Background: an optimization exercise with open tools, aiming at small area and a short achievable clock period. Do not read the settings as production practice. RTL that was checked went through simulation tests only; none was proved equivalent to the original. Some runs may be left out. An edit can pass the tests and still lose a function that they never use. Function not checked in run 2: the RTL went through the layout flow alone. Power is estimated from default activity; no workload was simulated.

**design/flow/config.mk**
```make
export PLATFORM = sky130hd
export DESIGN_NAME = ysyx_23060286_top
export DESIGN_NICKNAME = ysyx_23060286_top
export VERILOG_FILES = /design/flow/design.v
export SDC_FILE = /design/flow/constraint.sdc
export NUM_CORES = 4
export LEC_CHECK = 0
export CAP_MARGIN = 20
export CORE_MARGIN = 2
export CORE_UTILIZATION = 40
export SETUP_SLACK_MARGIN = 0.3
export SLEW_MARGIN = 20
```
**design/flow/constraint.sdc**
```tcl
create_clock -name core_clock -period 14.0 [get_ports {clk}]
set_input_delay 2.8000 -clock core_clock [delete_from_list [all_inputs] [get_ports {clk}]]
set_output_delay 2.8000 -clock core_clock [all_outputs]
set_load 0.01 [all_outputs]
```
**design/flow/design.v**
```verilog
module ysyx_23060286_Alu(
  input [31:0] srca,
  input [31:0] srcb,
  input [3:0] alucontrol,
  input [2:0] f3,
  output zero,
  output reg [31:0] aluresult
);
  assign zero = (aluresult == 32'd0 & f3==3'b000) |(aluresult != 32'd0 & f3==3'b001)|($signed(srca) >= $signed(srcb) & f3==3'b101)|(srca<srcb & f3==3'b110)|(($signed(srca) < $signed(srcb) & f3==3'b100))|(srca>=srcb & f3==3'b111);
  always @(*) begin
    case (alucontrol)
      4'b0000:aluresult=srca+srcb;
      4'b0001:aluresult=srca-srcb;
      4'b0010:aluresult=srca&srcb;
      4'b0011:aluresult=srca|srcb;
      4'b0100:aluresult=$signed(srca)>>>srcb[4:0];  
      4'b0101:aluresult=($signed(srca)<$signed(srcb) ? 32'd1:32'd0);
      4'b0110:aluresult=srca>>srcb[4:0];  
      4'b0111:aluresult=srca<<srcb[4:0];
      4'b1000:aluresult=srca^srcb;
      4'b1001:aluresult=srcb;
      default: aluresult={{32{1'b1}}};
    endcase
  end
endmodule
module ysyx_23060286_Alumux (
    input [31:0] rs2data,
    input [31:0] immext,
    input alusrc,
    output [31:0] srcb
);
    assign srcb=(alusrc ? immext:rs2data);
endmodule
module ysyx_23060286_Dnpc (
    input [31:0] pc,
    input [31:0] immext,
    input [31:0] rs1data,
    input jalr,
    output [31:0] dnpc
);
    assign dnpc= jalr? rs1data+immext:pc+immext;
endmodule
module ysyx_23060286_Idu (
    input [6:0] op,
    input [2:0] f3,
    input f7,
    input zero,
    output jalr,
    output pcsrc,
    output reg [1:0] resultsrc,
    output [3:0] memwrite,
    output reg [3:0] alucontrol,
    output reg alusrc,
    output reg [1:0] immsrc,
    output reg regwrite,
    output reg auipc
);
    reg branch;
    reg [1:0] aluop;
    reg jump;
    assign jalr=(immsrc==2'b00)&jump;
    assign pcsrc=(zero&branch)|jump;
    reg mw0;
    reg [2:0] mwhi;
    assign memwrite={mwhi,mw0};
  always @(*) begin
    /*verilator lint_off CASEINCOMPLETE*/
    case (op)
        7'd3:begin regwrite=1;immsrc=2'b00;alusrc=1;mw0=0;resultsrc=2'b01;branch=0;aluop=2'b00;jump=0;auipc=0; end  
        7'd35:begin regwrite=0;immsrc=2'b01;alusrc=1;mw0=1;resultsrc=2'b01;branch=0;aluop=2'b00;jump=0; auipc=0;end  
        7'd51:begin regwrite=1;immsrc=2'b00;alusrc=0;mw0=0;resultsrc=2'b00;branch=0;aluop=2'b10;jump=0; auipc=0;end  
        7'd99:begin regwrite=0;immsrc=2'b10;alusrc=0;mw0=0;resultsrc=2'b01;branch=1;aluop=2'b01;jump=0; auipc=0;end  
        7'd19:begin regwrite=1;immsrc=2'b00;alusrc=1;mw0=0;resultsrc=2'b00;branch=0;aluop=2'b10;jump=0; auipc=0;end  
        7'd111:begin regwrite=1;immsrc=2'b11;alusrc=1;mw0=0;resultsrc=2'b10;branch=0;aluop=2'b00;jump=1; auipc=0;end  
        7'd103:begin regwrite=1;immsrc=2'b00;alusrc=1;mw0=0;resultsrc=2'b10;branch=0;aluop=2'b00;jump=1; auipc=0;end  
        7'd23:begin regwrite=1;immsrc=2'b00;alusrc=1;mw0=0;resultsrc=2'b00;branch=0;aluop=2'b11;jump=0; auipc=1;end  
        7'd55:begin regwrite=1;immsrc=2'b00;alusrc=1;mw0=0;resultsrc=2'b00;branch=0;aluop=2'b11;jump=0; auipc=1;end  
        7'd115:begin regwrite=1;immsrc=2'b00;alusrc=1;mw0=0;resultsrc=2'b10;branch=0;aluop=2'b00;jump=1;auipc=1;end  
        default:begin regwrite=1;immsrc=2'b00;alusrc=1;mw0=0;resultsrc=2'b10;branch=0;aluop=2'b00;jump=1;auipc=1;end  
    endcase
    /*verilator lint_off CASEINCOMPLETE*/
  end
  always @(*) begin
    mwhi=3'b000;
    /*verilator lint_off CASEINCOMPLETE*/
    case (aluop)
        2'b00:begin
                alucontrol=4'b0000;  
                /*verilator lint_off CASEINCOMPLETE*/
                case(f3)
                    3'b010:mwhi=3'b000;  
                    3'b100:mwhi=3'b001;  
                    3'b001:mwhi=3'b010;  
                    3'b101:mwhi=3'b011;  
                    3'b000:mwhi=3'b011;  
                endcase
                 /*verilator lint_off CASEINCOMPLETE*/
            end
        2'b01:alucontrol=4'b0001;     
        2'b10:begin
            /*verilator lint_off CASEINCOMPLETE*/
            case (f3)
                3'b111:alucontrol=4'b0010;    
                3'b110:alucontrol=4'b0011;    
                3'b010:alucontrol=4'b0101;    
                3'b011:alucontrol=4'b0101;    
                3'b001:alucontrol=4'b0111;    
                3'b100:alucontrol=4'b1000;    
                3'b101:begin if(f7==1'b1) alucontrol=4'b0100; else alucontrol=4'b0110; end  
                3'b000:begin 
                        if ({op[5],f7}==2'b11)
                            alucontrol=4'b0001;   
                        else
                            alucontrol=4'b0000;   
                    end
            endcase
            /*verilator lint_off CASEINCOMPLETE*/
        end
        2'b11:begin if(op[5]==0) alucontrol=4'b0000; else alucontrol=4'b1001; end 
    endcase
    /*verilator lint_off CASEINCOMPLETE*/
  end
endmodule
module ysyx_23060286_Imm (
    input [31:7] imm,
    input auipc,
    input [1:0] immsrc,
    output reg [31:0] immext  
);
    always @(*) begin
        case ({immsrc,auipc})
            3'b000: immext = {{20{imm[31]}}, imm[31:20]};  
            3'b010: immext = {{20{imm[31]}}, imm[31:25], imm[11:7]};  
            3'b100: immext = {{19{imm[31]}}, imm[31], imm[7], imm[30:25], imm[11:8], 1'b0};  
            3'b110: immext = {{12{imm[31]}}, imm[19:12], imm[20], imm[30:21], 1'b0};  
            3'b001: immext = {{imm[31:12]},{12{1'b0}}};  
            default: immext = {32{1'b1}};
        endcase
    end
endmodule
module ysyx_23060286_Pc (
    input clk,
    input rst,
    input [31:0] next_pc,
    output reg [31:0] pc
);
    always @(posedge clk ) begin
        if(rst)
            pc<=32'h80000000;
        else
            pc<=next_pc;
    end
endmodule
module ysyx_23060286_Pcmux (
    input [31:0] snpc,
    input [31:0] dnpc,
    input pcsrc,
    output [31:0] next_pc
);
    assign next_pc=(pcsrc ? dnpc:snpc);
endmodule
module ysyx_23060286_RegisterFile(
  input clk,
  input [31:0] rddata,
  input [4:0] waddr,
  input [4:0] r1addr,
  input [4:0] r2addr,
  input wen,
  output [31:0] rs1data,
  output [31:0] rs2data
);
    reg [31:0] rf [31:0];
    assign rs1data=rf[r1addr];
    assign rs2data=rf[r2addr];
    always @(posedge clk) begin
        if (wen) rf[waddr] <= rddata;
        rf[0]<=32'd0;
    end
endmodule
module ysyx_23060286_Resultmux (
    input [31:0] aluresult,
    input [31:0] readdata,
    input [31:0] snpc,
    input [1:0] resultsrc,
    output [31:0] result
);
     assign result=(resultsrc[1] ? snpc:(resultsrc[0] ? readdata:aluresult));
endmodule
module ysyx_23060286_Snpc (
    input [31:0] pc,
    output [31:0] snpc
);
    assign snpc=pc+32'd4;
endmodule
module ysyx_23060286_Srcamux (
    input [31:0] rs1data,
    input [31:0] pc,
    input auipc,
    output [31:0] srca
);
    assign srca=auipc? pc:rs1data;
endmodule
module ysyx_23060286_top (
  input clk,
  input rst,
  /*verilator lint_off UNDRIVEN*/
  input [31:0] inst_wire,
  /*verilator lint_off UNDRIVEN*/
  input [31:0] readdata_wire,
  output [31:0] npc_wire,pc_wire,snpc_wire,rs1data_wire,rs2data_wire,immext_wire,srcb_wire,aluresult_wire,dnpc_wire,result_wire,srca_wire,
  output pcsrc,alusrc,regwrite,zero,jalr,auipc,
  output [1:0] resultsrc,immsrc,
  output [3:0] memwrite,
  output [3:0] alucontrol
);
	ysyx_23060286_Alu ALU(srca_wire,srcb_wire,alucontrol,inst_wire[14:12],zero,aluresult_wire);
  ysyx_23060286_Srcamux SRCA(rs1data_wire,pc_wire,auipc,srca_wire);
  ysyx_23060286_Alumux ALUMUX(rs2data_wire,immext_wire,alusrc,srcb_wire);
  ysyx_23060286_Dnpc DNPC(pc_wire,immext_wire,rs1data_wire,jalr,dnpc_wire);
  ysyx_23060286_Idu IDU(inst_wire[6:0],inst_wire[14:12],inst_wire[30],zero,jalr,pcsrc,resultsrc,memwrite,alucontrol,alusrc,immsrc,regwrite,auipc);
  ysyx_23060286_Imm Imm(inst_wire[31:7],auipc,immsrc,immext_wire);
  ysyx_23060286_Pc PC(clk,rst,npc_wire,pc_wire);
  ysyx_23060286_Pcmux PCMUX(snpc_wire,dnpc_wire,pcsrc,npc_wire);
  ysyx_23060286_RegisterFile GRP(clk,result_wire,inst_wire[11:7],inst_wire[19:15],inst_wire[24:20],regwrite,rs1data_wire,rs2data_wire);
  ysyx_23060286_Resultmux RESMUX(aluresult_wire,readdata_wire,snpc_wire,resultsrc,result_wire);
  ysyx_23060286_Snpc SNPC(pc_wire,snpc_wire);
endmodule
```
**design/flow/run.sh**
```bash
#!/bin/bash
# synth_recipe.tcl (not shown) runs the flow's synth.tcl, then flattens the netlist and writes it again
# the make line also repeats each setting of config.mk as NAME=value (left out here)
make -C /OpenROAD-flow-scripts/flow DESIGN_CONFIG=/design/flow/config.mk WORK_HOME=/design/flow/orfs CLKGATE_MAP_FILE= SYNTH_SCRIPT=/design/flow/synth_recipe.tcl finish
```
Run 1, routed metal per tile:
The die is cut into 40 by 40 equal tiles; dark blue is low, red is high, scaled to the fullest tile. Values are wire area over tile area, all layers added.
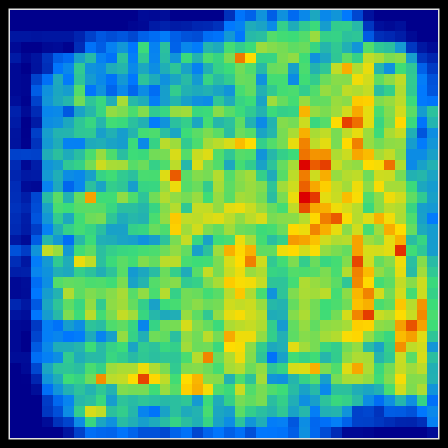
The densest ninth of the die: east. 44% of the tiles are over half the peak. 5.9% of the tiles are nearly empty.
WL final: 299 mm
WL/cell: 39.0 µm

Run 1, wiring by layer:
Scale bar: 100 µm. Only two layers are drawn.
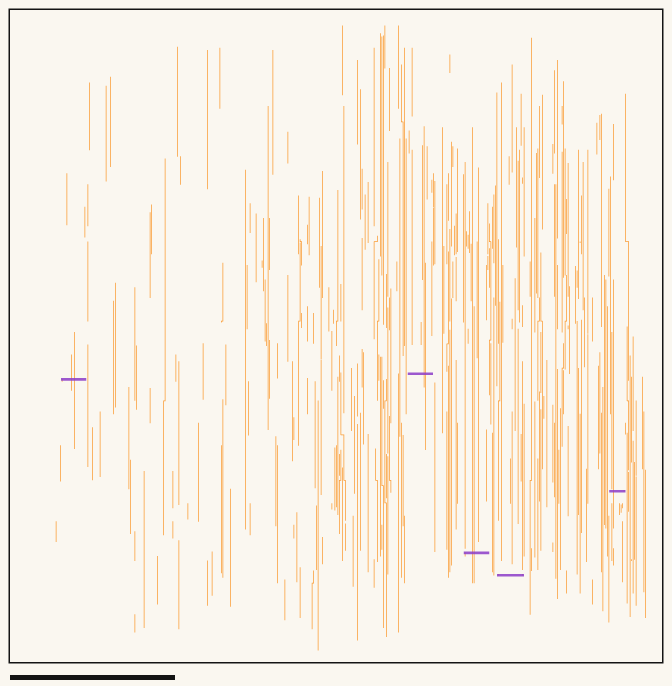
Key: purple = M5 [wire length 64.4 µm]; orange = M4 [wire length 21.6 mm]
Total GRT Usage: 0.372
Vias: 50257

==> qor.csv, run 1 <==
stage;metric;value;unit
status;status;finished clean;
sta;skew;48.3;ps
setup_path;arrival;10850;ps
worst_hold_path;hold_path.class;reg2reg;
place;placement.io_buffers;434;
power;swShare;0.343;
worst_hold_path;hold_end;PC.pc[0];
clock_tree;h-tree-depth;3;
finish;clock_area_frac;0.0464;
sta;finalSetupTns;0;ps
routing;wl_met2;137;mm
routing;met1_length;108;mm
sta;tightest_slew;1170;ps
finish;sh_seq_area;0.397;
setup_path;reg2reg_depth;30;
logic_synthesis;ys_types;102;
finish;seqCellArea;30400;µm²
clock_tree;cts.hold.buffers_added;0;
logic_synthesis;netlist_area;61500;µm²
setup_path;reg2reg_from;GRP.rf[14][1];
logic_synthesis;syn_avg_cell_area;13.0;µm²
worst_hold_path;hold_path.startpoint;PC.pc[0];
finish;fillerInstances;13085;
logic_synthesis;ys_seq_area_frac;0.495;
power;vdd_drop_max;99.7;µV
clock_tree;clock_latency;760;ps
logic_synthesis;synth_warnings;5;
setup_path;cpMostUsedCell;buf_4;
finish;drive_gt1_frac;0.270;
place;dpl.hpwl;214;mm
Run 1, cells colored by class:
Scale bar: 100 µm. Fill, decap, tap and diode cells in gray.
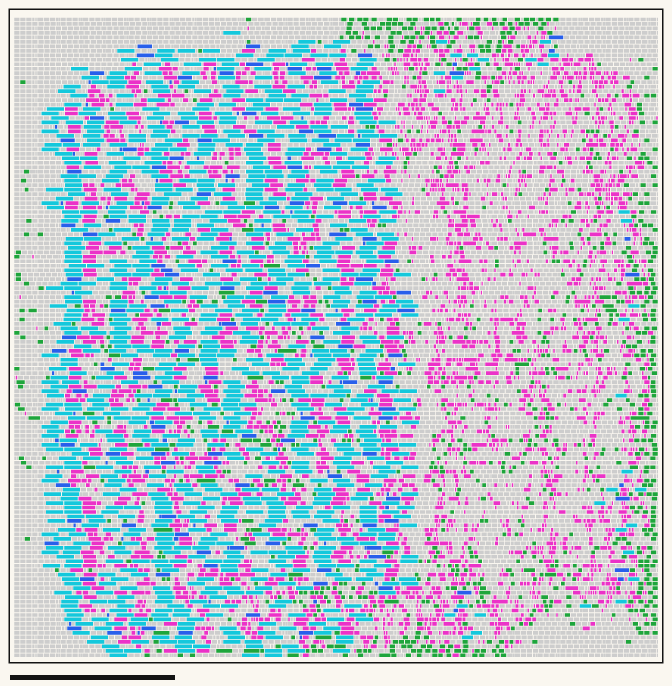
Key: magenta = remaining logic cells [cells 3350, share of their area 41%]; cyan = registers [cells 1024, share of their area 41%]; blue = clock drivers and dummy loads [cells 199, share of their area 4.8%]; green = remaining buffers and delay cells [cells 1040, share of their area 13%]
Cell Rows: 143
Core ar.: 152000 µm²

==> run 1: worst max path at each step <==
| stage | slack [ps] | to | startpoint | cells after the start |
|---|---|---|---|---|
| final | 350 | npc_wire[0] | inst_wire[19] | 32 |
| after detailed placement | -650 | npc_wire[1] | inst_wire[19] | 33 |
| after global routing | 300 | npc_wire[0] | inst_wire[16] | 34 |
| after global placement | -650 | npc_wire[3] | inst_wire[18] | 29 |
| after floorplan | 310 | npc_wire[0] | inst_wire[21] | 40 |
| after CTS | 160 | npc_wire[1] | inst_wire[18] | 37 |
==> run 1: registers in the layout, indices dropped and copies added (netlist names) <==
| name | count |
|---|---|
| PC.pc | 32 |
| GRP.rf | 992 |
==> run 1: power groups by stage <==
stage	Sequential (W)	Clock (W)	Combinational, W
floorplan	0.00374	0	0.00147
global placement	0.00375	0	0.00325
detailed placement	0.00375	0	0.00324
CTS	0.00369	0.00293	0.00325
global route	0.00369	0.00305	0.00348
finish	0.00369	0.00291	0.00336
==> run 1: logic make-up after synthesis <==
group	after synthesis	share of synthesized area
flops	1024	0.495
simple gates	1012	0.0766
compound gates	979	0.112
mux	913	0.235
buf+inv	582	0.0425
fa+ha+maj	133	0.0274
xor+xnor	83	0.0118
other cells	1	0.0000610
==> run 1: metrics by stage <==
stage / instance area, µm² / std cells / utilization
final: 76600 / 7657 / 0.503
after global routing: 76600 / 7647 / 0.503
after CTS: 75900 / 7620 / 0.499
after detailed placement: 71900 / 7408 / 0.472
after global placement: 71900 / 7408 / 0.472
after floorplan: 61700 / 4727 / -
==> run 1: worst min-delay path, cell delays in order, from the launching register on <==
cell	delay, ps
dfxtp_1	410
nand2b_1	110
mux2i_1	60
==> run 1: cell usage after synthesis, types with 40 or more instances <==
library cell  count  area share
a22o_1           52      0.0074
a21o_1           42      0.0051
a22oi_1         126       0.015
buf_1            52      0.0032
a31oi_1          40      0.0041
nor2_1          312       0.019
mux4_2          406        0.15
clkbuf_1        157      0.0096
a21oi_1         180       0.015
nor3_1           45      0.0037
nand2_1         324       0.020
nand3_1          74      0.0060
nor2b_1          44      0.0045
xnor2_1          49      0.0070
ha_1            130       0.026
o21ai_0         137       0.011
buf_2            91      0.0074
mux2_2          117       0.021
o22ai_1          51      0.0052
mux2i_1         358       0.058
inv_1           217       0.013
edfxtp_1        992        0.48
==> run 2: a larger rewrite; changed files in full <==
==> design/flow/design.v <==
module ysyx_23060286_Alu_unused;
endmodule
module ysyx_23060286_Alumux_unused;
endmodule
module ysyx_23060286_Dnpc_unused;
endmodule
module ysyx_23060286_Idu_unused;
endmodule
module ysyx_23060286_Imm_unused;
endmodule
module ysyx_23060286_Pc_unused;
endmodule
module ysyx_23060286_Pcmux_unused;
endmodule
module ysyx_23060286_rdport (
  input  [31:1] sel,
  input  [32*31-1:0] d,       
  output [31:0] q
);
  genvar b, j;
  generate for (b = 0; b < 32; b = b + 1) begin : bt
    wire [9:0] t;
    for (j = 0; j < 10; j = j + 1) begin : grp
      ysyx_23060286_aoi222 u (.a1(sel[3*j+1]), .a2(d[(3*j)*32+b]),
                              .b1(sel[3*j+2]), .b2(d[(3*j+1)*32+b]),
                              .c1(sel[3*j+3]), .c2(d[(3*j+2)*32+b]), .y(t[j]));
    end
    wire t31;
    ysyx_23060286_nand2 u31 (.a(sel[31]), .b(d[30*32+b]), .y(t31));
    wire [2:0] o;
    ysyx_23060286_nand4 n0 (.a(t[0]), .b(t[1]), .c(t[2]), .d(t[3]), .y(o[0]));
    ysyx_23060286_nand4 n1 (.a(t[4]), .b(t[5]), .c(t[6]), .d(t[7]), .y(o[1]));
    ysyx_23060286_nand3 n2 (.a(t[8]), .b(t[9]), .c(t31), .y(o[2]));
    ysyx_23060286_or3 r (.a(o[0]), .b(o[1]), .c(o[2]), .y(q[b]));
  end endgenerate
endmodule
module ysyx_23060286_aoi222 (input a1, a2, b1, b2, c1, c2, output y);
  assign y = ~((a1 & a2) | (b1 & b2) | (c1 & c2));
endmodule
module ysyx_23060286_nand2 (input a, b, output y);
  assign y = ~(a & b);
endmodule
module ysyx_23060286_nand3 (input a, b, c, output y);
  assign y = ~(a & b & c);
endmodule
module ysyx_23060286_nand4 (input a, b, c, d, output y);
  assign y = ~(a & b & c & d);
endmodule
module ysyx_23060286_or3 (input a, b, c, output y);
  assign y = a | b | c;
endmodule
module ysyx_23060286_Resultmux_unused;
endmodule
module ysyx_23060286_Snpc_unused;
endmodule
module ysyx_23060286_Srcamux_unused;
endmodule
module ysyx_23060286_top (
  input clk,
  input rst,
  input [31:0] inst_wire,
  input [31:0] readdata_wire,
  output [31:0] npc_wire,pc_wire,snpc_wire,rs1data_wire,rs2data_wire,immext_wire,srcb_wire,aluresult_wire,dnpc_wire,result_wire,srca_wire,
  output pcsrc,alusrc,regwrite,zero,jalr,auipc,
  output [1:0] resultsrc,immsrc,
  output [3:0] memwrite,
  output [3:0] alucontrol
);
  wire [6:0] op = inst_wire[6:0];
  wire [2:0] f3 = inst_wire[14:12];
  wire f7 = inst_wire[30];
  wire is_load  = op == 7'd3;
  wire is_store = op == 7'd35;
  wire is_r     = op == 7'd51;
  wire is_br    = op == 7'd99;
  wire is_i     = op == 7'd19;
  wire is_jal   = op == 7'd111;
  wire is_jalr  = op == 7'd103;
  wire is_u     = (op == 7'd23) | (op == 7'd55);    
  wire is_other = ~(is_load | is_store | is_r | is_br | is_i | is_jal | is_jalr | is_u);
  wire jump     = is_jal | is_jalr | is_other;
  wire is_ri    = is_r | is_i;                       
  wire aluop0   = ~(is_ri | is_br | is_u);           
  assign regwrite  = ~(is_store | is_br);
  assign immsrc    = {is_br | is_jal, is_store | is_jal};
  assign alusrc    = ~(is_r | is_br);
  assign resultsrc = {jump, is_load | is_store | is_br};
  assign auipc     = is_u | is_other;
  assign jalr      = is_jalr | is_other;
  wire sub_ri  = is_ri & (f3 == 3'b000) & op[5] & f7;
  wire op_add  = aluop0 | (is_ri & (f3 == 3'b000) & ~(op[5] & f7)) | (is_u & ~op[5]);
  wire op_sub  = is_br | sub_ri;
  wire op_and  = is_ri & (f3 == 3'b111);
  wire op_or   = is_ri & (f3 == 3'b110);
  wire op_slt  = is_ri & (f3[2:1] == 2'b01);
  wire op_sll  = is_ri & (f3 == 3'b001);
  wire op_xor  = is_ri & (f3 == 3'b100);
  wire op_sra  = is_ri & (f3 == 3'b101) & f7;
  wire op_srl  = is_ri & (f3 == 3'b101) & ~f7;
  wire op_pass = is_u & op[5];
  assign alucontrol = {op_xor | op_pass, op_sra | op_slt | op_srl | op_sll,
                       op_and | op_or | op_srl | op_sll,
                       op_sub | op_or | op_slt | op_sll | op_pass};
  wire [2:0] mwhi = ~aluop0 ? 3'b000 :
                    (f3 == 3'b100) ? 3'b001 :
                    (f3 == 3'b001) ? 3'b010 :
                    (f3 == 3'b101 || f3 == 3'b000) ? 3'b011 : 3'b000;
  assign memwrite = {mwhi, is_store};
  wire [31:0] i = inst_wire;
  wire [31:0] imm_i = {{20{i[31]}}, i[31:20]};
  wire [31:0] imm_s = {{20{i[31]}}, i[31:25], i[11:7]};
  wire [31:0] imm_b = {{19{i[31]}}, i[31], i[7], i[30:25], i[11:8], 1'b0};
  wire [31:0] imm_j = {{12{i[31]}}, i[19:12], i[20], i[30:21], 1'b0};
  wire [31:0] imm_u = {i[31:12], 12'b0};
  assign immext_wire = auipc ? imm_u : is_store ? imm_s : is_br ? imm_b : is_jal ? imm_j : imm_i;
  reg [31:0] rf [1:31];
  reg [31:0] pc;
  wire [4:0] ra1 = inst_wire[19:15];
  wire [4:0] ra2 = inst_wire[24:20];
  wire [4:0] wa  = inst_wire[11:7];
  wire [31:1] sel1, sel2;
  genvar g;
  generate for (g = 1; g < 32; g = g + 1) begin : dec
    assign sel1[g] = ra1 == g;
    assign sel2[g] = ra2 == g;
  end endgenerate
  wire [32*31-1:0] rfflat;
  generate for (g = 1; g < 32; g = g + 1) begin : fl
    assign rfflat[(g-1)*32 +: 32] = rf[g];
  end endgenerate
  wire [31:0] rd1, rd2;
  ysyx_23060286_rdport RP1 (.sel(sel1), .d(rfflat), .q(rd1));
  ysyx_23060286_rdport RP2 (.sel(sel2), .d(rfflat), .q(rd2));
  assign rs1data_wire = rd1;
  assign rs2data_wire = rd2;
  integer k;
  always @(posedge clk) begin
    for (k = 1; k < 32; k = k + 1)
      if (regwrite && wa == k) rf[k] <= result_wire;
  end
  always @(posedge clk) begin
    if (rst) pc <= 32'h80000000;
    else pc <= npc_wire;
  end
  assign pc_wire = pc;
  wire [31:0] a = auipc ? pc : rd1;
  wire [31:0] b = alusrc ? immext_wire : rd2;
  assign srca_wire = a;
  assign srcb_wire = b;
  wire [31:0] sum = a + (b ^ {32{op_sub}}) + {31'd0, op_sub};
  wire [32:0] cmp = {1'b0, a} + {1'b0, ~b} + 33'd1;
  wire ltu = ~cmp[32];
  wire lts = (a[31] ^ b[31]) ? a[31] : ltu;
  wire [4:0] sh = b[4:0];
  wire [31:0] a_rev;
  generate for (g = 0; g < 32; g = g + 1) begin : rv
    assign a_rev[g] = a[31 - g];
  end endgenerate
  wire [31:0] shin = op_sll ? a_rev : a;
  wire fill = op_sra & a[31];
  wire [31:0] shout = $signed({fill, shin}) >>> sh;
  wire [31:0] shout_rev;
  generate for (g = 0; g < 32; g = g + 1) begin : rv2
    assign shout_rev[g] = shout[31 - g];
  end endgenerate
  assign aluresult_wire =
      ({32{op_add | op_sub}} & sum) |
      ({32{op_and}} & (a & b)) |
      ({32{op_or}}  & (a | b)) |
      ({32{op_xor}} & (a ^ b)) |
      ({32{op_slt}} & {31'd0, lts}) |
      ({32{op_srl | op_sra}} & shout) |
      ({32{op_sll}} & shout_rev) |
      ({32{op_pass}} & b);
  wire z_add  = (a ^ b) == {(a[30:0] | b[30:0]), 1'b0};
  wire z_sub  = a == b;
  wire z_pass = b == 32'd0;
  wire z_sll  = (a & (32'hffffffff >> sh)) == 32'd0;
  wire alu_z  = op_add ? z_add : op_sub ? z_sub : op_pass ? z_pass : op_sll ? z_sll : (aluresult_wire == 32'd0);
  reg zr;
  always @(*) begin
    case (f3)
      3'b000: zr = alu_z;
      3'b001: zr = ~alu_z;
      3'b100: zr = lts;
      3'b101: zr = ~lts;
      3'b110: zr = ltu;
      3'b111: zr = ~ltu;
      default: zr = 1'b0;
    endcase
  end
  assign zero = zr;
  assign pcsrc = (zr & is_br) | jump;
  assign dnpc_wire = (jalr ? rd1 : pc) + immext_wire;
  assign snpc_wire = pc + 32'd4;
  assign npc_wire = pcsrc ? dnpc_wire : snpc_wire;
  assign result_wire = jump ? snpc_wire : (resultsrc[0] ? readdata_wire : aluresult_wire);
endmodule
==> design/flow/config.mk <==
export PLATFORM = sky130hd
export DESIGN_NAME = ysyx_23060286_top
export DESIGN_NICKNAME = ysyx_23060286_top
export VERILOG_FILES = /design/flow/design.v
export SDC_FILE = /design/flow/constraint.sdc
export NUM_CORES = 4
export LEC_CHECK = 0
export CAP_MARGIN = 20
export CORE_MARGIN = 2
export CORE_UTILIZATION = 40
export SETUP_SLACK_MARGIN = 0.3
export SLEW_MARGIN = 20
export SYNTH_HIERARCHICAL = 1
export SYNTH_MINIMUM_KEEP_SIZE = 0
Run 2, worst path highlighted:
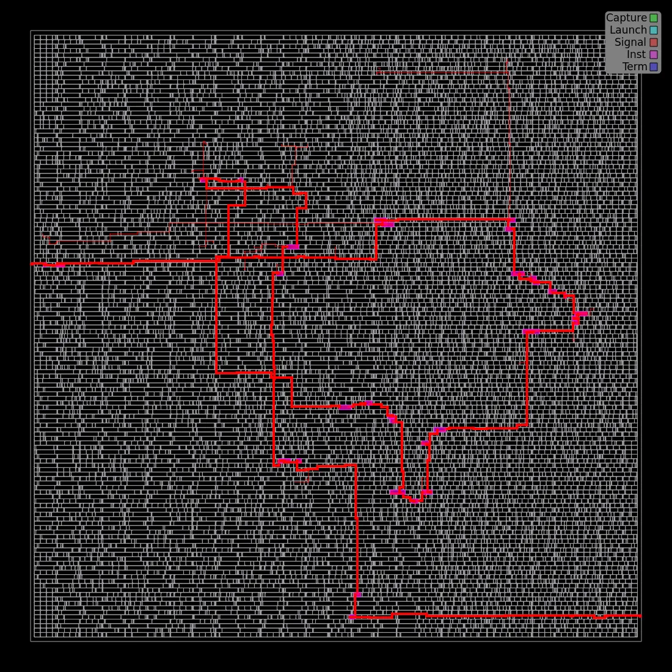
worst setup margin: 262 ps
post-layout util: 0.556
Post-Layout Cell Count: 7868

Run 2, wiring by layer:
Scale bar: 100 µm. Only two layers are drawn.
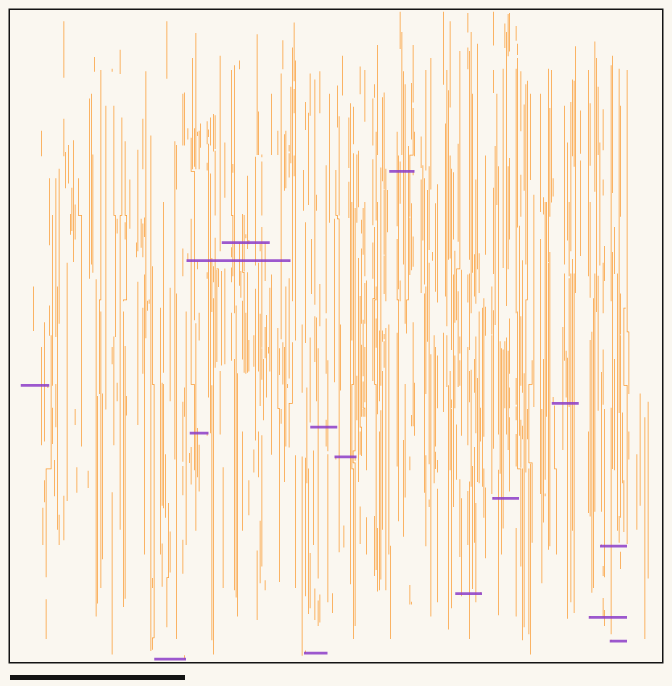
Key: orange = M4 [wire length 32.9 mm]; purple = M5 [wire length 258 µm]
Total GRT Usage: 0.455
Vias: 55689
WL final: 328 mm
WL/cell: 41.7 µm

==> run 2 against run 1 <==
Sequential share of layout area rose by 0.79 points. Area after synthesis fell by 12%. Global-route usage grew 8.3 points. Cell area is 2.0% lower. Sequential power is 2% higher. Total power increased by 5.2%. Critical endpoint is now npc_wire[11].
==> qor.csv, run 2 <==
stage;metric;value;unit;change
routing;wl_met2;138;mm;was 137 mm
sta;finalSetupTns;0;ps;unchanged
logic_synthesis;ys_top_cells_by_count;edfxtp_1, a222oi_1, nor2_1;;was edfxtp_1, mux4_2, mux2i_1
logic_synthesis;ys_seq_area_frac;0.559;;was 0.495
worst_hold_path;hold_path.class;reg2reg;;unchanged
floorplan;initial_utilization;0.402;;was 0.404
sta;period_needed;13740;ps;was 13650 ps
sta;tightest_slew;1230;ps;was 1170 ps
setup_path;reg2reg_from;rf[4][3];;was GRP.rf[14][1]
logic_synthesis;synth_most_common_cell;edfxtp_1;;unchanged
logic_synthesis;syn_avg_cell_area;12.3;µm²;was 13.0 µm²
floorplan;fp.coreArea;135000;µm²;was 152000 µm²
sta;skew;42.4;ps;was 48.3 ps
logic_synthesis;synth_top_area_cell;edfxtp_1;;unchanged
setup_path;arrival;10940;ps;was 10850 ps
power;vdd_drop_max;127;µV;was 99.7 µV
worst_hold_path;hold_path.startpoint;pc[0];;was PC.pc[0]
routing;first_iter_violations;11869;;was 6223
setup_path;cp_max_fo;12;;was 11
logic_synthesis;netlist_top_cells_area;edfxtp_1, a222oi_1, ha_1, nor2_1, mux2i_1;;was edfxtp_1, mux4_2, mux2i_1, ha_1, mux2_2
clock_tree;path_clk_slew;50;ps;was 70 ps
logic_synthesis;synth.top_cell.area_share;0.548;;was 0.484
logic_synthesis;ys_types;106;;was 102
routing;vias_per_cell;7.08;;was 6.56
finish;drive_gt1_frac;0.287;;was 0.270
logic_synthesis;netlist_area;54400;µm²;was 61500 µm²
logic_synthesis;synth-async-reset-ratio;0;;unchanged
place;dpl.hpwl;251;mm;was 214 mm
finish;largest_reg_flops;992;;unchanged
finish;reg_top3;rf x992, pc x32;;was GRP.rf x992, PC.pc x32
setup_path;cpMostUsedCell;buf_12;;was buf_4
sta;rsz0062_at_grt;no;;unchanged
logic_synthesis;synth_nets;4663;;was 4926
place;placement.io_buffers;434;;unchanged
clock_tree;clock_latency;730;ps;was 760 ps
clock_tree;h-tree-depth;3;;unchanged
setup_path;cp-startpoint;inst_wire[19];;unchanged
routing;antenna_left;0;;unchanged
logic_synthesis;synth_warnings;8;;was 5
status;status;finished clean;;unchanged
floorplan;num_rows;135;;was 143
Run 2, routed metal per tile:
The die is cut into 37 by 37 equal tiles; dark blue is low, red is high, scaled to the fullest tile. Values are wire area over tile area, all layers added.
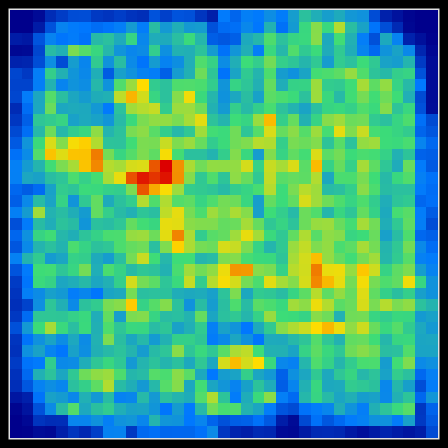
The fullest tile reaches 1.0. The densest ninth of the die: center. The mean over all tiles is 0.43. 32% of the tiles are over half the peak. 1.5% of the tiles are nearly empty.

Run 2, cells colored by class:
Scale bar: 100 µm. Fill, decap, tap and diode cells in gray.
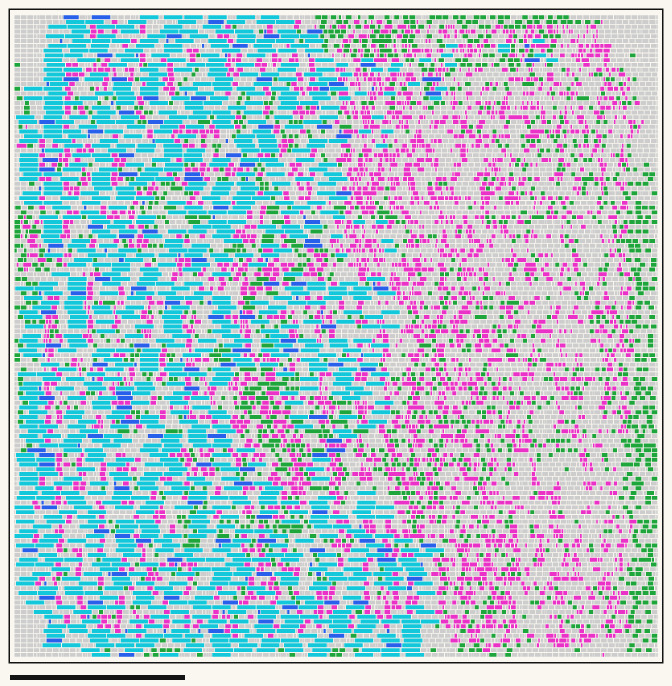
Key: magenta = remaining logic cells [cells 3248, share of their area 34%]; green = remaining buffers and delay cells [cells 1606, share of their area 19%]; blue = clock drivers and dummy loads [cells 185, share of their area 4.5%]; cyan = registers [cells 1024, share of their area 42%]
fraction of area in registers: 0.405
Design Area, Final: 75100 µm²

run 2: changes by cell type after synthesis, moves of 62 or more:
| cell | delta |
|---|---|
| buf_2 | -62 |
| inv_1 | -70 |
| nand4_1 | +132 |
| mux2i_1 | -242 |
| mux4_2 | -401 |
| a222oi_1 | +638 |
| a22oi_1 | -110 |
run 2: report_power, final:
group	total (W)	switching (W)	internal, W	leakage (nW)
logic	0.00394	0.00243	0.00152	17.5
registers	0.00375	0.000123	0.00363	9.36
clock network	0.00278	0.00122	0.00156	1.62
total	0.0105	0.00377	0.00671	28.4
run 2: cell type report:
type | count | area [µm²]
timing repair buffer | 1606 | 14200
antenna | 24 | 60.1
clock buffer | 123 | 2630
sequential | 1024 | 30400
multi-input combinational | 3096 | 24300
fill | 11588 | 60000
inverter | 152 | 571
clock inverter | 62 | 672
tap | 1781 | 2230
run 2: repair_timing:
action                                  4_1_cts  5_1_grt
buffers inserted                             17       31
gates resized for setup                     127      118
pin swaps                                    52       97
hold buffers                                  0        0
cloned                                        2        3
endpoints found under the setup margin       34       35
run 2: worst paths after layout:
check / endpoint / slack [ps] / depth (start not counted)
setup reg to reg: pc[13] / 6170 / 33
hold reg to reg: pc[0] / 800 / 4
hold / removal: pc[0] / 800 / 4
setup / recovery: npc_wire[11] / 260 / 33
run 2: logic make-up after synthesis:
kind of cell | Yosys count | share of synthesized area
adder cells (fa/ha/maj) | 159 | 0.0368
buffers and inverters | 322 | 0.0236
AO/OA/AOI/OAI | 1377 | 0.209
flip-flops | 1024 | 0.559
other | 1 | 0.0000690
XOR/XNOR | 138 | 0.0222
AND/OR/NAND/NOR | 1219 | 0.109
multiplexers | 199 | 0.0398
run 2: through the flow:
stage | setup WS [ps] | cell area (µm²) | util
floorplan | 350 | 54600 | -
global placement | -675 | 70400 | 0.521
detailed placement | -720 | 70500 | 0.522
CTS | 265 | 74300 | 0.550
global route | 239 | 75000 | 0.555
finish | 262 | 75100 | 0.556
run 2: worst reg2reg max path: cells and delay by family, from the launching register on:
| family | cells | cell delay (ps) |
|---|---|---|
| simple gates | 8 | 2650 |
| compound gates | 11 | 2530 |
| buf+inv | 10 | 1270 |
| flops | 1 | 450 |
| mux | 2 | 420 |
| fa+ha+maj | 1 | 300 |
| xor+xnor | 1 | 130 |
==> run 2 -> run 3 <==
--- a/design/flow/design.v
+++ b/design/flow/design.v
@@ -1,2 +1,26 @@
-module ysyx_23060286_Alu_unused;
+module ysyx_23060286_shifter (
+  input  [31:0] a,
+  input  [4:0]  sh,
+  input         left,     
+  input         arith,    
+  output [31:0] y
+);
+  wire fill = arith & a[31];
+  wire [31:0] s0;   
+  genvar i;
+  generate for (i = 0; i < 32; i = i + 1) begin : rv
+    ysyx_23060286_mux2i m (.s(left), .a0(a[i]), .a1(a[31-i]), .y(s0[i]));
+  end endgenerate
+  wire [31:0] s1, s2, s3, s4, s5;
+  generate for (i = 0; i < 32; i = i + 1) begin : st
+    ysyx_23060286_mux2i m0 (.s(sh[0]), .a0(s0[i]), .a1((i + 1  < 32) ? s0[(i + 1)  % 32] : ~fill), .y(s1[i]));
+    ysyx_23060286_mux2i m1 (.s(sh[1]), .a0(s1[i]), .a1((i + 2  < 32) ? s1[(i + 2)  % 32] :  fill), .y(s2[i]));
+    ysyx_23060286_mux2i m2 (.s(sh[2]), .a0(s2[i]), .a1((i + 4  < 32) ? s2[(i + 4)  % 32] : ~fill), .y(s3[i]));
+    ysyx_23060286_mux2i m3 (.s(sh[3]), .a0(s3[i]), .a1((i + 8  < 32) ? s3[(i + 8)  % 32] :  fill), .y(s4[i]));
+    ysyx_23060286_mux2i m4 (.s(sh[4]), .a0(s4[i]), .a1((i + 16 < 32) ? s4[(i + 16) % 32] : ~fill), .y(s5[i]));
+  end endgenerate
+  assign y = s5;
+endmodule
+module ysyx_23060286_mux2i (input s, a0, a1, output y);
+  assign y = ~(s ? a1 : a0);
 endmodule
@@ -12,3 +36,41 @@
 endmodule
-module ysyx_23060286_Pcmux_unused;
+module ysyx_23060286_cmp (
+  input  [31:0] a,
+  input  [31:0] b,
+  output ltu,      
+  output lts,      
+  output eq        
+);
+  wire [31:0] g0 = ~a & b;
+  wire [31:0] e0 = ~(a ^ b);
+  wire [31:0] gp = {1'b0, g0[30:0]};
+  wire [31:0] ep = {1'b1, e0[30:0]};
+  wire [15:0] g1, e1;
+  wire [7:0]  g2, e2;
+  wire [3:0]  g3, e3;
+  wire [1:0]  g4, e4;
+  genvar i;
+  generate
+    for (i = 0; i < 16; i = i + 1) begin : l1
+      assign g1[i] = gp[2*i+1] | (ep[2*i+1] & gp[2*i]);
+      assign e1[i] = ep[2*i+1] & ep[2*i];
+    end
+    for (i = 0; i < 8; i = i + 1) begin : l2
+      assign g2[i] = g1[2*i+1] | (e1[2*i+1] & g1[2*i]);
+      assign e2[i] = e1[2*i+1] & e1[2*i];
+    end
+    for (i = 0; i < 4; i = i + 1) begin : l3
+      assign g3[i] = g2[2*i+1] | (e2[2*i+1] & g2[2*i]);
+      assign e3[i] = e2[2*i+1] & e2[2*i];
+    end
+    for (i = 0; i < 2; i = i + 1) begin : l4
+      assign g4[i] = g3[2*i+1] | (e3[2*i+1] & g3[2*i]);
+      assign e4[i] = e3[2*i+1] & e3[2*i];
+    end
+  endgenerate
+  wire glo = g4[1] | (e4[1] & g4[0]);    
+  wire elo = e4[1] & e4[0];              
+  assign ltu = g0[31] | (e0[31] & glo);
+  assign lts = (a[31] & ~b[31]) | (e0[31] & glo);
+  assign eq  = e0[31] & elo;
 endmodule
@@ -150,13 +212,7 @@
   wire [31:0] sum = a + (b ^ {32{op_sub}}) + {31'd0, op_sub};
-  wire [32:0] cmp = {1'b0, a} + {1'b0, ~b} + 33'd1;
-  wire ltu = ~cmp[32];
-  wire lts = (a[31] ^ b[31]) ? a[31] : ltu;
+  wire ltu, lts, eq;
+  ysyx_23060286_cmp CMP (.a(a), .b(b), .ltu(ltu), .lts(lts), .eq(eq));
   wire [4:0] sh = b[4:0];
-  wire [31:0] a_rev;
-  generate for (g = 0; g < 32; g = g + 1) begin : rv
-    assign a_rev[g] = a[31 - g];
-  end endgenerate
-  wire [31:0] shin = op_sll ? a_rev : a;
-  wire fill = op_sra & a[31];
-  wire [31:0] shout = $signed({fill, shin}) >>> sh;
+  wire [31:0] shout;
+  ysyx_23060286_shifter SHF (.a(rd1), .sh(sh), .left(op_sll), .arith(op_sra), .y(shout));
   wire [31:0] shout_rev;
@@ -167,5 +223,5 @@
       ({32{op_add | op_sub}} & sum) |
-      ({32{op_and}} & (a & b)) |
-      ({32{op_or}}  & (a | b)) |
-      ({32{op_xor}} & (a ^ b)) |
+      ({32{op_and}} & (rd1 & b)) |
+      ({32{op_or}}  & (rd1 | b)) |
+      ({32{op_xor}} & (rd1 ^ b)) |
       ({32{op_slt}} & {31'd0, lts}) |
@@ -175,6 +231,6 @@
   wire z_add  = (a ^ b) == {(a[30:0] | b[30:0]), 1'b0};
-  wire z_sub  = a == b;
+  wire z_sub  = eq;
   wire z_pass = b == 32'd0;
-  wire z_sll  = (a & (32'hffffffff >> sh)) == 32'd0;
-  wire alu_z  = op_add ? z_add : op_sub ? z_sub : op_pass ? z_pass : op_sll ? z_sll : (aluresult_wire == 32'd0);
+  wire z_sll  = (rd1 & (32'hffffffff >> sh)) == 32'd0;
+  wire alu_z  = op_add ? z_add : op_sub ? z_sub : op_pass ? z_pass : op_sll & z_sll;
   reg zr;
@@ -192,3 +248,15 @@
   assign zero = zr;
-  assign pcsrc = (zr & is_br) | jump;
+  reg brc;
+  always @(*) begin
+    case (f3)
+      3'b000: brc = eq;
+      3'b001: brc = ~eq;
+      3'b100: brc = lts;
+      3'b101: brc = ~lts;
+      3'b110: brc = ltu;
+      3'b111: brc = ~ltu;
+      default: brc = 1'b0;
+    endcase
+  end
+  assign pcsrc = (brc & is_br) | jump;
   assign dnpc_wire = (jalr ? rd1 : pc) + immext_wire;
==> design/flow/flow/run.sh (new file) <==
#!/bin/bash
# Standard ORFS layout (standard.sh), with the port buffers made from
# sky130_fd_sc_hd__buf_2 instead of the flow's default pick (a delay buffer).
set -euo pipefail
export BUFFER_PORTS_ARGS="-buffer_cell sky130_fd_sc_hd__buf_2"
bash standard.sh BUFFER_PORTS_ARGS="$BUFFER_PORTS_ARGS" finish > standard_flow.log 2>&1
==> design/flow/standard.sh (new file) <==
#!/bin/bash
# synth_recipe.tcl (not shown) runs the flow's synth.tcl, then flattens the netlist and writes it again
# the make line also repeats each setting of config.mk as NAME=value (left out here)
make -C /OpenROAD-flow-scripts/flow DESIGN_CONFIG=/design/flow/config.mk WORK_HOME=/design/flow/orfs CLKGATE_MAP_FILE= SYNTH_SCRIPT=/design/flow/synth_recipe.tcl "${@:-finish}"
--- a/design/flow/config.mk
+++ b/design/flow/config.mk
@@ -9,4 +9,4 @@
 export CORE_MARGIN = 2
-export CORE_UTILIZATION = 40
-export SETUP_SLACK_MARGIN = 0.3
+export CORE_UTILIZATION = 35
+export SETUP_SLACK_MARGIN = 2.0
 export SLEW_MARGIN = 20
removed: design/flow/run.sh
Run 3, worst path highlighted:
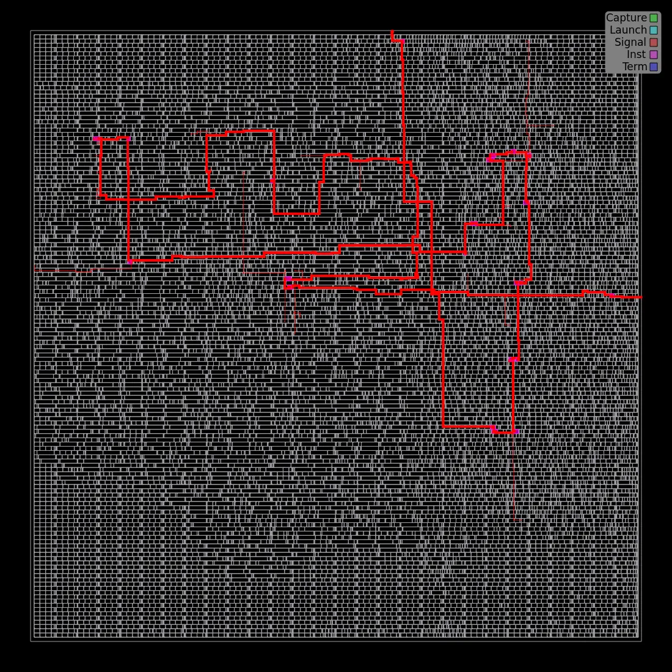
worst setup margin: 1950 ps
post-layout util: 0.430
crit path time final: 12050 ps

Run 3, routed metal per tile:
The die is cut into 39 by 39 equal tiles; dark blue is low, red is high, scaled to the fullest tile. Values are wire area over tile area, all layers added.
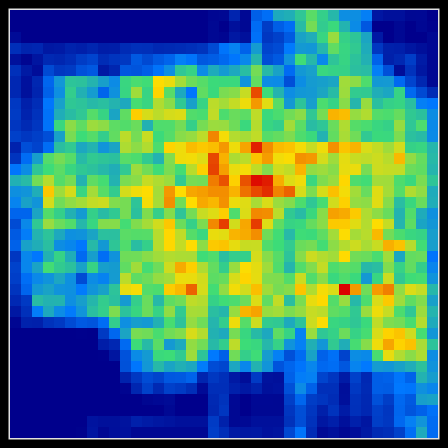
The densest ninth of the die: center. 14% of the tiles are nearly empty. The mean over all tiles is 0.33.
WL/cell: 39.6 µm
Total GRT Usage: 0.344
Vias: 48017
WL final: 275 mm

==> run 3 against run 2 <==
Register-to-register slack improved by 1500 ps. Area after synthesis decreased by 3.3%. Largest power group is now sequential cells. Core utilization decreased by 13 points. Still clean. Flip-flop and latch count unchanged. Global-route usage decreased by 11 points. Combinational power decreased by 35%. Total power decreased by 13%. Cell area decreased by 14%. Final cell count decreased by 12%.
==> qor.csv, run 3 <==
stage;metric;value;unit;change
power;seq-power;0.00370;W;was 0.00375 W
logic_synthesis;synth_top_area_cell;edfxtp_1;;unchanged
setup_path;cp_num_cells;23;;was 33
worst_hold_path;hold_depth;3;;was 4
setup_path;arrival;9250;ps;was 10940 ps
logic_synthesis;netlist_top_cells_area;edfxtp_1, a222oi_1, ha_1, mux2i_1, nand2_1;;was edfxtp_1, a222oi_1, ha_1, nor2_1, mux2i_1
power;power.group.top;sequential cells;;was combinational logic
sta;tightest_slew;1270;ps;was 1230 ps
logic_synthesis;ys_seq_area_frac;0.579;;was 0.559
finish;largest_reg_flops;992;;unchanged
logic_synthesis;netlist_area;52600;µm²;was 54400 µm²
logic_synthesis;synth_warnings;8;;unchanged
worst_hold_path;hold_path.class;reg2reg;;unchanged
routing;vias_per_cell;6.90;;was 7.08
setup_path;reg2reg_depth;18;;was 33
clock_tree;clock_latency;770;ps;was 730 ps
logic_synthesis;ys_top_cells_by_count;edfxtp_1, a222oi_1, nand2_1;;was edfxtp_1, a222oi_1, nor2_1
logic_synthesis;synth_top_family_by_area;compound AO/OA/AOI/OAI gates;;unchanged
place;pre_cts_slack;598;ps;was -720 ps
floorplan;num_rows;142;;was 135
place;dpl.hpwl;199;mm;was 251 mm
logic_synthesis;syn_avg_cell_area;13.0;µm²;was 12.3 µm²
power;p_comb_frac;0.283;;was 0.376
logic_synthesis;synth_nets;4307;;was 4663
sta;finalSetupTns;0;ps;unchanged
routing;antenna_left;0;;unchanged
routing;first_iter_violations;11158;;was 11869
power;vdd_drop_max;111;µV;was 127 µV
logic_synthesis;ys_types;89;;was 106
status;status;finished clean;;unchanged
finish;drive_gt1_frac;0.240;;was 0.287
power;p_int;0.00593;W;was 0.00671 W
finish;largest-register;rf;;unchanged
logic_synthesis;synth_most_common_cell;edfxtp_1;;unchanged
power;comb_power;0.00258;W;was 0.00394 W
Run 3, wiring by layer:
Scale bar: 100 µm. Only two layers are drawn.
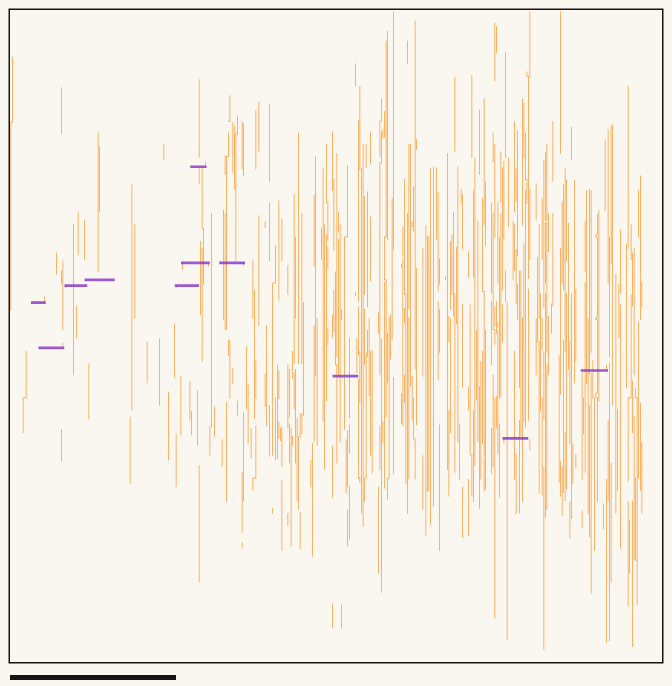
Key: purple = M5 [wire length 143 µm]; orange = M4 [wire length 23.0 mm]

Run 3, cells colored by class:
Scale bar: 100 µm. Fill, decap, tap and diode cells in gray.
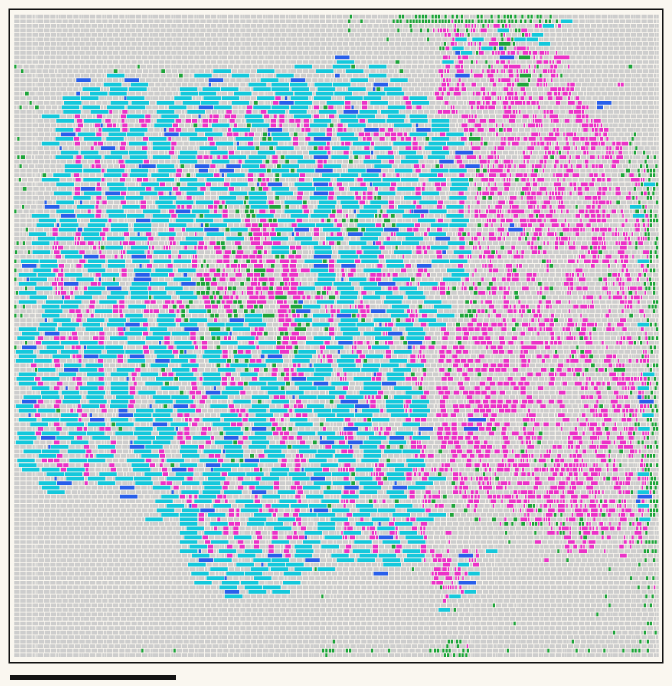
Key: blue = clock drivers and dummy loads [cells 203, share of their area 5.6%]; cyan = registers [cells 1024, share of their area 49%]; magenta = remaining logic cells [cells 2928, share of their area 37%]; green = remaining buffers and delay cells [cells 757, share of their area 7.7%]
fraction of area in registers: 0.473
Core ar.: 150000 µm²
Design Area, Final: 64400 µm²

-- run 3: per-module statistics from Yosys (local to each module, per instance), a selection --
module / cell area (µm²) / times used / cells inside
ysyx_23060286_aoi222: 10.0 / 640 / 1
ysyx_23060286_cmp: 856 / 1 / 121
ysyx_23060286_mux2i: 10.0 / 192 / 1
ysyx_23060286_nand2: 3.75 / 64 / 1
ysyx_23060286_nand3: 5.00 / 64 / 1
ysyx_23060286_nand4: 6.26 / 128 / 1
ysyx_23060286_or3: 6.26 / 64 / 1
ysyx_23060286_shifter: 10.0 / 1 / 2
ysyx_23060286_top: 41600 / 1 / 2774
-- run 3: layer usage --
metal / vias to the layer above / routed length (µm) / global-route usage
li1: 19061 / - / -
met1: 23629 / 94300 / 0.421
met2: 4403 / 117000 / 0.518
met3: 902 / 40500 / 0.109
met4: 22 / 23000 / 0.232
met5: - / 142 / 0
-- run 3: cells by family (layout without fill, tap and decap cells) --
group           Yosys count  after routing
simple gates            995           1004
compound gates         1133           1134
mux                     262            262
fa+ha+maj               194            194
buf+inv                 290           1143
xor+xnor                150            150
flops                  1024           1024
other cells               1             29
-- run 3: area by class of cell --
cell class | instances | area [µm²]
Fill cell | 13987 | 85200
Antenna cell | 28 | 70.1
Clock inverter | 79 | 677
Inverter | 183 | 692
Multi-Input combinational cell | 2745 | 22400
Sequential cell | 1024 | 30400
Tap cell | 2016 | 2520
Clock buffer | 124 | 2760
Timing Repair Buffer | 757 | 4790
-- run 3: per-stage QoR --
stage	utilization	cells	area [µm²]	power, W	hold slack [ps]
after floorplan	-	4049	52700	0.00489	693
after global placement	0.400	6660	59900	0.00617	789
after detailed placement	0.400	6661	59900	0.00617	783
after CTS	0.427	6898	63800	0.00899	791
after global routing	0.430	6934	64300	0.00931	799
final	0.430	6956	64400	0.00910	777
-- run 3: repair_timing --
| action | in CTS | in global routing |
|---|---|---|
| setup buffers | 29 | 25 |
| setup endpoints to repair | 90 | 60 |
| gates cloned | 5 | 5 |
| pin swaps | 28 | 29 |
| hold endpoints to repair | 0 | 0 |
| gates resized for setup | 53 | 49 |
-- run 3: worst paths after layout --
| check | from | end | slack, ps |
|---|---|---|---|
| worst max-delay path | inst_wire[20] | result_wire[0] | 1950 |
| worst min-delay path | pc[1] | pc[1] | 780 |
| worst max register to register | rf[7][10] | rf[30][19] | 7650 |
| worst min register to register | pc[1] | pc[1] | 780 |
==> run 3 -> run 4 <==
--- a/design/flow/config.mk
+++ b/design/flow/config.mk
@@ -10,2 +10,4 @@
 export CORE_UTILIZATION = 35
+export CTS_CLUSTER_DIAMETER = 100
+export CTS_CLUSTER_SIZE = 20
 export SETUP_SLACK_MARGIN = 2.0
Run 4, wiring by layer:
Scale bar: 100 µm. Only two layers are drawn.
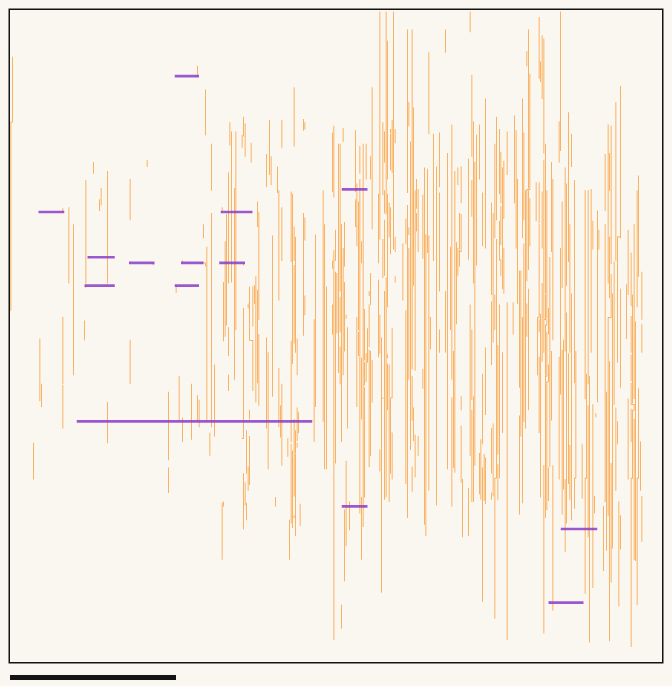
Key: orange = M4 [wire length 22.6 mm]; purple = M5 [wire length 335 µm]
Total GRT Usage: 0.342
WL final: 275 mm
Vias: 47817
WL/cell: 40.2 µm

Run 4, routed metal per tile:
The die is cut into 39 by 39 equal tiles; dark blue is low, red is high, scaled to the fullest tile. Values are wire area over tile area, all layers added.
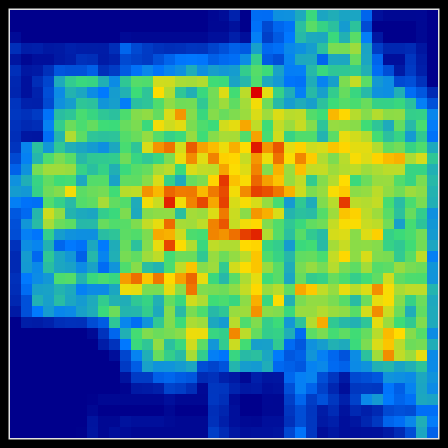
The emptiest ninth of the die: south-west. The fullest tile reaches 0.87. 38% of the tiles are over half the peak. 14% of the tiles are nearly empty. The densest ninth of the die: center.

==> run 4 against run 3 <==
Still clean on timing, DRC and antenna. Register-to-register slack worse by 120 ps. Final cell count down 1.6%. First-iteration DRC count down 0.85%. Synthesized cell count unchanged. Critical endpoint unchanged.
==> qor.csv, run 4 <==
stage;metric;value;unit;change
finish;largest_reg_flops;992;;unchanged
setup_path;rr_endpoint;rf[20][25];;was rf[30][19]
global_routing;grt_pass1_vias;43794;;was 44243
routing;vias_per_cell;6.98;;was 6.90
setup_path;r2r_slack;7530;ps;was 7650 ps
worst_hold_path;hold_depth;3;;unchanged
status;status;finished clean;;unchanged
logic_synthesis;synth-adder-area-share;0.0463;;unchanged
routing;antenna_left;0;;unchanged
setup_path;arrival;9350;ps;was 9250 ps
place;placement.io_buffers;434;;unchanged
clock_tree;h-tree-depth;3;;unchanged
sta;report.final.slew_viol_count;0;;unchanged
logic_synthesis;synth_compound_area_frac;0.184;;unchanged
setup_path;path_class;in2out;;unchanged
routing;first_iter_violations;11063;;was 11158
sta;hold_slack;766;ps;was 777 ps
logic_synthesis;synth_top_area_cell;edfxtp_1;;unchanged
clock_tree;cts.hold.buffers_added;0;;unchanged
floorplan;initial_utilization;0.352;;unchanged
worst_hold_path;hold_end;pc[1];;unchanged
logic_synthesis;synth-async-reset-ratio;0;;unchanged
clock_tree;clock_latency;730;ps;was 770 ps
logic_synthesis;synth_warnings;8;;unchanged
clock_tree;path_clk_slew;90;ps;was 60 ps
worst_hold_path;hold_path.startpoint;pc[1];;unchanged
setup_path;reg2reg_depth;16;;was 18
logic_synthesis;ys_ff_latch;1024;;unchanged
sta;tightest_slew;1310;ps;was 1270 ps
logic_synthesis;ys_seq_area_frac;0.579;;unchanged
power;total_leakage_power;22.4;nW;was 23.1 nW
logic_synthesis;netlist_top_cells_area;edfxtp_1, a222oi_1, ha_1, mux2i_1, nand2_1;;unchanged
logic_synthesis;synth-xor-area-share;0.0252;;unchanged
logic_synthesis;netlist_area;52600;µm²;unchanged
finish;drive_gt1_frac;0.236;;was 0.240
power;vdd_drop_max;97.3;µV;was 111 µV
logic_synthesis;ys_types;89;;unchanged
setup_path;cp_max_fo;9;;was 20
floorplan;fp.coreArea;150000;µm²;unchanged
setup_path;crit_slowest_cell;or3_1;;was nor2_4
worst_hold_path;hold_path.class;reg2reg;;unchanged
logic_synthesis;synth_top_family_by_area;compound AO/OA/AOI/OAI gates;;unchanged
sta;finalSetupTns;0;ps;unchanged
logic_synthesis;synth.top_cell.area_share;0.566;;unchanged
Run 4, cells colored by class:
Scale bar: 100 µm. Fill, decap, tap and diode cells in gray.
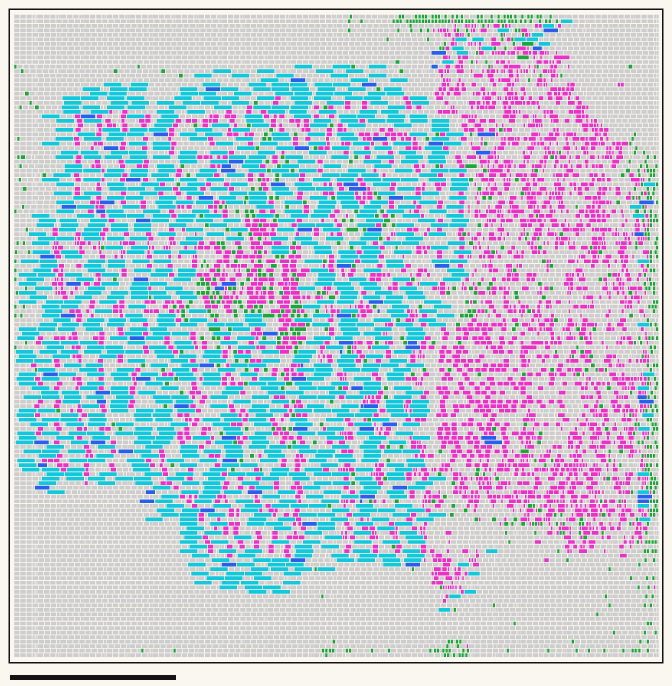
Key: magenta = remaining logic cells [cells 2930, share of their area 38%]; blue = clock drivers and dummy loads [cells 87, share of their area 3.3%]; cyan = registers [cells 1024, share of their area 50%]; green = remaining buffers and delay cells [cells 771, share of their area 8.0%]
Design Area, Final: 63000 µm²
Cell Rows: 142

Run 4, worst path highlighted:
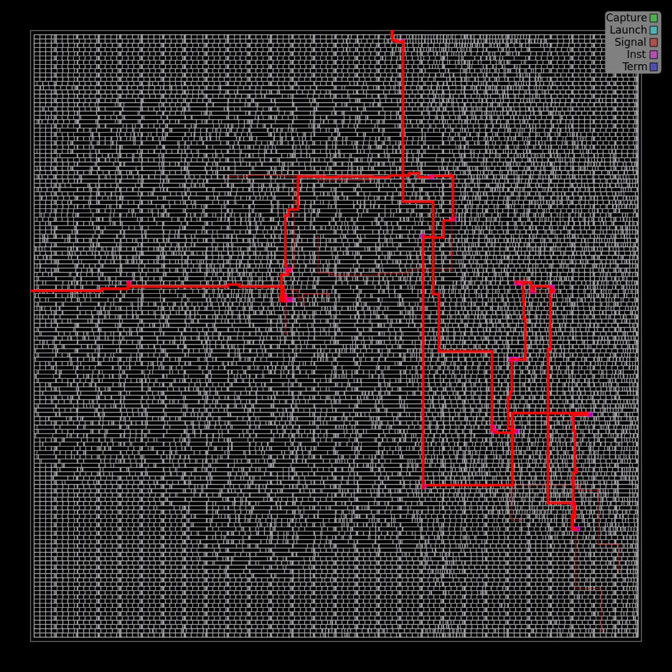
post-layout util: 0.421
crit path time final: 12150 ps
worst setup margin: 1850 ps
Post-Layout Cell Count: 6848

run 4: cell types whose count changed in the layout (fill, tap and decap cells not counted), moves of 8 or more:
cell	delta
buf_4	+17
clkbuf_1	-11
clkbuf_16	-42
clkinv_1	-31
clkinv_2	-22
diode_2	-8
or3_1	-14
or3_4	+14
run 4: layout make-up:
cell class,count,area [µm²]
Antenna cell,20,50.0
Clock buffer,71,1670
Clock inverter,16,304
Fill cell,14063,86600
Inverter,183,694
Multi-Input combinational cell,2747,22500
Sequential cell,1024,30400
Tap cell,2016,2520
Timing Repair Buffer,771,4850
run 4: through the flow:
stage,util,instances,worst slack (ps)
after floorplan,-,4049,2090
after global placement,0.400,6660,533
after detailed placement,0.400,6661,598
after CTS,0.417,6778,1990
after global routing,0.421,6832,1840
final,0.421,6848,1850
run 4: logic make-up after synthesis:
group	count (synthesis)
adder cells (fa/ha/maj)	194
AO/OA/AOI/OAI	1133
buffers and inverters	290
flip-flops	1024
other	1
AND/OR/NAND/NOR	995
multiplexers	262
XOR/XNOR	150
run 4: how the worst max path moves through the flow:
stage	startpoint	endpoint	slack, ps	cells past startpoint
2_1_floorplan	inst_wire[20]	result_wire[26]	2090	23
3_3_place_gp	inst_wire[18]	result_wire[25]	530	23
3_5_place_dp	inst_wire[18]	result_wire[25]	600	23
4_1_cts	inst_wire[19]	result_wire[0]	1990	23
5_1_grt	inst_wire[20]	result_wire[28]	1840	23
6_report	inst_wire[23]	result_wire[0]	1850	23
run 4: power by group:
group / internal (W) / switching [W] / leakage [nW] / total, W
Combinational: 0.000769 / 0.00180 / 12.1 / 0.00257
Clock: 0.000893 / 0.00112 / 0.949 / 0.00201
Sequential: 0.00362 / 0.0000782 / 9.35 / 0.00369
Total: 0.00528 / 0.00300 / 22.4 / 0.00827
run 4: layer usage:
layer	track usage	wire length, µm	up-vias
met2	0.514	117000	4354
met1	0.420	94600	23652
li1	-	-	18899
met4	0.224	22600	28
met3	0.112	40500	884
met5	0	334	-
run 4: worst min-delay path, delay by kind of cell, from the launching register on:
family           cells  cell delay, ps
flip-flops           1             430
AND/OR/NAND/NOR      3             300
run 4: what timing repair did:
item	CTS	global route
buffers inserted	26	42
resized for setup	51	75
pin swaps	24	45
endpoints found under the setup margin	90	63
hold endpoints to repair	0	0
cloned	4	8
==> run 4 -> run 5 <==
--- a/design/flow/config.mk
+++ b/design/flow/config.mk
@@ -12,3 +12,3 @@
 export CTS_CLUSTER_SIZE = 20
-export SETUP_SLACK_MARGIN = 2.0
+export SETUP_SLACK_MARGIN = 2.6
 export SLEW_MARGIN = 20
Run 5, wiring by layer:
Scale bar: 100 µm. Only two layers are drawn.
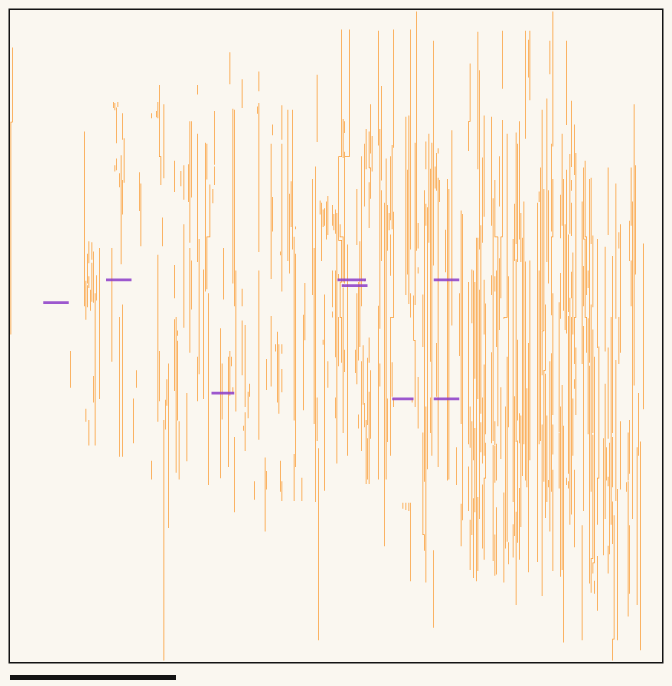
Key: purple = M5 [wire length 107 µm]; orange = M4 [wire length 24.3 mm]
Total GRT Usage: 0.343
WL/cell: 39.7 µm
Vias: 48086

Run 5, worst path highlighted:
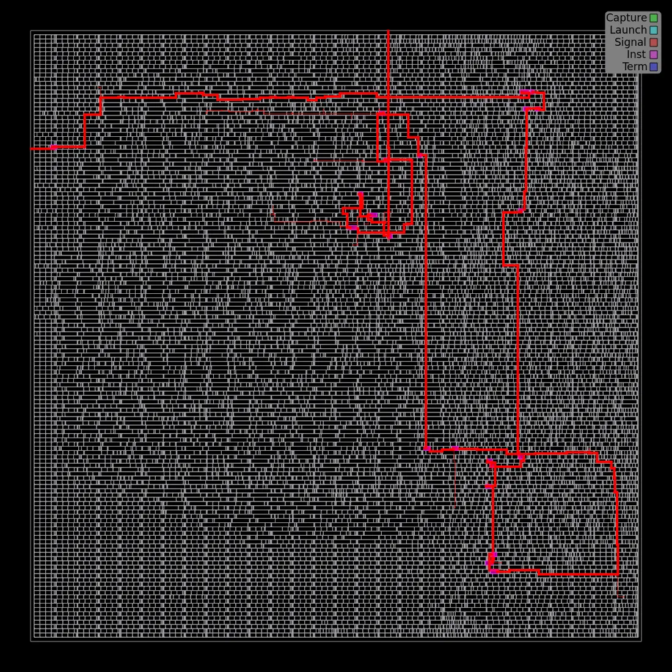
worst setup margin: 2450 ps
post-layout util: 0.432

==> run 5 against run 4 <==
Clock power is 6% lower. Hold slack got worse by 38 ps. Routed wire length grew 0.15%. Global-route usage grew 0.083 points. Die area is the same. Via count grew 0.56%. Clock skew fell by 26 ps. First-iteration DRC count up 0.66%. Synthesized cell count unchanged. Total power about the same. Area after synthesis stayed put. Sequential power barely moved. Largest cell class unchanged. Highest routed layer unchanged.
==> qor.csv, run 5 <==
stage;metric;value;unit;change
logic_synthesis;synth_top_area_cell;edfxtp_1;;unchanged
sta;hold_slack;728;ps;was 766 ps
status;status;finished clean;;unchanged
place;placement.io_buffers;434;;unchanged
logic_synthesis;ys_seq_area_frac;0.579;;unchanged
logic_synthesis;netlist_top_cells_area;edfxtp_1, a222oi_1, ha_1, mux2i_1, nand2_1;;unchanged
place;pre_cts_slack;1110;ps;was 598 ps
finish;largest-register;rf;;unchanged
routing;met1_length;93.9;mm;was 94.6 mm
place;dpl.hpwl;194;mm;was 199 mm
setup_path;cpMostUsedCell;mux2i_1;;
floorplan;initial_utilization;0.352;;unchanged
sta;tightest_slew;1210;ps;was 1310 ps
logic_synthesis;synthSimpleGateAreaFrac;0.0934;;unchanged
setup_path;reg2reg_depth;17;;was 16
logic_synthesis;synth-xor-area-share;0.0252;;unchanged
setup_path;cp_num_cells;22;;was 23
floorplan;fp.coreArea;150000;µm²;unchanged
setup_path;cp_max_fo;10;;was 9
logic_synthesis;syn_avg_cell_area;13.0;µm²;unchanged
clock_tree;h-tree-depth;2;;was 3
routing;route.met3.wl;40.5;mm;about the same
setup_path;arrival;8750;ps;was 9350 ps
logic_synthesis;synth_compound_area_frac;0.184;;unchanged
sta;finalSetupTns;0;ps;unchanged
routing;wl_met2;117;mm;about the same
global_routing;grt_pass1_vias;43904;;was 43794
floorplan;num_rows;142;;unchanged
power;power_frac_seq;0.447;;was 0.446
Run 5, cells colored by class:
Scale bar: 100 µm. Fill, decap, tap and diode cells in gray.
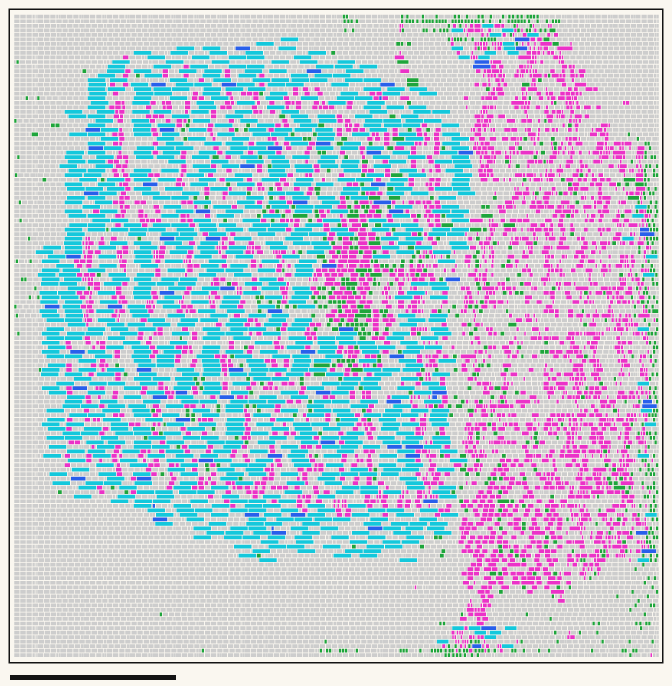
Key: cyan = registers [cells 1024, share of their area 49%]; green = remaining buffers and delay cells [cells 867, share of their area 9.5%]; blue = clock drivers and dummy loads [cells 74, share of their area 2.8%]; magenta = remaining logic cells [cells 2939, share of their area 39%]
Design Area, Final: 64600 µm²
fraction of area in registers: 0.471

Run 5, routed metal per tile:
The die is cut into 39 by 39 equal tiles; dark blue is low, red is high, scaled to the fullest tile. Values are wire area over tile area, all layers added.
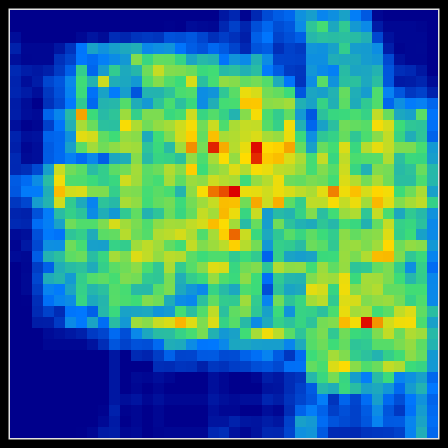
33% of the tiles are over half the peak. The emptiest ninth of the die: south-west. The fullest tile reaches 0.93. 15% of the tiles are nearly empty.
WL final: 276 mm

[run 5: final timing paths]
kind,from,endpoint,slack [ps]
setup / recovery,inst_wire[18],result_wire[27],2450
hold / removal,pc[0],pc[0],730
setup reg to reg,rf[1][8],rf[19][27],7880
hold reg to reg,pc[0],pc[0],730
[run 5: final cells by class]
type                    instances  area, µm²
well taps                    2016       2520
clock inverters                13        221
repair inverters                2       15.0
multi-input cells            2754      23200
flip-flops and latches       1024      30400
diodes                         14       35.0
repair buffers                867       5920
fillers                     13890      85000
inverters                     183        717
clock buffers                  61       1530
[run 5: cells by family (layout without fill, tap and decap cells)]
kind of cell	Yosys count	in the layout
xor+xnor	150	150
other cells	1	15
compound gates	1133	1135
simple gates	995	1012
flops	1024	1024
fa+ha+maj	194	194
mux	262	262
buf+inv	290	1126
[run 5: metal layers]
metal	vias to the layer above	global-route usage
li1	19094	-
met1	23624	0.416
met2	4423	0.512
met3	929	0.115
met4	16	0.240
met5	-	0
[run 5: worst register-to-register path, delay by kind of cell (launching register included)]
family                 cells  cell delay, ps
AOI/OAI and AO/OA          6            2490
buffers and inverters      2             530
DFF                        1             410
muxes                      6            1110
and+or+nand+nor            3            1240
[run 5: power by group through the flow]
stage / clock network, W / registers, W / logic, W
after global placement: 0 / 0.00376 / 0.00238
after detailed placement: 0 / 0.00376 / 0.00239
final: 0.00188 / 0.00370 / 0.00270
after floorplan: 0 / 0.00374 / 0.00115
after global routing: 0.00198 / 0.00370 / 0.00279
after CTS: 0.00188 / 0.00369 / 0.00251
[run 5: stage by stage]
step | utilization | instances | total power [W]
after floorplan | - | 4049 | 0.00489
after global placement | 0.400 | 6652 | 0.00614
after detailed placement | 0.400 | 6654 | 0.00615
after CTS | 0.423 | 6831 | 0.00808
after global routing | 0.432 | 6923 | 0.00847
final | 0.432 | 6934 | 0.00828
[run 5: modules after synthesis (local to each module, per instance), excerpt]
module                 flops+latches  cells
ysyx_23060286_top               1024   2774
ysyx_23060286_cmp                  0    121
ysyx_23060286_aoi222               0      1
ysyx_23060286_mux2i                0      1
ysyx_23060286_shifter              0      2
ysyx_23060286_nand4                0      1
ysyx_23060286_or3                  0      1
ysyx_23060286_nand3                0      1
ysyx_23060286_nand2                0      1
[run 5: timing repair]
action                                  4_1_cts  5_1_grt
pin swaps                                   110      130
resized for setup                           185      140
setup buffers                                85       85
endpoints found under the setup margin      103       60
cloned                                       18        4
==> run 5 -> run 6 <==
--- a/design/flow/config.mk
+++ b/design/flow/config.mk
@@ -12,3 +12,3 @@
 export CTS_CLUSTER_SIZE = 20
-export SETUP_SLACK_MARGIN = 2.6
+export SETUP_SLACK_MARGIN = 1.4
 export SLEW_MARGIN = 20
Run 6, routed metal per tile:
The die is cut into 39 by 39 equal tiles; dark blue is low, red is high, scaled to the fullest tile. Values are wire area over tile area, all layers added.
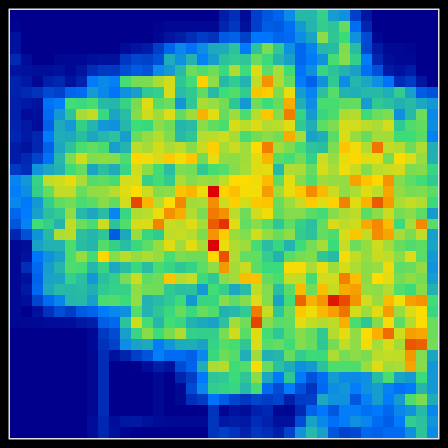
The fullest tile reaches 0.81. 15% of the tiles are nearly empty. The emptiest ninth of the die: south-west. 42% of the tiles are over half the peak.
Total GRT Usage: 0.341
WL/cell: 40.0 µm
Vias: 47273

Run 6, cells colored by class:
Scale bar: 100 µm. Fill, decap, tap and diode cells in gray.
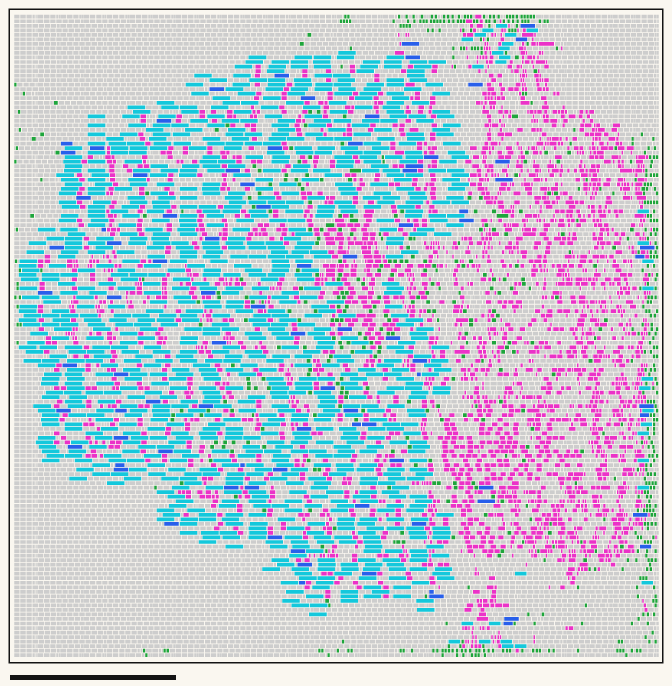
Key: magenta = remaining logic cells [cells 2924, share of their area 38%]; cyan = registers [cells 1024, share of their area 51%]; green = remaining buffers and delay cells [cells 701, share of their area 7.1%]; blue = clock drivers and dummy loads [cells 87, share of their area 3.4%]
fraction of area in registers: 0.489
Design Area, Final: 62200 µm²
post-layout util: 0.416

==> run 6 against run 5 <==
Hold slack got worse by 13 ps. Core utilization is 1.6 points lower. Critical path depth is 1 higher. Sequential share of layout area grew 1.8 points.
==> qor.csv, run 6 <==
stage;metric;value;unit;change
logic_synthesis;synth_top_area_cell;edfxtp_1;;unchanged
logic_synthesis;syn_avg_cell_area;13.0;µm²;unchanged
finish;drive_gt1_frac;0.215;;was 0.272
global_routing;grt_pass1_vias;43718;;was 43904
finish;reg_top3;rf x992, pc x32;;unchanged
power;power_frac_seq;0.448;;was 0.447
worst_hold_path;hold_depth;3;;unchanged
logic_synthesis;synth-async-reset-ratio;0;;unchanged
power;total_leakage_power;22.0;nW;was 23.0 nW
place;placed_area;59700;µm²;was 59900 µm²
finish;largest_reg_flops;992;;unchanged
logic_synthesis;ys_types;89;;unchanged
logic_synthesis;ys_seq_area_frac;0.579;;unchanged
finish;largest-register;rf;;unchanged
place;pre_cts_slack;925;ps;was 1110 ps
sta;tightest_slew;1130;ps;was 1210 ps
logic_synthesis;synth_warnings;8;;unchanged
worst_hold_path;hold_path.startpoint;pc[1];;was pc[0]
place;placement.io_buffers;434;;unchanged
place;dpl.hpwl;196;mm;was 194 mm
power;swShare;0.361;;was 0.360
setup_path;r2r_slack;7170;ps;was 7880 ps
sta;report.final.slew_viol_count;0;;unchanged
status;status;finished clean;;unchanged
logic_synthesis;synth-adder-area-share;0.0463;;unchanged
floorplan;initial_utilization;0.352;;unchanged
sta;skew;61.6;ps;was 40.8 ps
place;dpl.cell_count;6633;;was 6654
sta;hold_slack;715;ps;was 728 ps
routing;first_iter_violations;10611;;was 11136
power;p_int;0.00528;W;was 0.00530 W
sta;rsz0062_at_grt;no;;was yes
power;vdd_drop_max;91.0;µV;was 103 µV
floorplan;num_rows;142;;unchanged
clock_tree;h-tree-depth;3;;was 2
clock_tree;cts.hold.buffers_added;0;;unchanged
power;p_comb_frac;0.302;;was 0.326
Run 6, wiring by layer:
Scale bar: 100 µm. Only two layers are drawn.
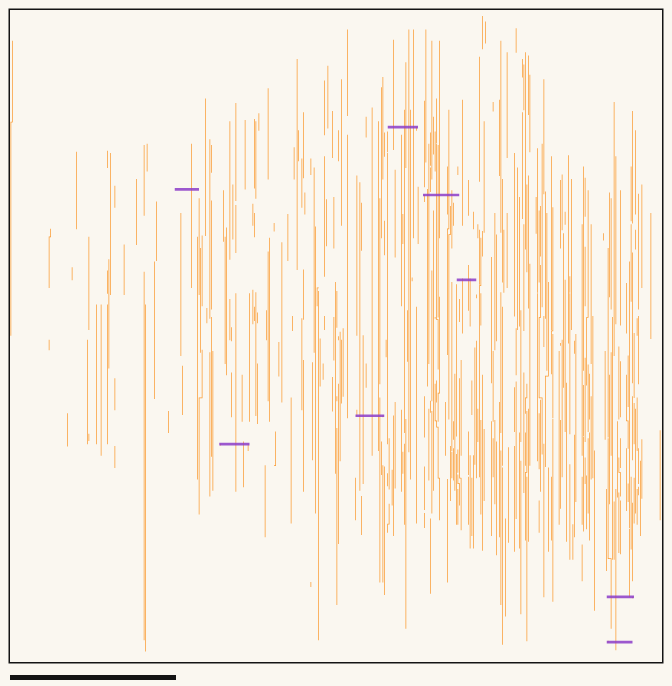
Key: purple = M5 [wire length 121 µm]; orange = M4 [wire length 23.5 mm]
WL final: 271 mm

Run 6, worst path highlighted:
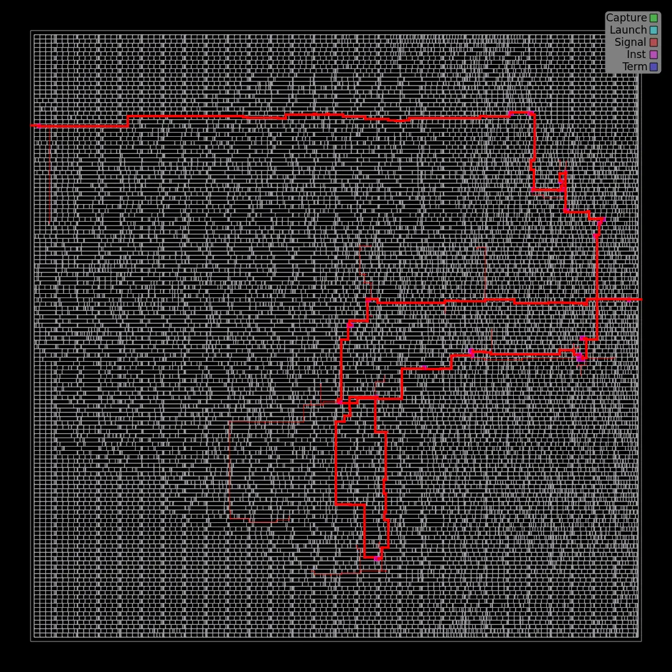
setup tns final: 0 ps
crit path time final: 12600 ps

==> run 6: cell types whose count changed in the layout (fill, tap and decap cells not counted), sizes merged <==
cell,delta
buf,-164
diode,+16
inv,+14
nor2,-11
clkinvlp,-6
clkbuf,+5
clkinv,-4
a21oi,-2
==> run 6: per-module statistics from Yosys (local to each module, per instance), excerpt <==
module	area, µm²	times used	cells	flip-flops and latches
ysyx_23060286_aoi222	10.0	640	1	0
ysyx_23060286_nand2	3.75	64	1	0
ysyx_23060286_top	41600	1	2774	1024
ysyx_23060286_nand3	5.00	64	1	0
ysyx_23060286_or3	6.26	64	1	0
ysyx_23060286_mux2i	10.0	192	1	0
ysyx_23060286_cmp	856	1	121	0
ysyx_23060286_nand4	6.26	128	1	0
ysyx_23060286_shifter	10.0	1	2	0
==> run 6: area by class of cell <==
cell class / count / area [µm²]
diodes: 30 / 75.1
clock buffers: 68 / 1700
inverters: 183 / 693
clock inverters: 19 / 343
flip-flops and latches: 1024 / 30400
repair buffers: 701 / 4230
fillers: 14047 / 87400
well taps: 2016 / 2520
multi-input cells: 2741 / 22200
==> run 6: critical path: stages <==
cell and delay [ps]:
buf_2 360, nand2b_2 380, nor2_4 150, buf_4 240
a222oi_1 920, nand4_1 310, or3_1 590, nand2b_1 200
o31ai_1 280, xnor2_1 140, ha_1 290, a21o_1 240
a21oi_1 180, nor2b_1 60, o31a_1 300, a221oi_1 460
a21oi_1 170, or2_2 330, xnor2_1 140, o21ai_0 490
o211a_1 220, a21o_2 300, buf_2 200
==> run 6: timing repair <==
| item | 4_1_cts | 5_1_grt |
|---|---|---|
| buffers inserted | 12 | 14 |
| hold endpoints to repair | 0 | 0 |
| endpoints found under the setup margin | 48 | 49 |
| resized for setup | 17 | 30 |
| cloned | 4 | 2 |
| pin swaps | 8 | 10 |
==> run 6: routing by layer <==
layer | vias to the layer above | global-route usage | part of all wire
met2 | 4199 | 0.521 | 0.44
met5 | - | 0 | 0.00044
met4 | 16 | 0.244 | 0.087
li1 | 18731 | - | -
met1 | 23442 | 0.411 | 0.34
met3 | 885 | 0.0989 | 0.13
==> run 6: power groups by stage <==
stage               Sequential, W  Combinational, W  Clock [W]
finish                    0.00370           0.00250    0.00206
global route              0.00370           0.00258    0.00217
CTS                       0.00370           0.00241    0.00207
detailed placement        0.00377           0.00239          0
global placement          0.00376           0.00239          0
floorplan                 0.00375           0.00114          0
==> run 6 -> run 7 <==
--- a/design/flow/config.mk
+++ b/design/flow/config.mk
@@ -12,3 +12,3 @@
 export CTS_CLUSTER_SIZE = 20
-export SETUP_SLACK_MARGIN = 1.4
+export SETUP_SLACK_MARGIN = 3.2
 export SLEW_MARGIN = 20
Run 7, routed metal per tile:
The die is cut into 39 by 39 equal tiles; dark blue is low, red is high, scaled to the fullest tile. Values are wire area over tile area, all layers added.
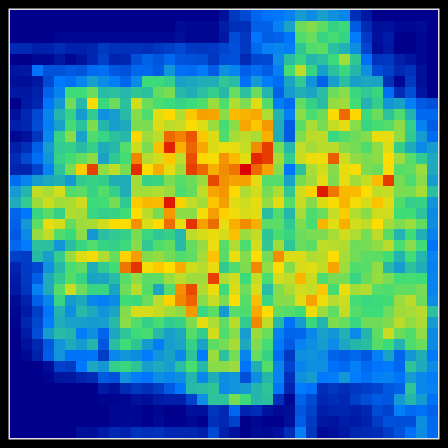
The densest ninth of the die: center. The mean over all tiles is 0.35. The fullest tile reaches 0.89. 11% of the tiles are nearly empty. 39% of the tiles are over half the peak. The emptiest ninth of the die: south-west.
Vias: 49531
WL final: 291 mm
WL/cell: 40.5 µm
Total GRT Usage: 0.360

Run 7, cells colored by class:
Scale bar: 100 µm. Fill, decap, tap and diode cells in gray.
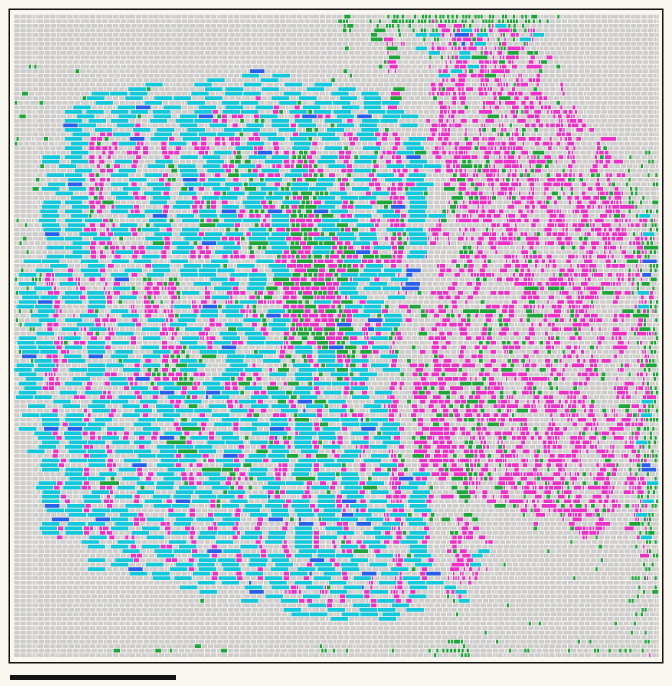
Key: magenta = remaining logic cells [cells 2946, share of their area 38%]; cyan = registers [cells 1024, share of their area 46%]; green = remaining buffers and delay cells [cells 1086, share of their area 14%]; blue = clock drivers and dummy loads [cells 79, share of their area 2.5%]
fraction of area in registers: 0.441
post-layout util: 0.461
Design Area, Final: 69000 µm²

==> run 7 against run 6 <==
Flip-flop and latch count unchanged. Non-clock buffer count grew 385. Clock skew grew 6.2 ps. Via count is 4.8% higher. Combinational power increased by 24%. Register-to-register slack improved by 710 ps. Global-route usage is 2.0 points higher. Critical path depth shrank 1. Critical path type unchanged. Critical endpoint is now result_wire[24].
==> qor.csv, run 7 <==
stage;metric;value;unit;change
status;status;finished clean;;unchanged
setup_path;path_buf_inv;7;;was 3
setup_path;reg2reg_depth;19;;was 22
worst_hold_path;hold_depth;3;;unchanged
logic_synthesis;synth_most_common_cell;edfxtp_1;;unchanged
place;dpl.cell_count;6632;;was 6633
finish;largest_reg_flops;992;;unchanged
clock_tree;path_clk_slew;90;ps;was 80 ps
routing;first_iter_violations;10913;;was 10611
power;vdd_drop_max;127;µV;was 91.0 µV
power;p_int;0.00552;W;was 0.00528 W
logic_synthesis;synth_warnings;8;;unchanged
power;power_frac_seq;0.429;;was 0.448
finish;reg_top3;rf x992, pc x32;;unchanged
worst_hold_path;hold_end;pc[1];;unchanged
setup_path;cp_max_fo;7;;was 12
power;switching_power;0.00312;W;was 0.00298 W
place;pre_cts_slack;950;ps;was 925 ps
floorplan;initial_utilization;0.352;;unchanged
logic_synthesis;synth_nets;4307;;unchanged
sta;skew;67.8;ps;was 61.6 ps
setup_path;reg2reg_from;rf[7][7];;was rf[16][1]
setup_path;cp_top_family;simple AND/OR/NAND/NOR gates;;was compound AO/OA/AOI/OAI gates
logic_synthesis;ys_seq_area_frac;0.579;;unchanged
setup_path;crit_slowest_cell;a222oi_1;;unchanged
power;swShare;0.361;;about the same
worst_hold_path;hold_path.startpoint;pc[1];;unchanged
setup_path;crit_chain;buf_12 -> nand2b_4 -> buf_12 -> nor3_4 -> buf_6 -> a222oi_1 -> nand4_1 -> or3_4 -> buf_12 -> mux2i_4 -> mux2i_2 -> mux2i_2 -> mux2i_2 -> mux2i_2 -> mux2i_1 -> a222oi_1 -> o2111ai_2 -> buf_4 -> mux2i_4 -> a21oi_4 -> buf_12 -> buf_6;;was buf_2 -> nand2b_2 -> nor2_4 -> buf_4 -> a222oi_1 -> nand4_1 -> or3_1 -> nand2b_1 -> o31ai_1 -> xnor2_1 -> ha_1 -> a21o_1 -> a21oi_1 -> nor2b_1 -> o31a_1 -> a221oi_1 -> a21oi_1 -> or2_2 -> xnor2_1 -> o21ai_0 -> o211a_1 -> a21o_2 -> buf_2
logic_synthesis;synth.top_cell.area_share;0.566;;unchanged
sta;tightest_slew;1140;ps;was 1130 ps
setup_path;path_class;in2out;;unchanged
finish;drive_gt1_frac;0.335;;was 0.215
logic_synthesis;synth_top_area_cell;edfxtp_1;;unchanged
sta;rsz0062_at_grt;yes;;was no
setup_path;max_stage_delay;960;ps;was 920 ps
routing;antenna_left;0;;unchanged
Run 7, wiring by layer:
Scale bar: 100 µm. Only two layers are drawn.
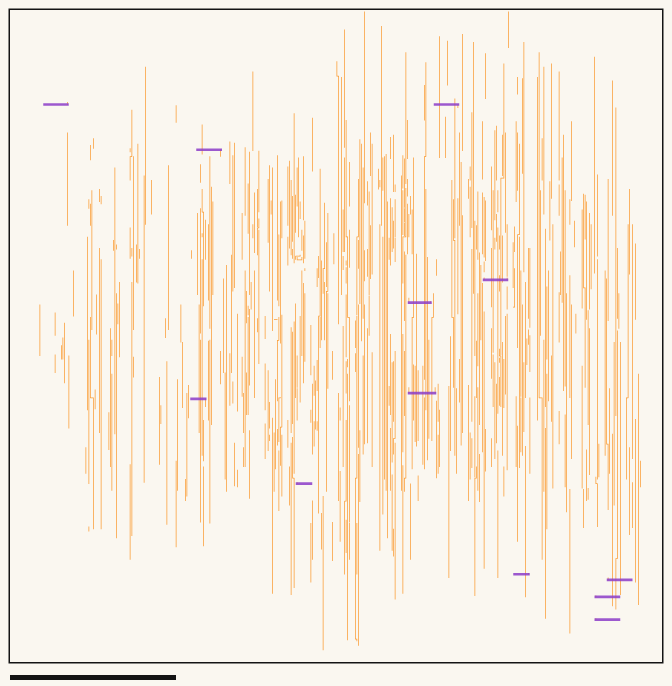
Key: purple = M5 [wire length 150 µm]; orange = M4 [wire length 26.8 mm]

Run 7, worst path highlighted:
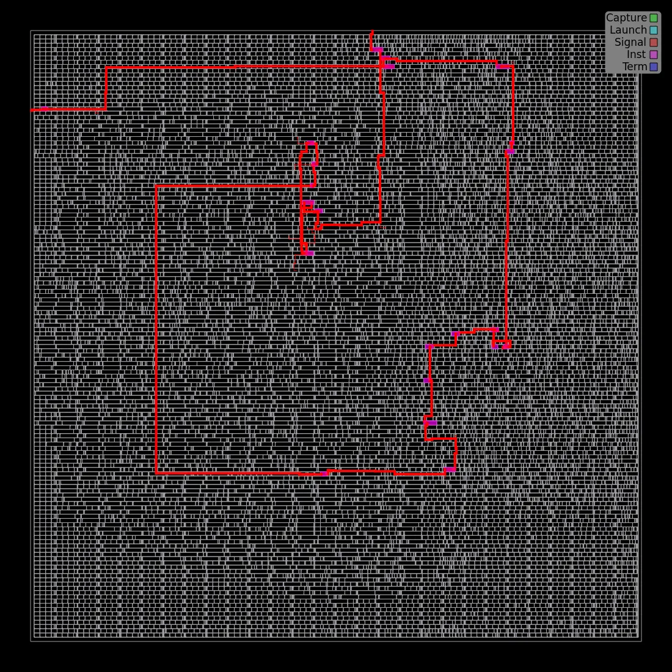
worst setup margin: 2680 ps
Post-Layout Cell Count: 7167

## run 7: power groups by stage
stage          Sequential (W)  Clock (W)  Combinational, W
2_1_floorplan         0.00374          0           0.00116
3_3_place_gp          0.00376          0           0.00243
3_5_place_dp          0.00377          0           0.00242
4_1_cts               0.00370    0.00182           0.00280
5_1_grt               0.00370    0.00192           0.00320
6_report              0.00370    0.00183           0.00310
## run 7: worst max path at each step
stage                              from              end  slack [ps]  cells past startpoint
after global placement    inst_wire[18]  result_wire[25]         920                     21
after CTS                 inst_wire[16]  result_wire[31]        3150                     23
after detailed placement  inst_wire[18]  result_wire[25]         950                     21
final                     inst_wire[17]  result_wire[24]        2680                     22
after floorplan           inst_wire[21]  result_wire[28]        3080                     23
after global routing      inst_wire[17]  result_wire[27]        2720                     23
## run 7: what timing repair did
| item | CTS | global route |
|---|---|---|
| buffers inserted | 300 | 91 |
| endpoints found under the setup margin | 122 | 99 |
| cloned | 38 | 9 |
| gates resized for setup | 522 | 223 |
| pin swaps | 340 | 146 |
## run 7: through the flow
stage / area (µm²) / power [W]
after global routing: 68900 / 0.00883
after CTS: 67000 / 0.00832
after floorplan: 53200 / 0.00490
final: 69000 / 0.00863
after detailed placement: 59900 / 0.00619
after global placement: 59800 / 0.00619
## run 7: layout make-up
type	instances	area (µm²)
Fill cell	13466	80600
Inverter	183	727
Clock inverter	9	151
Multi-Input combinational cell	2760	24400
Sequential cell	1024	30400
Timing Repair Buffer	1086	9130
Timing Repair inverter	3	31.3
Antenna cell	16	40.0
Clock buffer	70	1520
Tap cell	2016	2520
## run 7: routing by layer
layer  up-vias  part of all wire  GRT usage
met4        24             0.092      0.252
met1     24371              0.34      0.431
li1      19587                 -          -
met5         -           0.00051          0
met2      4471              0.43      0.549
met3      1078              0.15      0.117
## run 7: cell families after synthesis
logic type | Yosys count | synth area share
buffers and inverters | 290 | 0.0216
flip-flops | 1024 | 0.579
AO/OA/AOI/OAI | 1133 | 0.184
AND/OR/NAND/NOR | 995 | 0.0934
other | 1 | 0.0000713
adder cells (fa/ha/maj) | 194 | 0.0463
multiplexers | 262 | 0.0506
XOR/XNOR | 150 | 0.0252
==> run 7 -> run 8 <==
--- a/design/flow/config.mk
+++ b/design/flow/config.mk
@@ -12,3 +12,3 @@
 export CTS_CLUSTER_SIZE = 20
-export SETUP_SLACK_MARGIN = 3.2
+export SETUP_SLACK_MARGIN = 3.8
 export SLEW_MARGIN = 20
Run 8, wiring by layer:
Scale bar: 100 µm. Only two layers are drawn.
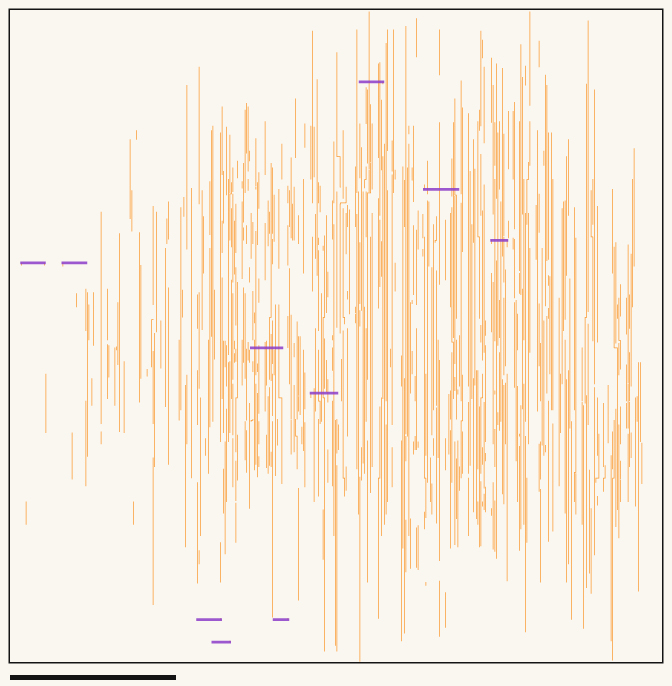
Key: orange = M4 [wire length 29.7 mm]; purple = M5 [wire length 137 µm]
WL final: 303 mm
Total GRT Usage: 0.381

Run 8, routed metal per tile:
The die is cut into 39 by 39 equal tiles; dark blue is low, red is high, scaled to the fullest tile. Values are wire area over tile area, all layers added.
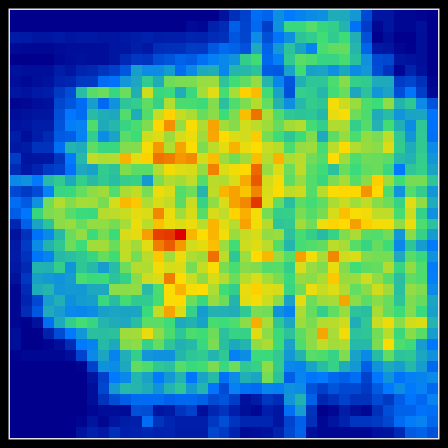
The fullest tile reaches 0.95. 39% of the tiles are over half the peak. The mean over all tiles is 0.37.
Vias: 51287
WL/cell: 41.2 µm

==> run 8 against run 7 <==
Critical path type unchanged. Count of clock-buffer cells in the layout grew 2. Still clean. Total power grew 6.0%. Routed wire length is 4.2% higher. Sequential share of layout area decreased by 1.8 points. Core utilization rose by 2.0 points. Combinational power rose by 11%. Non-clock buffer count increased by 187. Final cell count rose by 2.6%. Via count increased by 3.5%. Sequential power hardly changed.
==> qor.csv, run 8 <==
stage;metric;value;unit;change
status;status;finished clean;;unchanged
worst_hold_path;hold_path.class;reg2reg;;unchanged
logic_synthesis;synth_warnings;8;;unchanged
clock_tree;path_clk_slew;90;ps;about the same
setup_path;reg2reg_depth;56;;was 19
power;p_clk_frac;0.221;;was 0.212
global_routing;top_usage_layer;met2;;unchanged
power;comb_power;0.00343;W;was 0.00310 W
logic_synthesis;netlist_area;52600;µm²;unchanged
power;powerClk;0.00202;W;was 0.00183 W
global_routing;grt_use_met3;0.131;;was 0.117
finish;largest_reg_flops;992;;unchanged
setup_path;cp-endpoint;result_wire[30];;was result_wire[24]
place;placement.io_buffers;434;;unchanged
power;power_frac_seq;0.404;;was 0.429
routing;vias_per_cell;6.97;;was 6.91
global_routing;grt_util_met1;0.457;;was 0.431
sta;finalSetupTns;0;ps;unchanged
logic_synthesis;syn_avg_cell_area;13.0;µm²;unchanged
clock_tree;clock_latency;720;ps;was 740 ps
finish;largest-register;rf;;unchanged
setup_path;r2r_slack;4580;ps;was 7880 ps
setup_path;crit_chain;buf_12 -> buf_4 -> or3_4 -> nor2_4 -> buf_12 -> a222oi_1 -> nand4_1 -> or3_4 -> buf_12 -> mux2i_4 -> mux2i_1 -> mux2i_1 -> mux2i_1 -> mux2i_2 -> mux2i_1 -> a222oi_1 -> o211ai_1 -> a221oi_2 -> nand2_1 -> a21oi_2 -> nor2_4 -> buf_6;;was buf_12 -> nand2b_4 -> buf_12 -> nor3_4 -> buf_6 -> a222oi_1 -> nand4_1 -> or3_4 -> buf_12 -> mux2i_4 -> mux2i_2 -> mux2i_2 -> mux2i_2 -> mux2i_2 -> mux2i_1 -> a222oi_1 -> o2111ai_2 -> buf_4 -> mux2i_4 -> a21oi_4 -> buf_12 -> buf_6
setup_path;path_buf_inv;5;;was 7
floorplan;fp.coreArea;150000;µm²;unchanged
logic_synthesis;ys_ff_latch;1024;;unchanged
setup_path;cp_max_fo;5;;was 7
finish;drive_gt1_frac;0.379;;was 0.335
logic_synthesis;synth_top_area_cell;edfxtp_1;;unchanged
setup_path;max_stage_delay;950;ps;was 960 ps
sta;rsz0062_at_grt;yes;;unchanged
power;switching_power;0.00335;W;was 0.00312 W
setup_path;cpMostUsedCell;mux2i_1;;
sta;skew;36.9;ps;was 67.8 ps
setup_path;path_class;in2out;;unchanged
logic_synthesis;synth-adder-area-share;0.0463;;unchanged
logic_synthesis;ys_seq_area_frac;0.579;;unchanged
sta;tightest_slew;1270;ps;was 1140 ps
place;dpl.hpwl;201;mm;was 198 mm
logic_synthesis;synth_top_family_by_area;compound AO/OA/AOI/OAI gates;;unchanged
global_routing;grt_pass1_vias;47873;;was 46071
global_routing;grt_use_met2;0.561;;was 0.549
setup_path;crit_slowest_cell;a222oi_1;;unchanged
power;swShare;0.366;;was 0.361
logic_synthesis;synth.top_cell.area_share;0.566;;unchanged
power;total_leakage_power;26.1;nW;was 24.8 nW
finish;reg_top3;rf x992, pc x32;;unchanged
floorplan;num_rows;142;;unchanged
clock_tree;h-tree-depth;3;;was 2
clock_tree;cts.hold.buffers_added;0;;unchanged
setup_path;arrival;9040;ps;was 8520 ps
setup_path;cp_num_cells;22;;unchanged
logic_synthesis;synth-async-reset-ratio;0;;unchanged
sta;report.final.slew_viol_count;0;;unchanged
routing;antenna_left;0;;unchanged
Run 8, cells colored by class:
Scale bar: 100 µm. Fill, decap, tap and diode cells in gray.
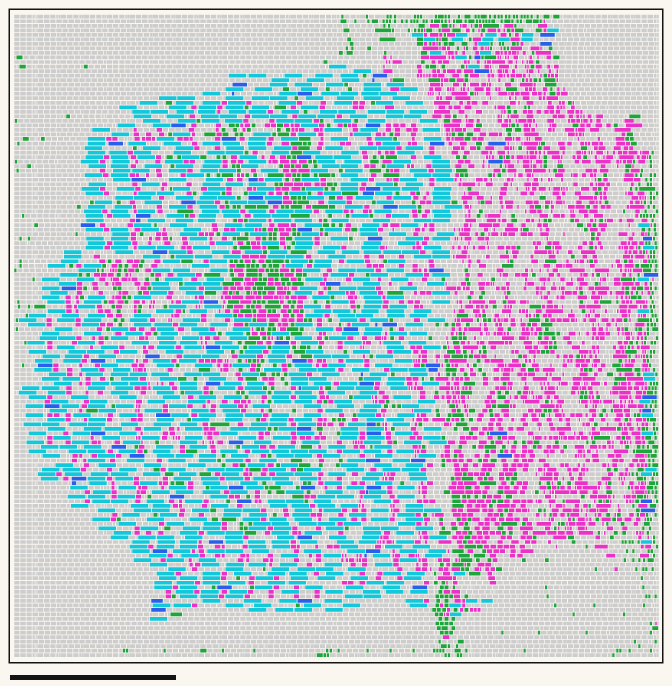
Key: cyan = registers [cells 1024, share of their area 44%]; magenta = remaining logic cells [cells 2939, share of their area 38%]; blue = clock drivers and dummy loads [cells 88, share of their area 2.8%]; green = remaining buffers and delay cells [cells 1273, share of their area 16%]
Design Area, Final: 71900 µm²
fraction of area in registers: 0.423
post-layout util: 0.481

Run 8, worst path highlighted:
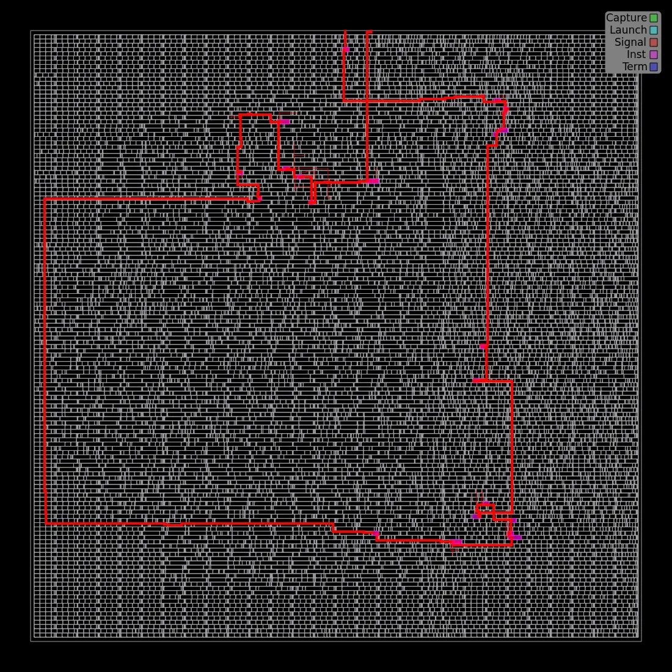
Post-Layout Cell Count: 7356
crit path time final: 11840 ps
worst setup margin: 2160 ps

[run 8: cell counts after synthesis]
No cell type changed its count.
[run 8: layer usage]
metal / up-vias / routed length, µm
li1: 19957 / -
met1: 25272 / 101000
met2: 4869 / 126000
met3: 1169 / 46300
met4: 20 / 29700
met5: - / 137
[run 8: Yosys stat by module (local to each module, per instance), excerpt]
module,times used,flops+latches,cells
ysyx_23060286_aoi222,640,0,1
ysyx_23060286_shifter,1,0,2
ysyx_23060286_mux2i,192,0,1
ysyx_23060286_nand2,64,0,1
ysyx_23060286_or3,64,0,1
ysyx_23060286_nand3,64,0,1
ysyx_23060286_cmp,1,0,121
ysyx_23060286_nand4,128,0,1
ysyx_23060286_top,1,1024,2774
[run 8: worst min-delay path by stage]
stage	startpoint	endpoint	depth (start not counted)
final	pc[2]	pc[2]	3
after global routing	pc[2]	pc[2]	3
after CTS	pc[2]	pc[2]	3
after detailed placement	pc[1]	pc[1]	3
after global placement	pc[1]	pc[1]	3
after floorplan	pc[0]	pc[0]	3
[run 8: cell type report]
cell class	instances	area (µm²)
Fill cell	13197	77700
Tap cell	2016	2520
Timing Repair inverter	2	16.3
Timing Repair Buffer	1273	10800
Sequential cell	1024	30400
Inverter	183	797
Multi-Input combinational cell	2754	25400
Clock buffer	72	1670
Antenna cell	16	40.0
Clock inverter	16	258
[run 8: kinds of logic after synthesis]
kind of cell / after synthesis
xor+xnor: 150
fa+ha+maj: 194
simple gates: 995
flops: 1024
other cells: 1
compound gates: 1133
buf+inv: 290
mux: 262
[run 8: timing repair]
item | in CTS | in global routing
gates resized for setup | 773 | 134
pin swaps | 412 | 127
setup buffers | 490 | 75
endpoints found under the setup margin | 126 | 122
endpoints found under the hold margin | 0 | 0
gates cloned | 35 | 1
[run 8: per-stage QoR]
| step | instance area, µm² | hold WS [ps] | total power (W) | cells | setup WS (ps) |
|---|---|---|---|---|---|
| after global routing | 71900 | 805 | 0.00933 | 7347 | 2110 |
| after floorplan | 53900 | 692 | 0.00495 | 4049 | 3620 |
| after detailed placement | 60300 | 763 | 0.00624 | 6649 | 970 |
| after global placement | 60300 | 749 | 0.00624 | 6648 | 911 |
| after CTS | 70600 | 779 | 0.00886 | 7262 | 2960 |
| final | 71900 | 786 | 0.00915 | 7356 | 2160 |
==> run 8 -> run 9 <==
--- a/design/flow/config.mk
+++ b/design/flow/config.mk
@@ -12,3 +12,3 @@
 export CTS_CLUSTER_SIZE = 20
-export SETUP_SLACK_MARGIN = 3.8
+export SETUP_SLACK_MARGIN = 2.8
 export SLEW_MARGIN = 20
Run 9, routed metal per tile:
The die is cut into 39 by 39 equal tiles; dark blue is low, red is high, scaled to the fullest tile. Values are wire area over tile area, all layers added.
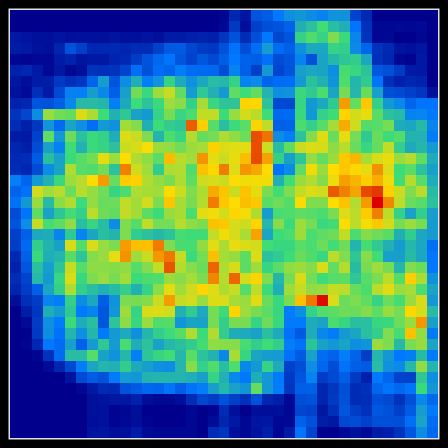
The fullest tile reaches 0.89. 36% of the tiles are over half the peak. The mean over all tiles is 0.33. 10% of the tiles are nearly empty.
Total GRT Usage: 0.349
WL/cell: 40.3 µm
Vias: 48380

Run 9, cells colored by class:
Scale bar: 100 µm. Fill, decap, tap and diode cells in gray.
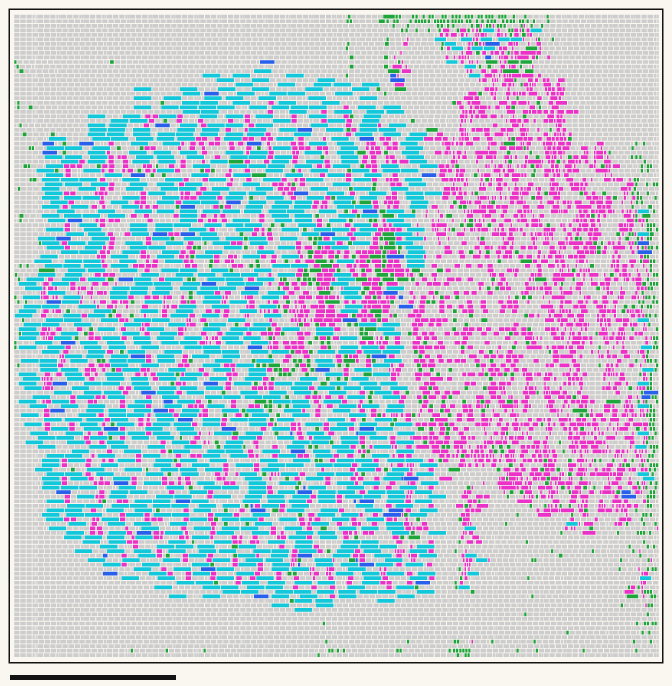
Key: cyan = registers [cells 1024, share of their area 49%]; green = remaining buffers and delay cells [cells 897, share of their area 10%]; magenta = remaining logic cells [cells 2931, share of their area 39%]; blue = clock drivers and dummy loads [cells 80, share of their area 2.8%]
post-layout util: 0.436
fraction of area in registers: 0.466
Design Area, Final: 65300 µm²

==> run 9 against run 8 <==
Setup slack better by 460 ps. Clock power is 7% lower. Total power is 8.9% lower. Still clean. First-iteration DRC count is 5.0% lower. Routed wire length fell by 7.4%. Flip-flop and latch count is the same. Critical endpoint is now result_wire[5]. Core utilization is 4.4 points lower. Via count shrank 5.7%. Critical path type unchanged. Area after synthesis unchanged. Highest routed layer unchanged.
==> qor.csv, run 9 <==
stage;metric;value;unit;change
status;status;finished clean;;unchanged
sta;tightest_slew;1110;ps;was 1270 ps
logic_synthesis;netlist_area;52600;µm²;unchanged
logic_synthesis;synth.top_cell.area_share;0.566;;unchanged
logic_synthesis;ys_types;89;;unchanged
logic_synthesis;syn_avg_cell_area;13.0;µm²;unchanged
setup_path;crit_slowest_cell;a222oi_1;;unchanged
setup_path;reg2reg_from;rf[10][16];;was rf[1][17]
finish;largest-register;rf;;unchanged
setup_path;cpMostUsedCell;mux2i_1;;unchanged
routing;vias_per_cell;6.95;;was 6.97
logic_synthesis;netlist_top_cells_area;edfxtp_1, a222oi_1, ha_1, mux2i_1, nand2_1;;unchanged
worst_hold_path;hold_path.startpoint;pc[1];;was pc[2]
sta;finalSetupTns;0;ps;unchanged
logic_synthesis;synth_warnings;8;;unchanged
logic_synthesis;synth_most_common_cell;edfxtp_1;;unchanged
sta;rsz0062_at_grt;yes;;unchanged
sta;hold_slack;798;ps;was 786 ps
floorplan;initial_utilization;0.352;;unchanged
finish;reg_top3;rf x992, pc x32;;unchanged
worst_hold_path;hold_path.class;reg2reg;;unchanged
setup_path;path_buf_inv;5;;unchanged
global_routing;grt_pass1_vias;44162;;was 47873
global_routing;grt_use_met3;0.107;;was 0.131
global_routing;grt_use_met2;0.531;;was 0.561
place;dpl.hpwl;198;mm;was 201 mm
clock_tree;path_clk_slew;100;ps;was 90 ps
global_routing;top_usage_layer;met2;;unchanged
floorplan;fp.coreArea;150000;µm²;unchanged
sta;skew;48.2;ps;was 36.9 ps
power;vdd_drop_max;109;µV;about the same
place;dpl.cell_count;6649;;unchanged
finish;drive_gt1_frac;0.285;;was 0.379
clock_tree;cts.hold.buffers_added;0;;unchanged
power;total_leakage_power;23.2;nW;was 26.1 nW
routing;antenna_left;0;;unchanged
setup_path;r2r_slack;8030;ps;was 4580 ps
Run 9, worst path highlighted:
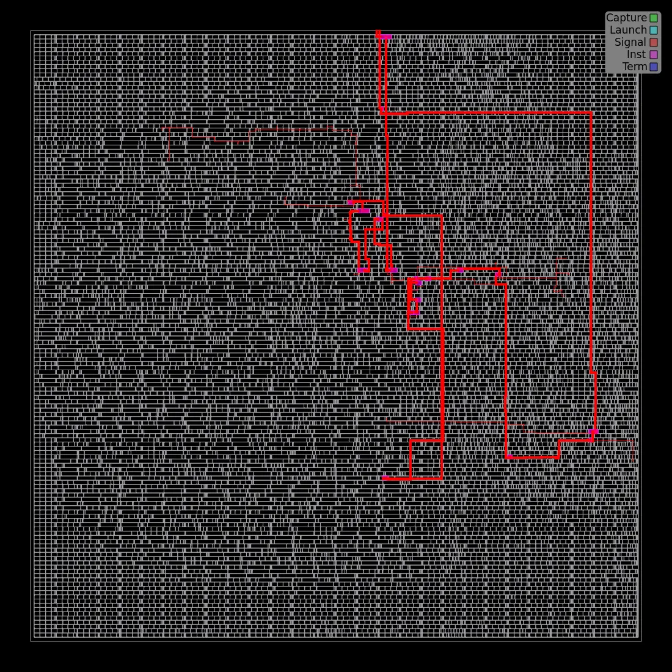
crit path time final: 11380 ps
worst setup margin: 2620 ps
Post-Layout Cell Count: 6965

Run 9, wiring by layer:
Scale bar: 100 µm. Only two layers are drawn.
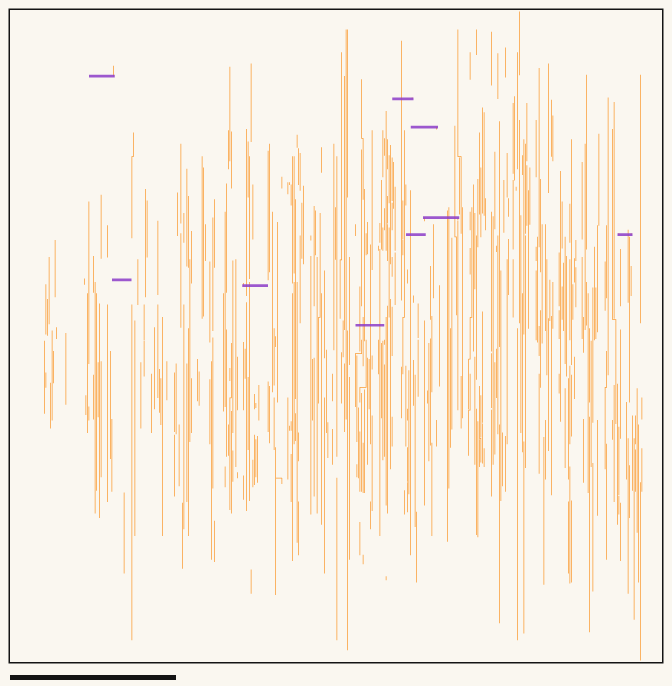
Key: orange = M4 [wire length 24.4 mm]; purple = M5 [wire length 117 µm]
WL final: 281 mm

## run 9: changes by cell type in the layout (fill, tap and decap cells not counted), sizes merged, moves of 3 or more
cell	delta
clkinvlp	-3
nor2	-8
clkinv	-4
inv	+4
buf	-379
## run 9: final timing paths
| kind | end | depth (start not counted) |
|---|---|---|
| hold / removal | pc[1] | 4 |
| setup / recovery | result_wire[5] | 20 |
| hold reg to reg | pc[1] | 4 |
| setup reg to reg | rf[18][19] | 18 |
## run 9: logic make-up after synthesis
kind of cell,count (synthesis),synth area share
AO/OA/AOI/OAI,1133,0.184
flip-flops,1024,0.579
AND/OR/NAND/NOR,995,0.0934
buffers and inverters,290,0.0216
multiplexers,262,0.0506
adder cells (fa/ha/maj),194,0.0463
XOR/XNOR,150,0.0252
other,1,0.0000713
## run 9: per-module statistics from Yosys (local to each module, per instance), a selection
module | flip-flops and latches | cells
ysyx_23060286_or3 | 0 | 1
ysyx_23060286_mux2i | 0 | 1
ysyx_23060286_nand4 | 0 | 1
ysyx_23060286_nand2 | 0 | 1
ysyx_23060286_top | 1024 | 2774
ysyx_23060286_cmp | 0 | 121
ysyx_23060286_aoi222 | 0 | 1
ysyx_23060286_shifter | 0 | 2
ysyx_23060286_nand3 | 0 | 1
## run 9: through the flow
step                      worst slack [ps]  utilization  power [W]  cell area (µm²)
after floorplan                       2770            -    0.00489            53000
after global placement                 935        0.400    0.00616            59900
after detailed placement               831        0.400    0.00617            59900
after CTS                             2750        0.426    0.00813            63700
after global routing                  2690        0.436    0.00854            65300
final                                 2620        0.436    0.00834            65300
## run 9: timing repair
item | CTS | global route
cloned | 12 | 6
endpoints found under the setup margin | 114 | 72
resized for setup | 232 | 185
pin swaps | 117 | 145
buffers inserted | 126 | 75
## run 9: final cells by class
cell class	count	area (µm²)
Timing Repair inverter	3	22.5
Clock buffer	69	1560
Antenna cell	17	42.5
Sequential cell	1024	30400
Multi-Input combinational cell	2745	23500
Clock inverter	11	189
Inverter	183	727
Tap cell	2016	2520
Timing Repair Buffer	897	6340
Fill cell	14009	84300
## run 9: per-layer routing
metal,vias up,wire length (µm)
met2,4379,120000
met3,956,40200
met4,18,24400
met1,23897,95400
li1,19130,-
met5,-,116
## run 9: report_power, final
part	total, W	switching [W]	internal, W
sequential	0.00369	0.0000794	0.00361
combinational	0.00277	0.00187	0.000897
clock	0.00187	0.00106	0.000808
total	0.00834	0.00302	0.00532

==> static timing again, ports no longer ideal <==
The flow's constraints put no driver on any port. The routed layouts listed below were extracted and timed again, unchanged, in two steps.
Step 1 assumes that a clkbuf_16 drives the clock port and a buf_2 every other input.
Step 2 adds t to the input delays and takes it off the output delays; t is the mean of the earliest and latest rising clock arrival at the registers after step 1. Input paths then give back, and output paths get back, about the clock's delay inside the block.
Slacks: no drivers / after step 1 / after step 2; pairs: no drivers / after step 1.
run	t (ns)	setup WS [ns]	latest minus earliest clock arrival (ns)	slew at the worst register clock pin (ns)
run 1	0.818	0.347 / 0.247 / 0.247	0.049 / 0.048	0.07 / 0.07
run 2	0.792	0.262 / 0.089 / 0.089	0.042 / 0.042	0.08 / 0.08
run 3	0.816	1.946 / 1.796 / 1.796	0.068 / 0.068	0.08 / 0.08
run 4	0.782	1.852 / 1.733 / 1.733	0.066 / 0.067	0.09 / 0.09
run 5	0.814	2.453 / 2.302 / 2.302	0.041 / 0.040	0.09 / 0.09
run 6	0.793	1.403 / 1.373 / 1.373	0.062 / 0.061	0.09 / 0.09
run 7	0.786	2.681 / 2.493 / 2.493	0.067 / 0.068	0.09 / 0.09
run 8	0.782	2.160 / 2.026 / 1.522	0.037 / 0.037	0.09 / 0.09
run 9	0.804	2.615 / 2.405 / 2.405	0.048 / 0.048	0.10 / 0.10
After both steps setup and hold are still met in every run listed. The setup slack of run 8, which loses most, moves by -0.134 ns with the drivers and by -0.638 ns with both steps.
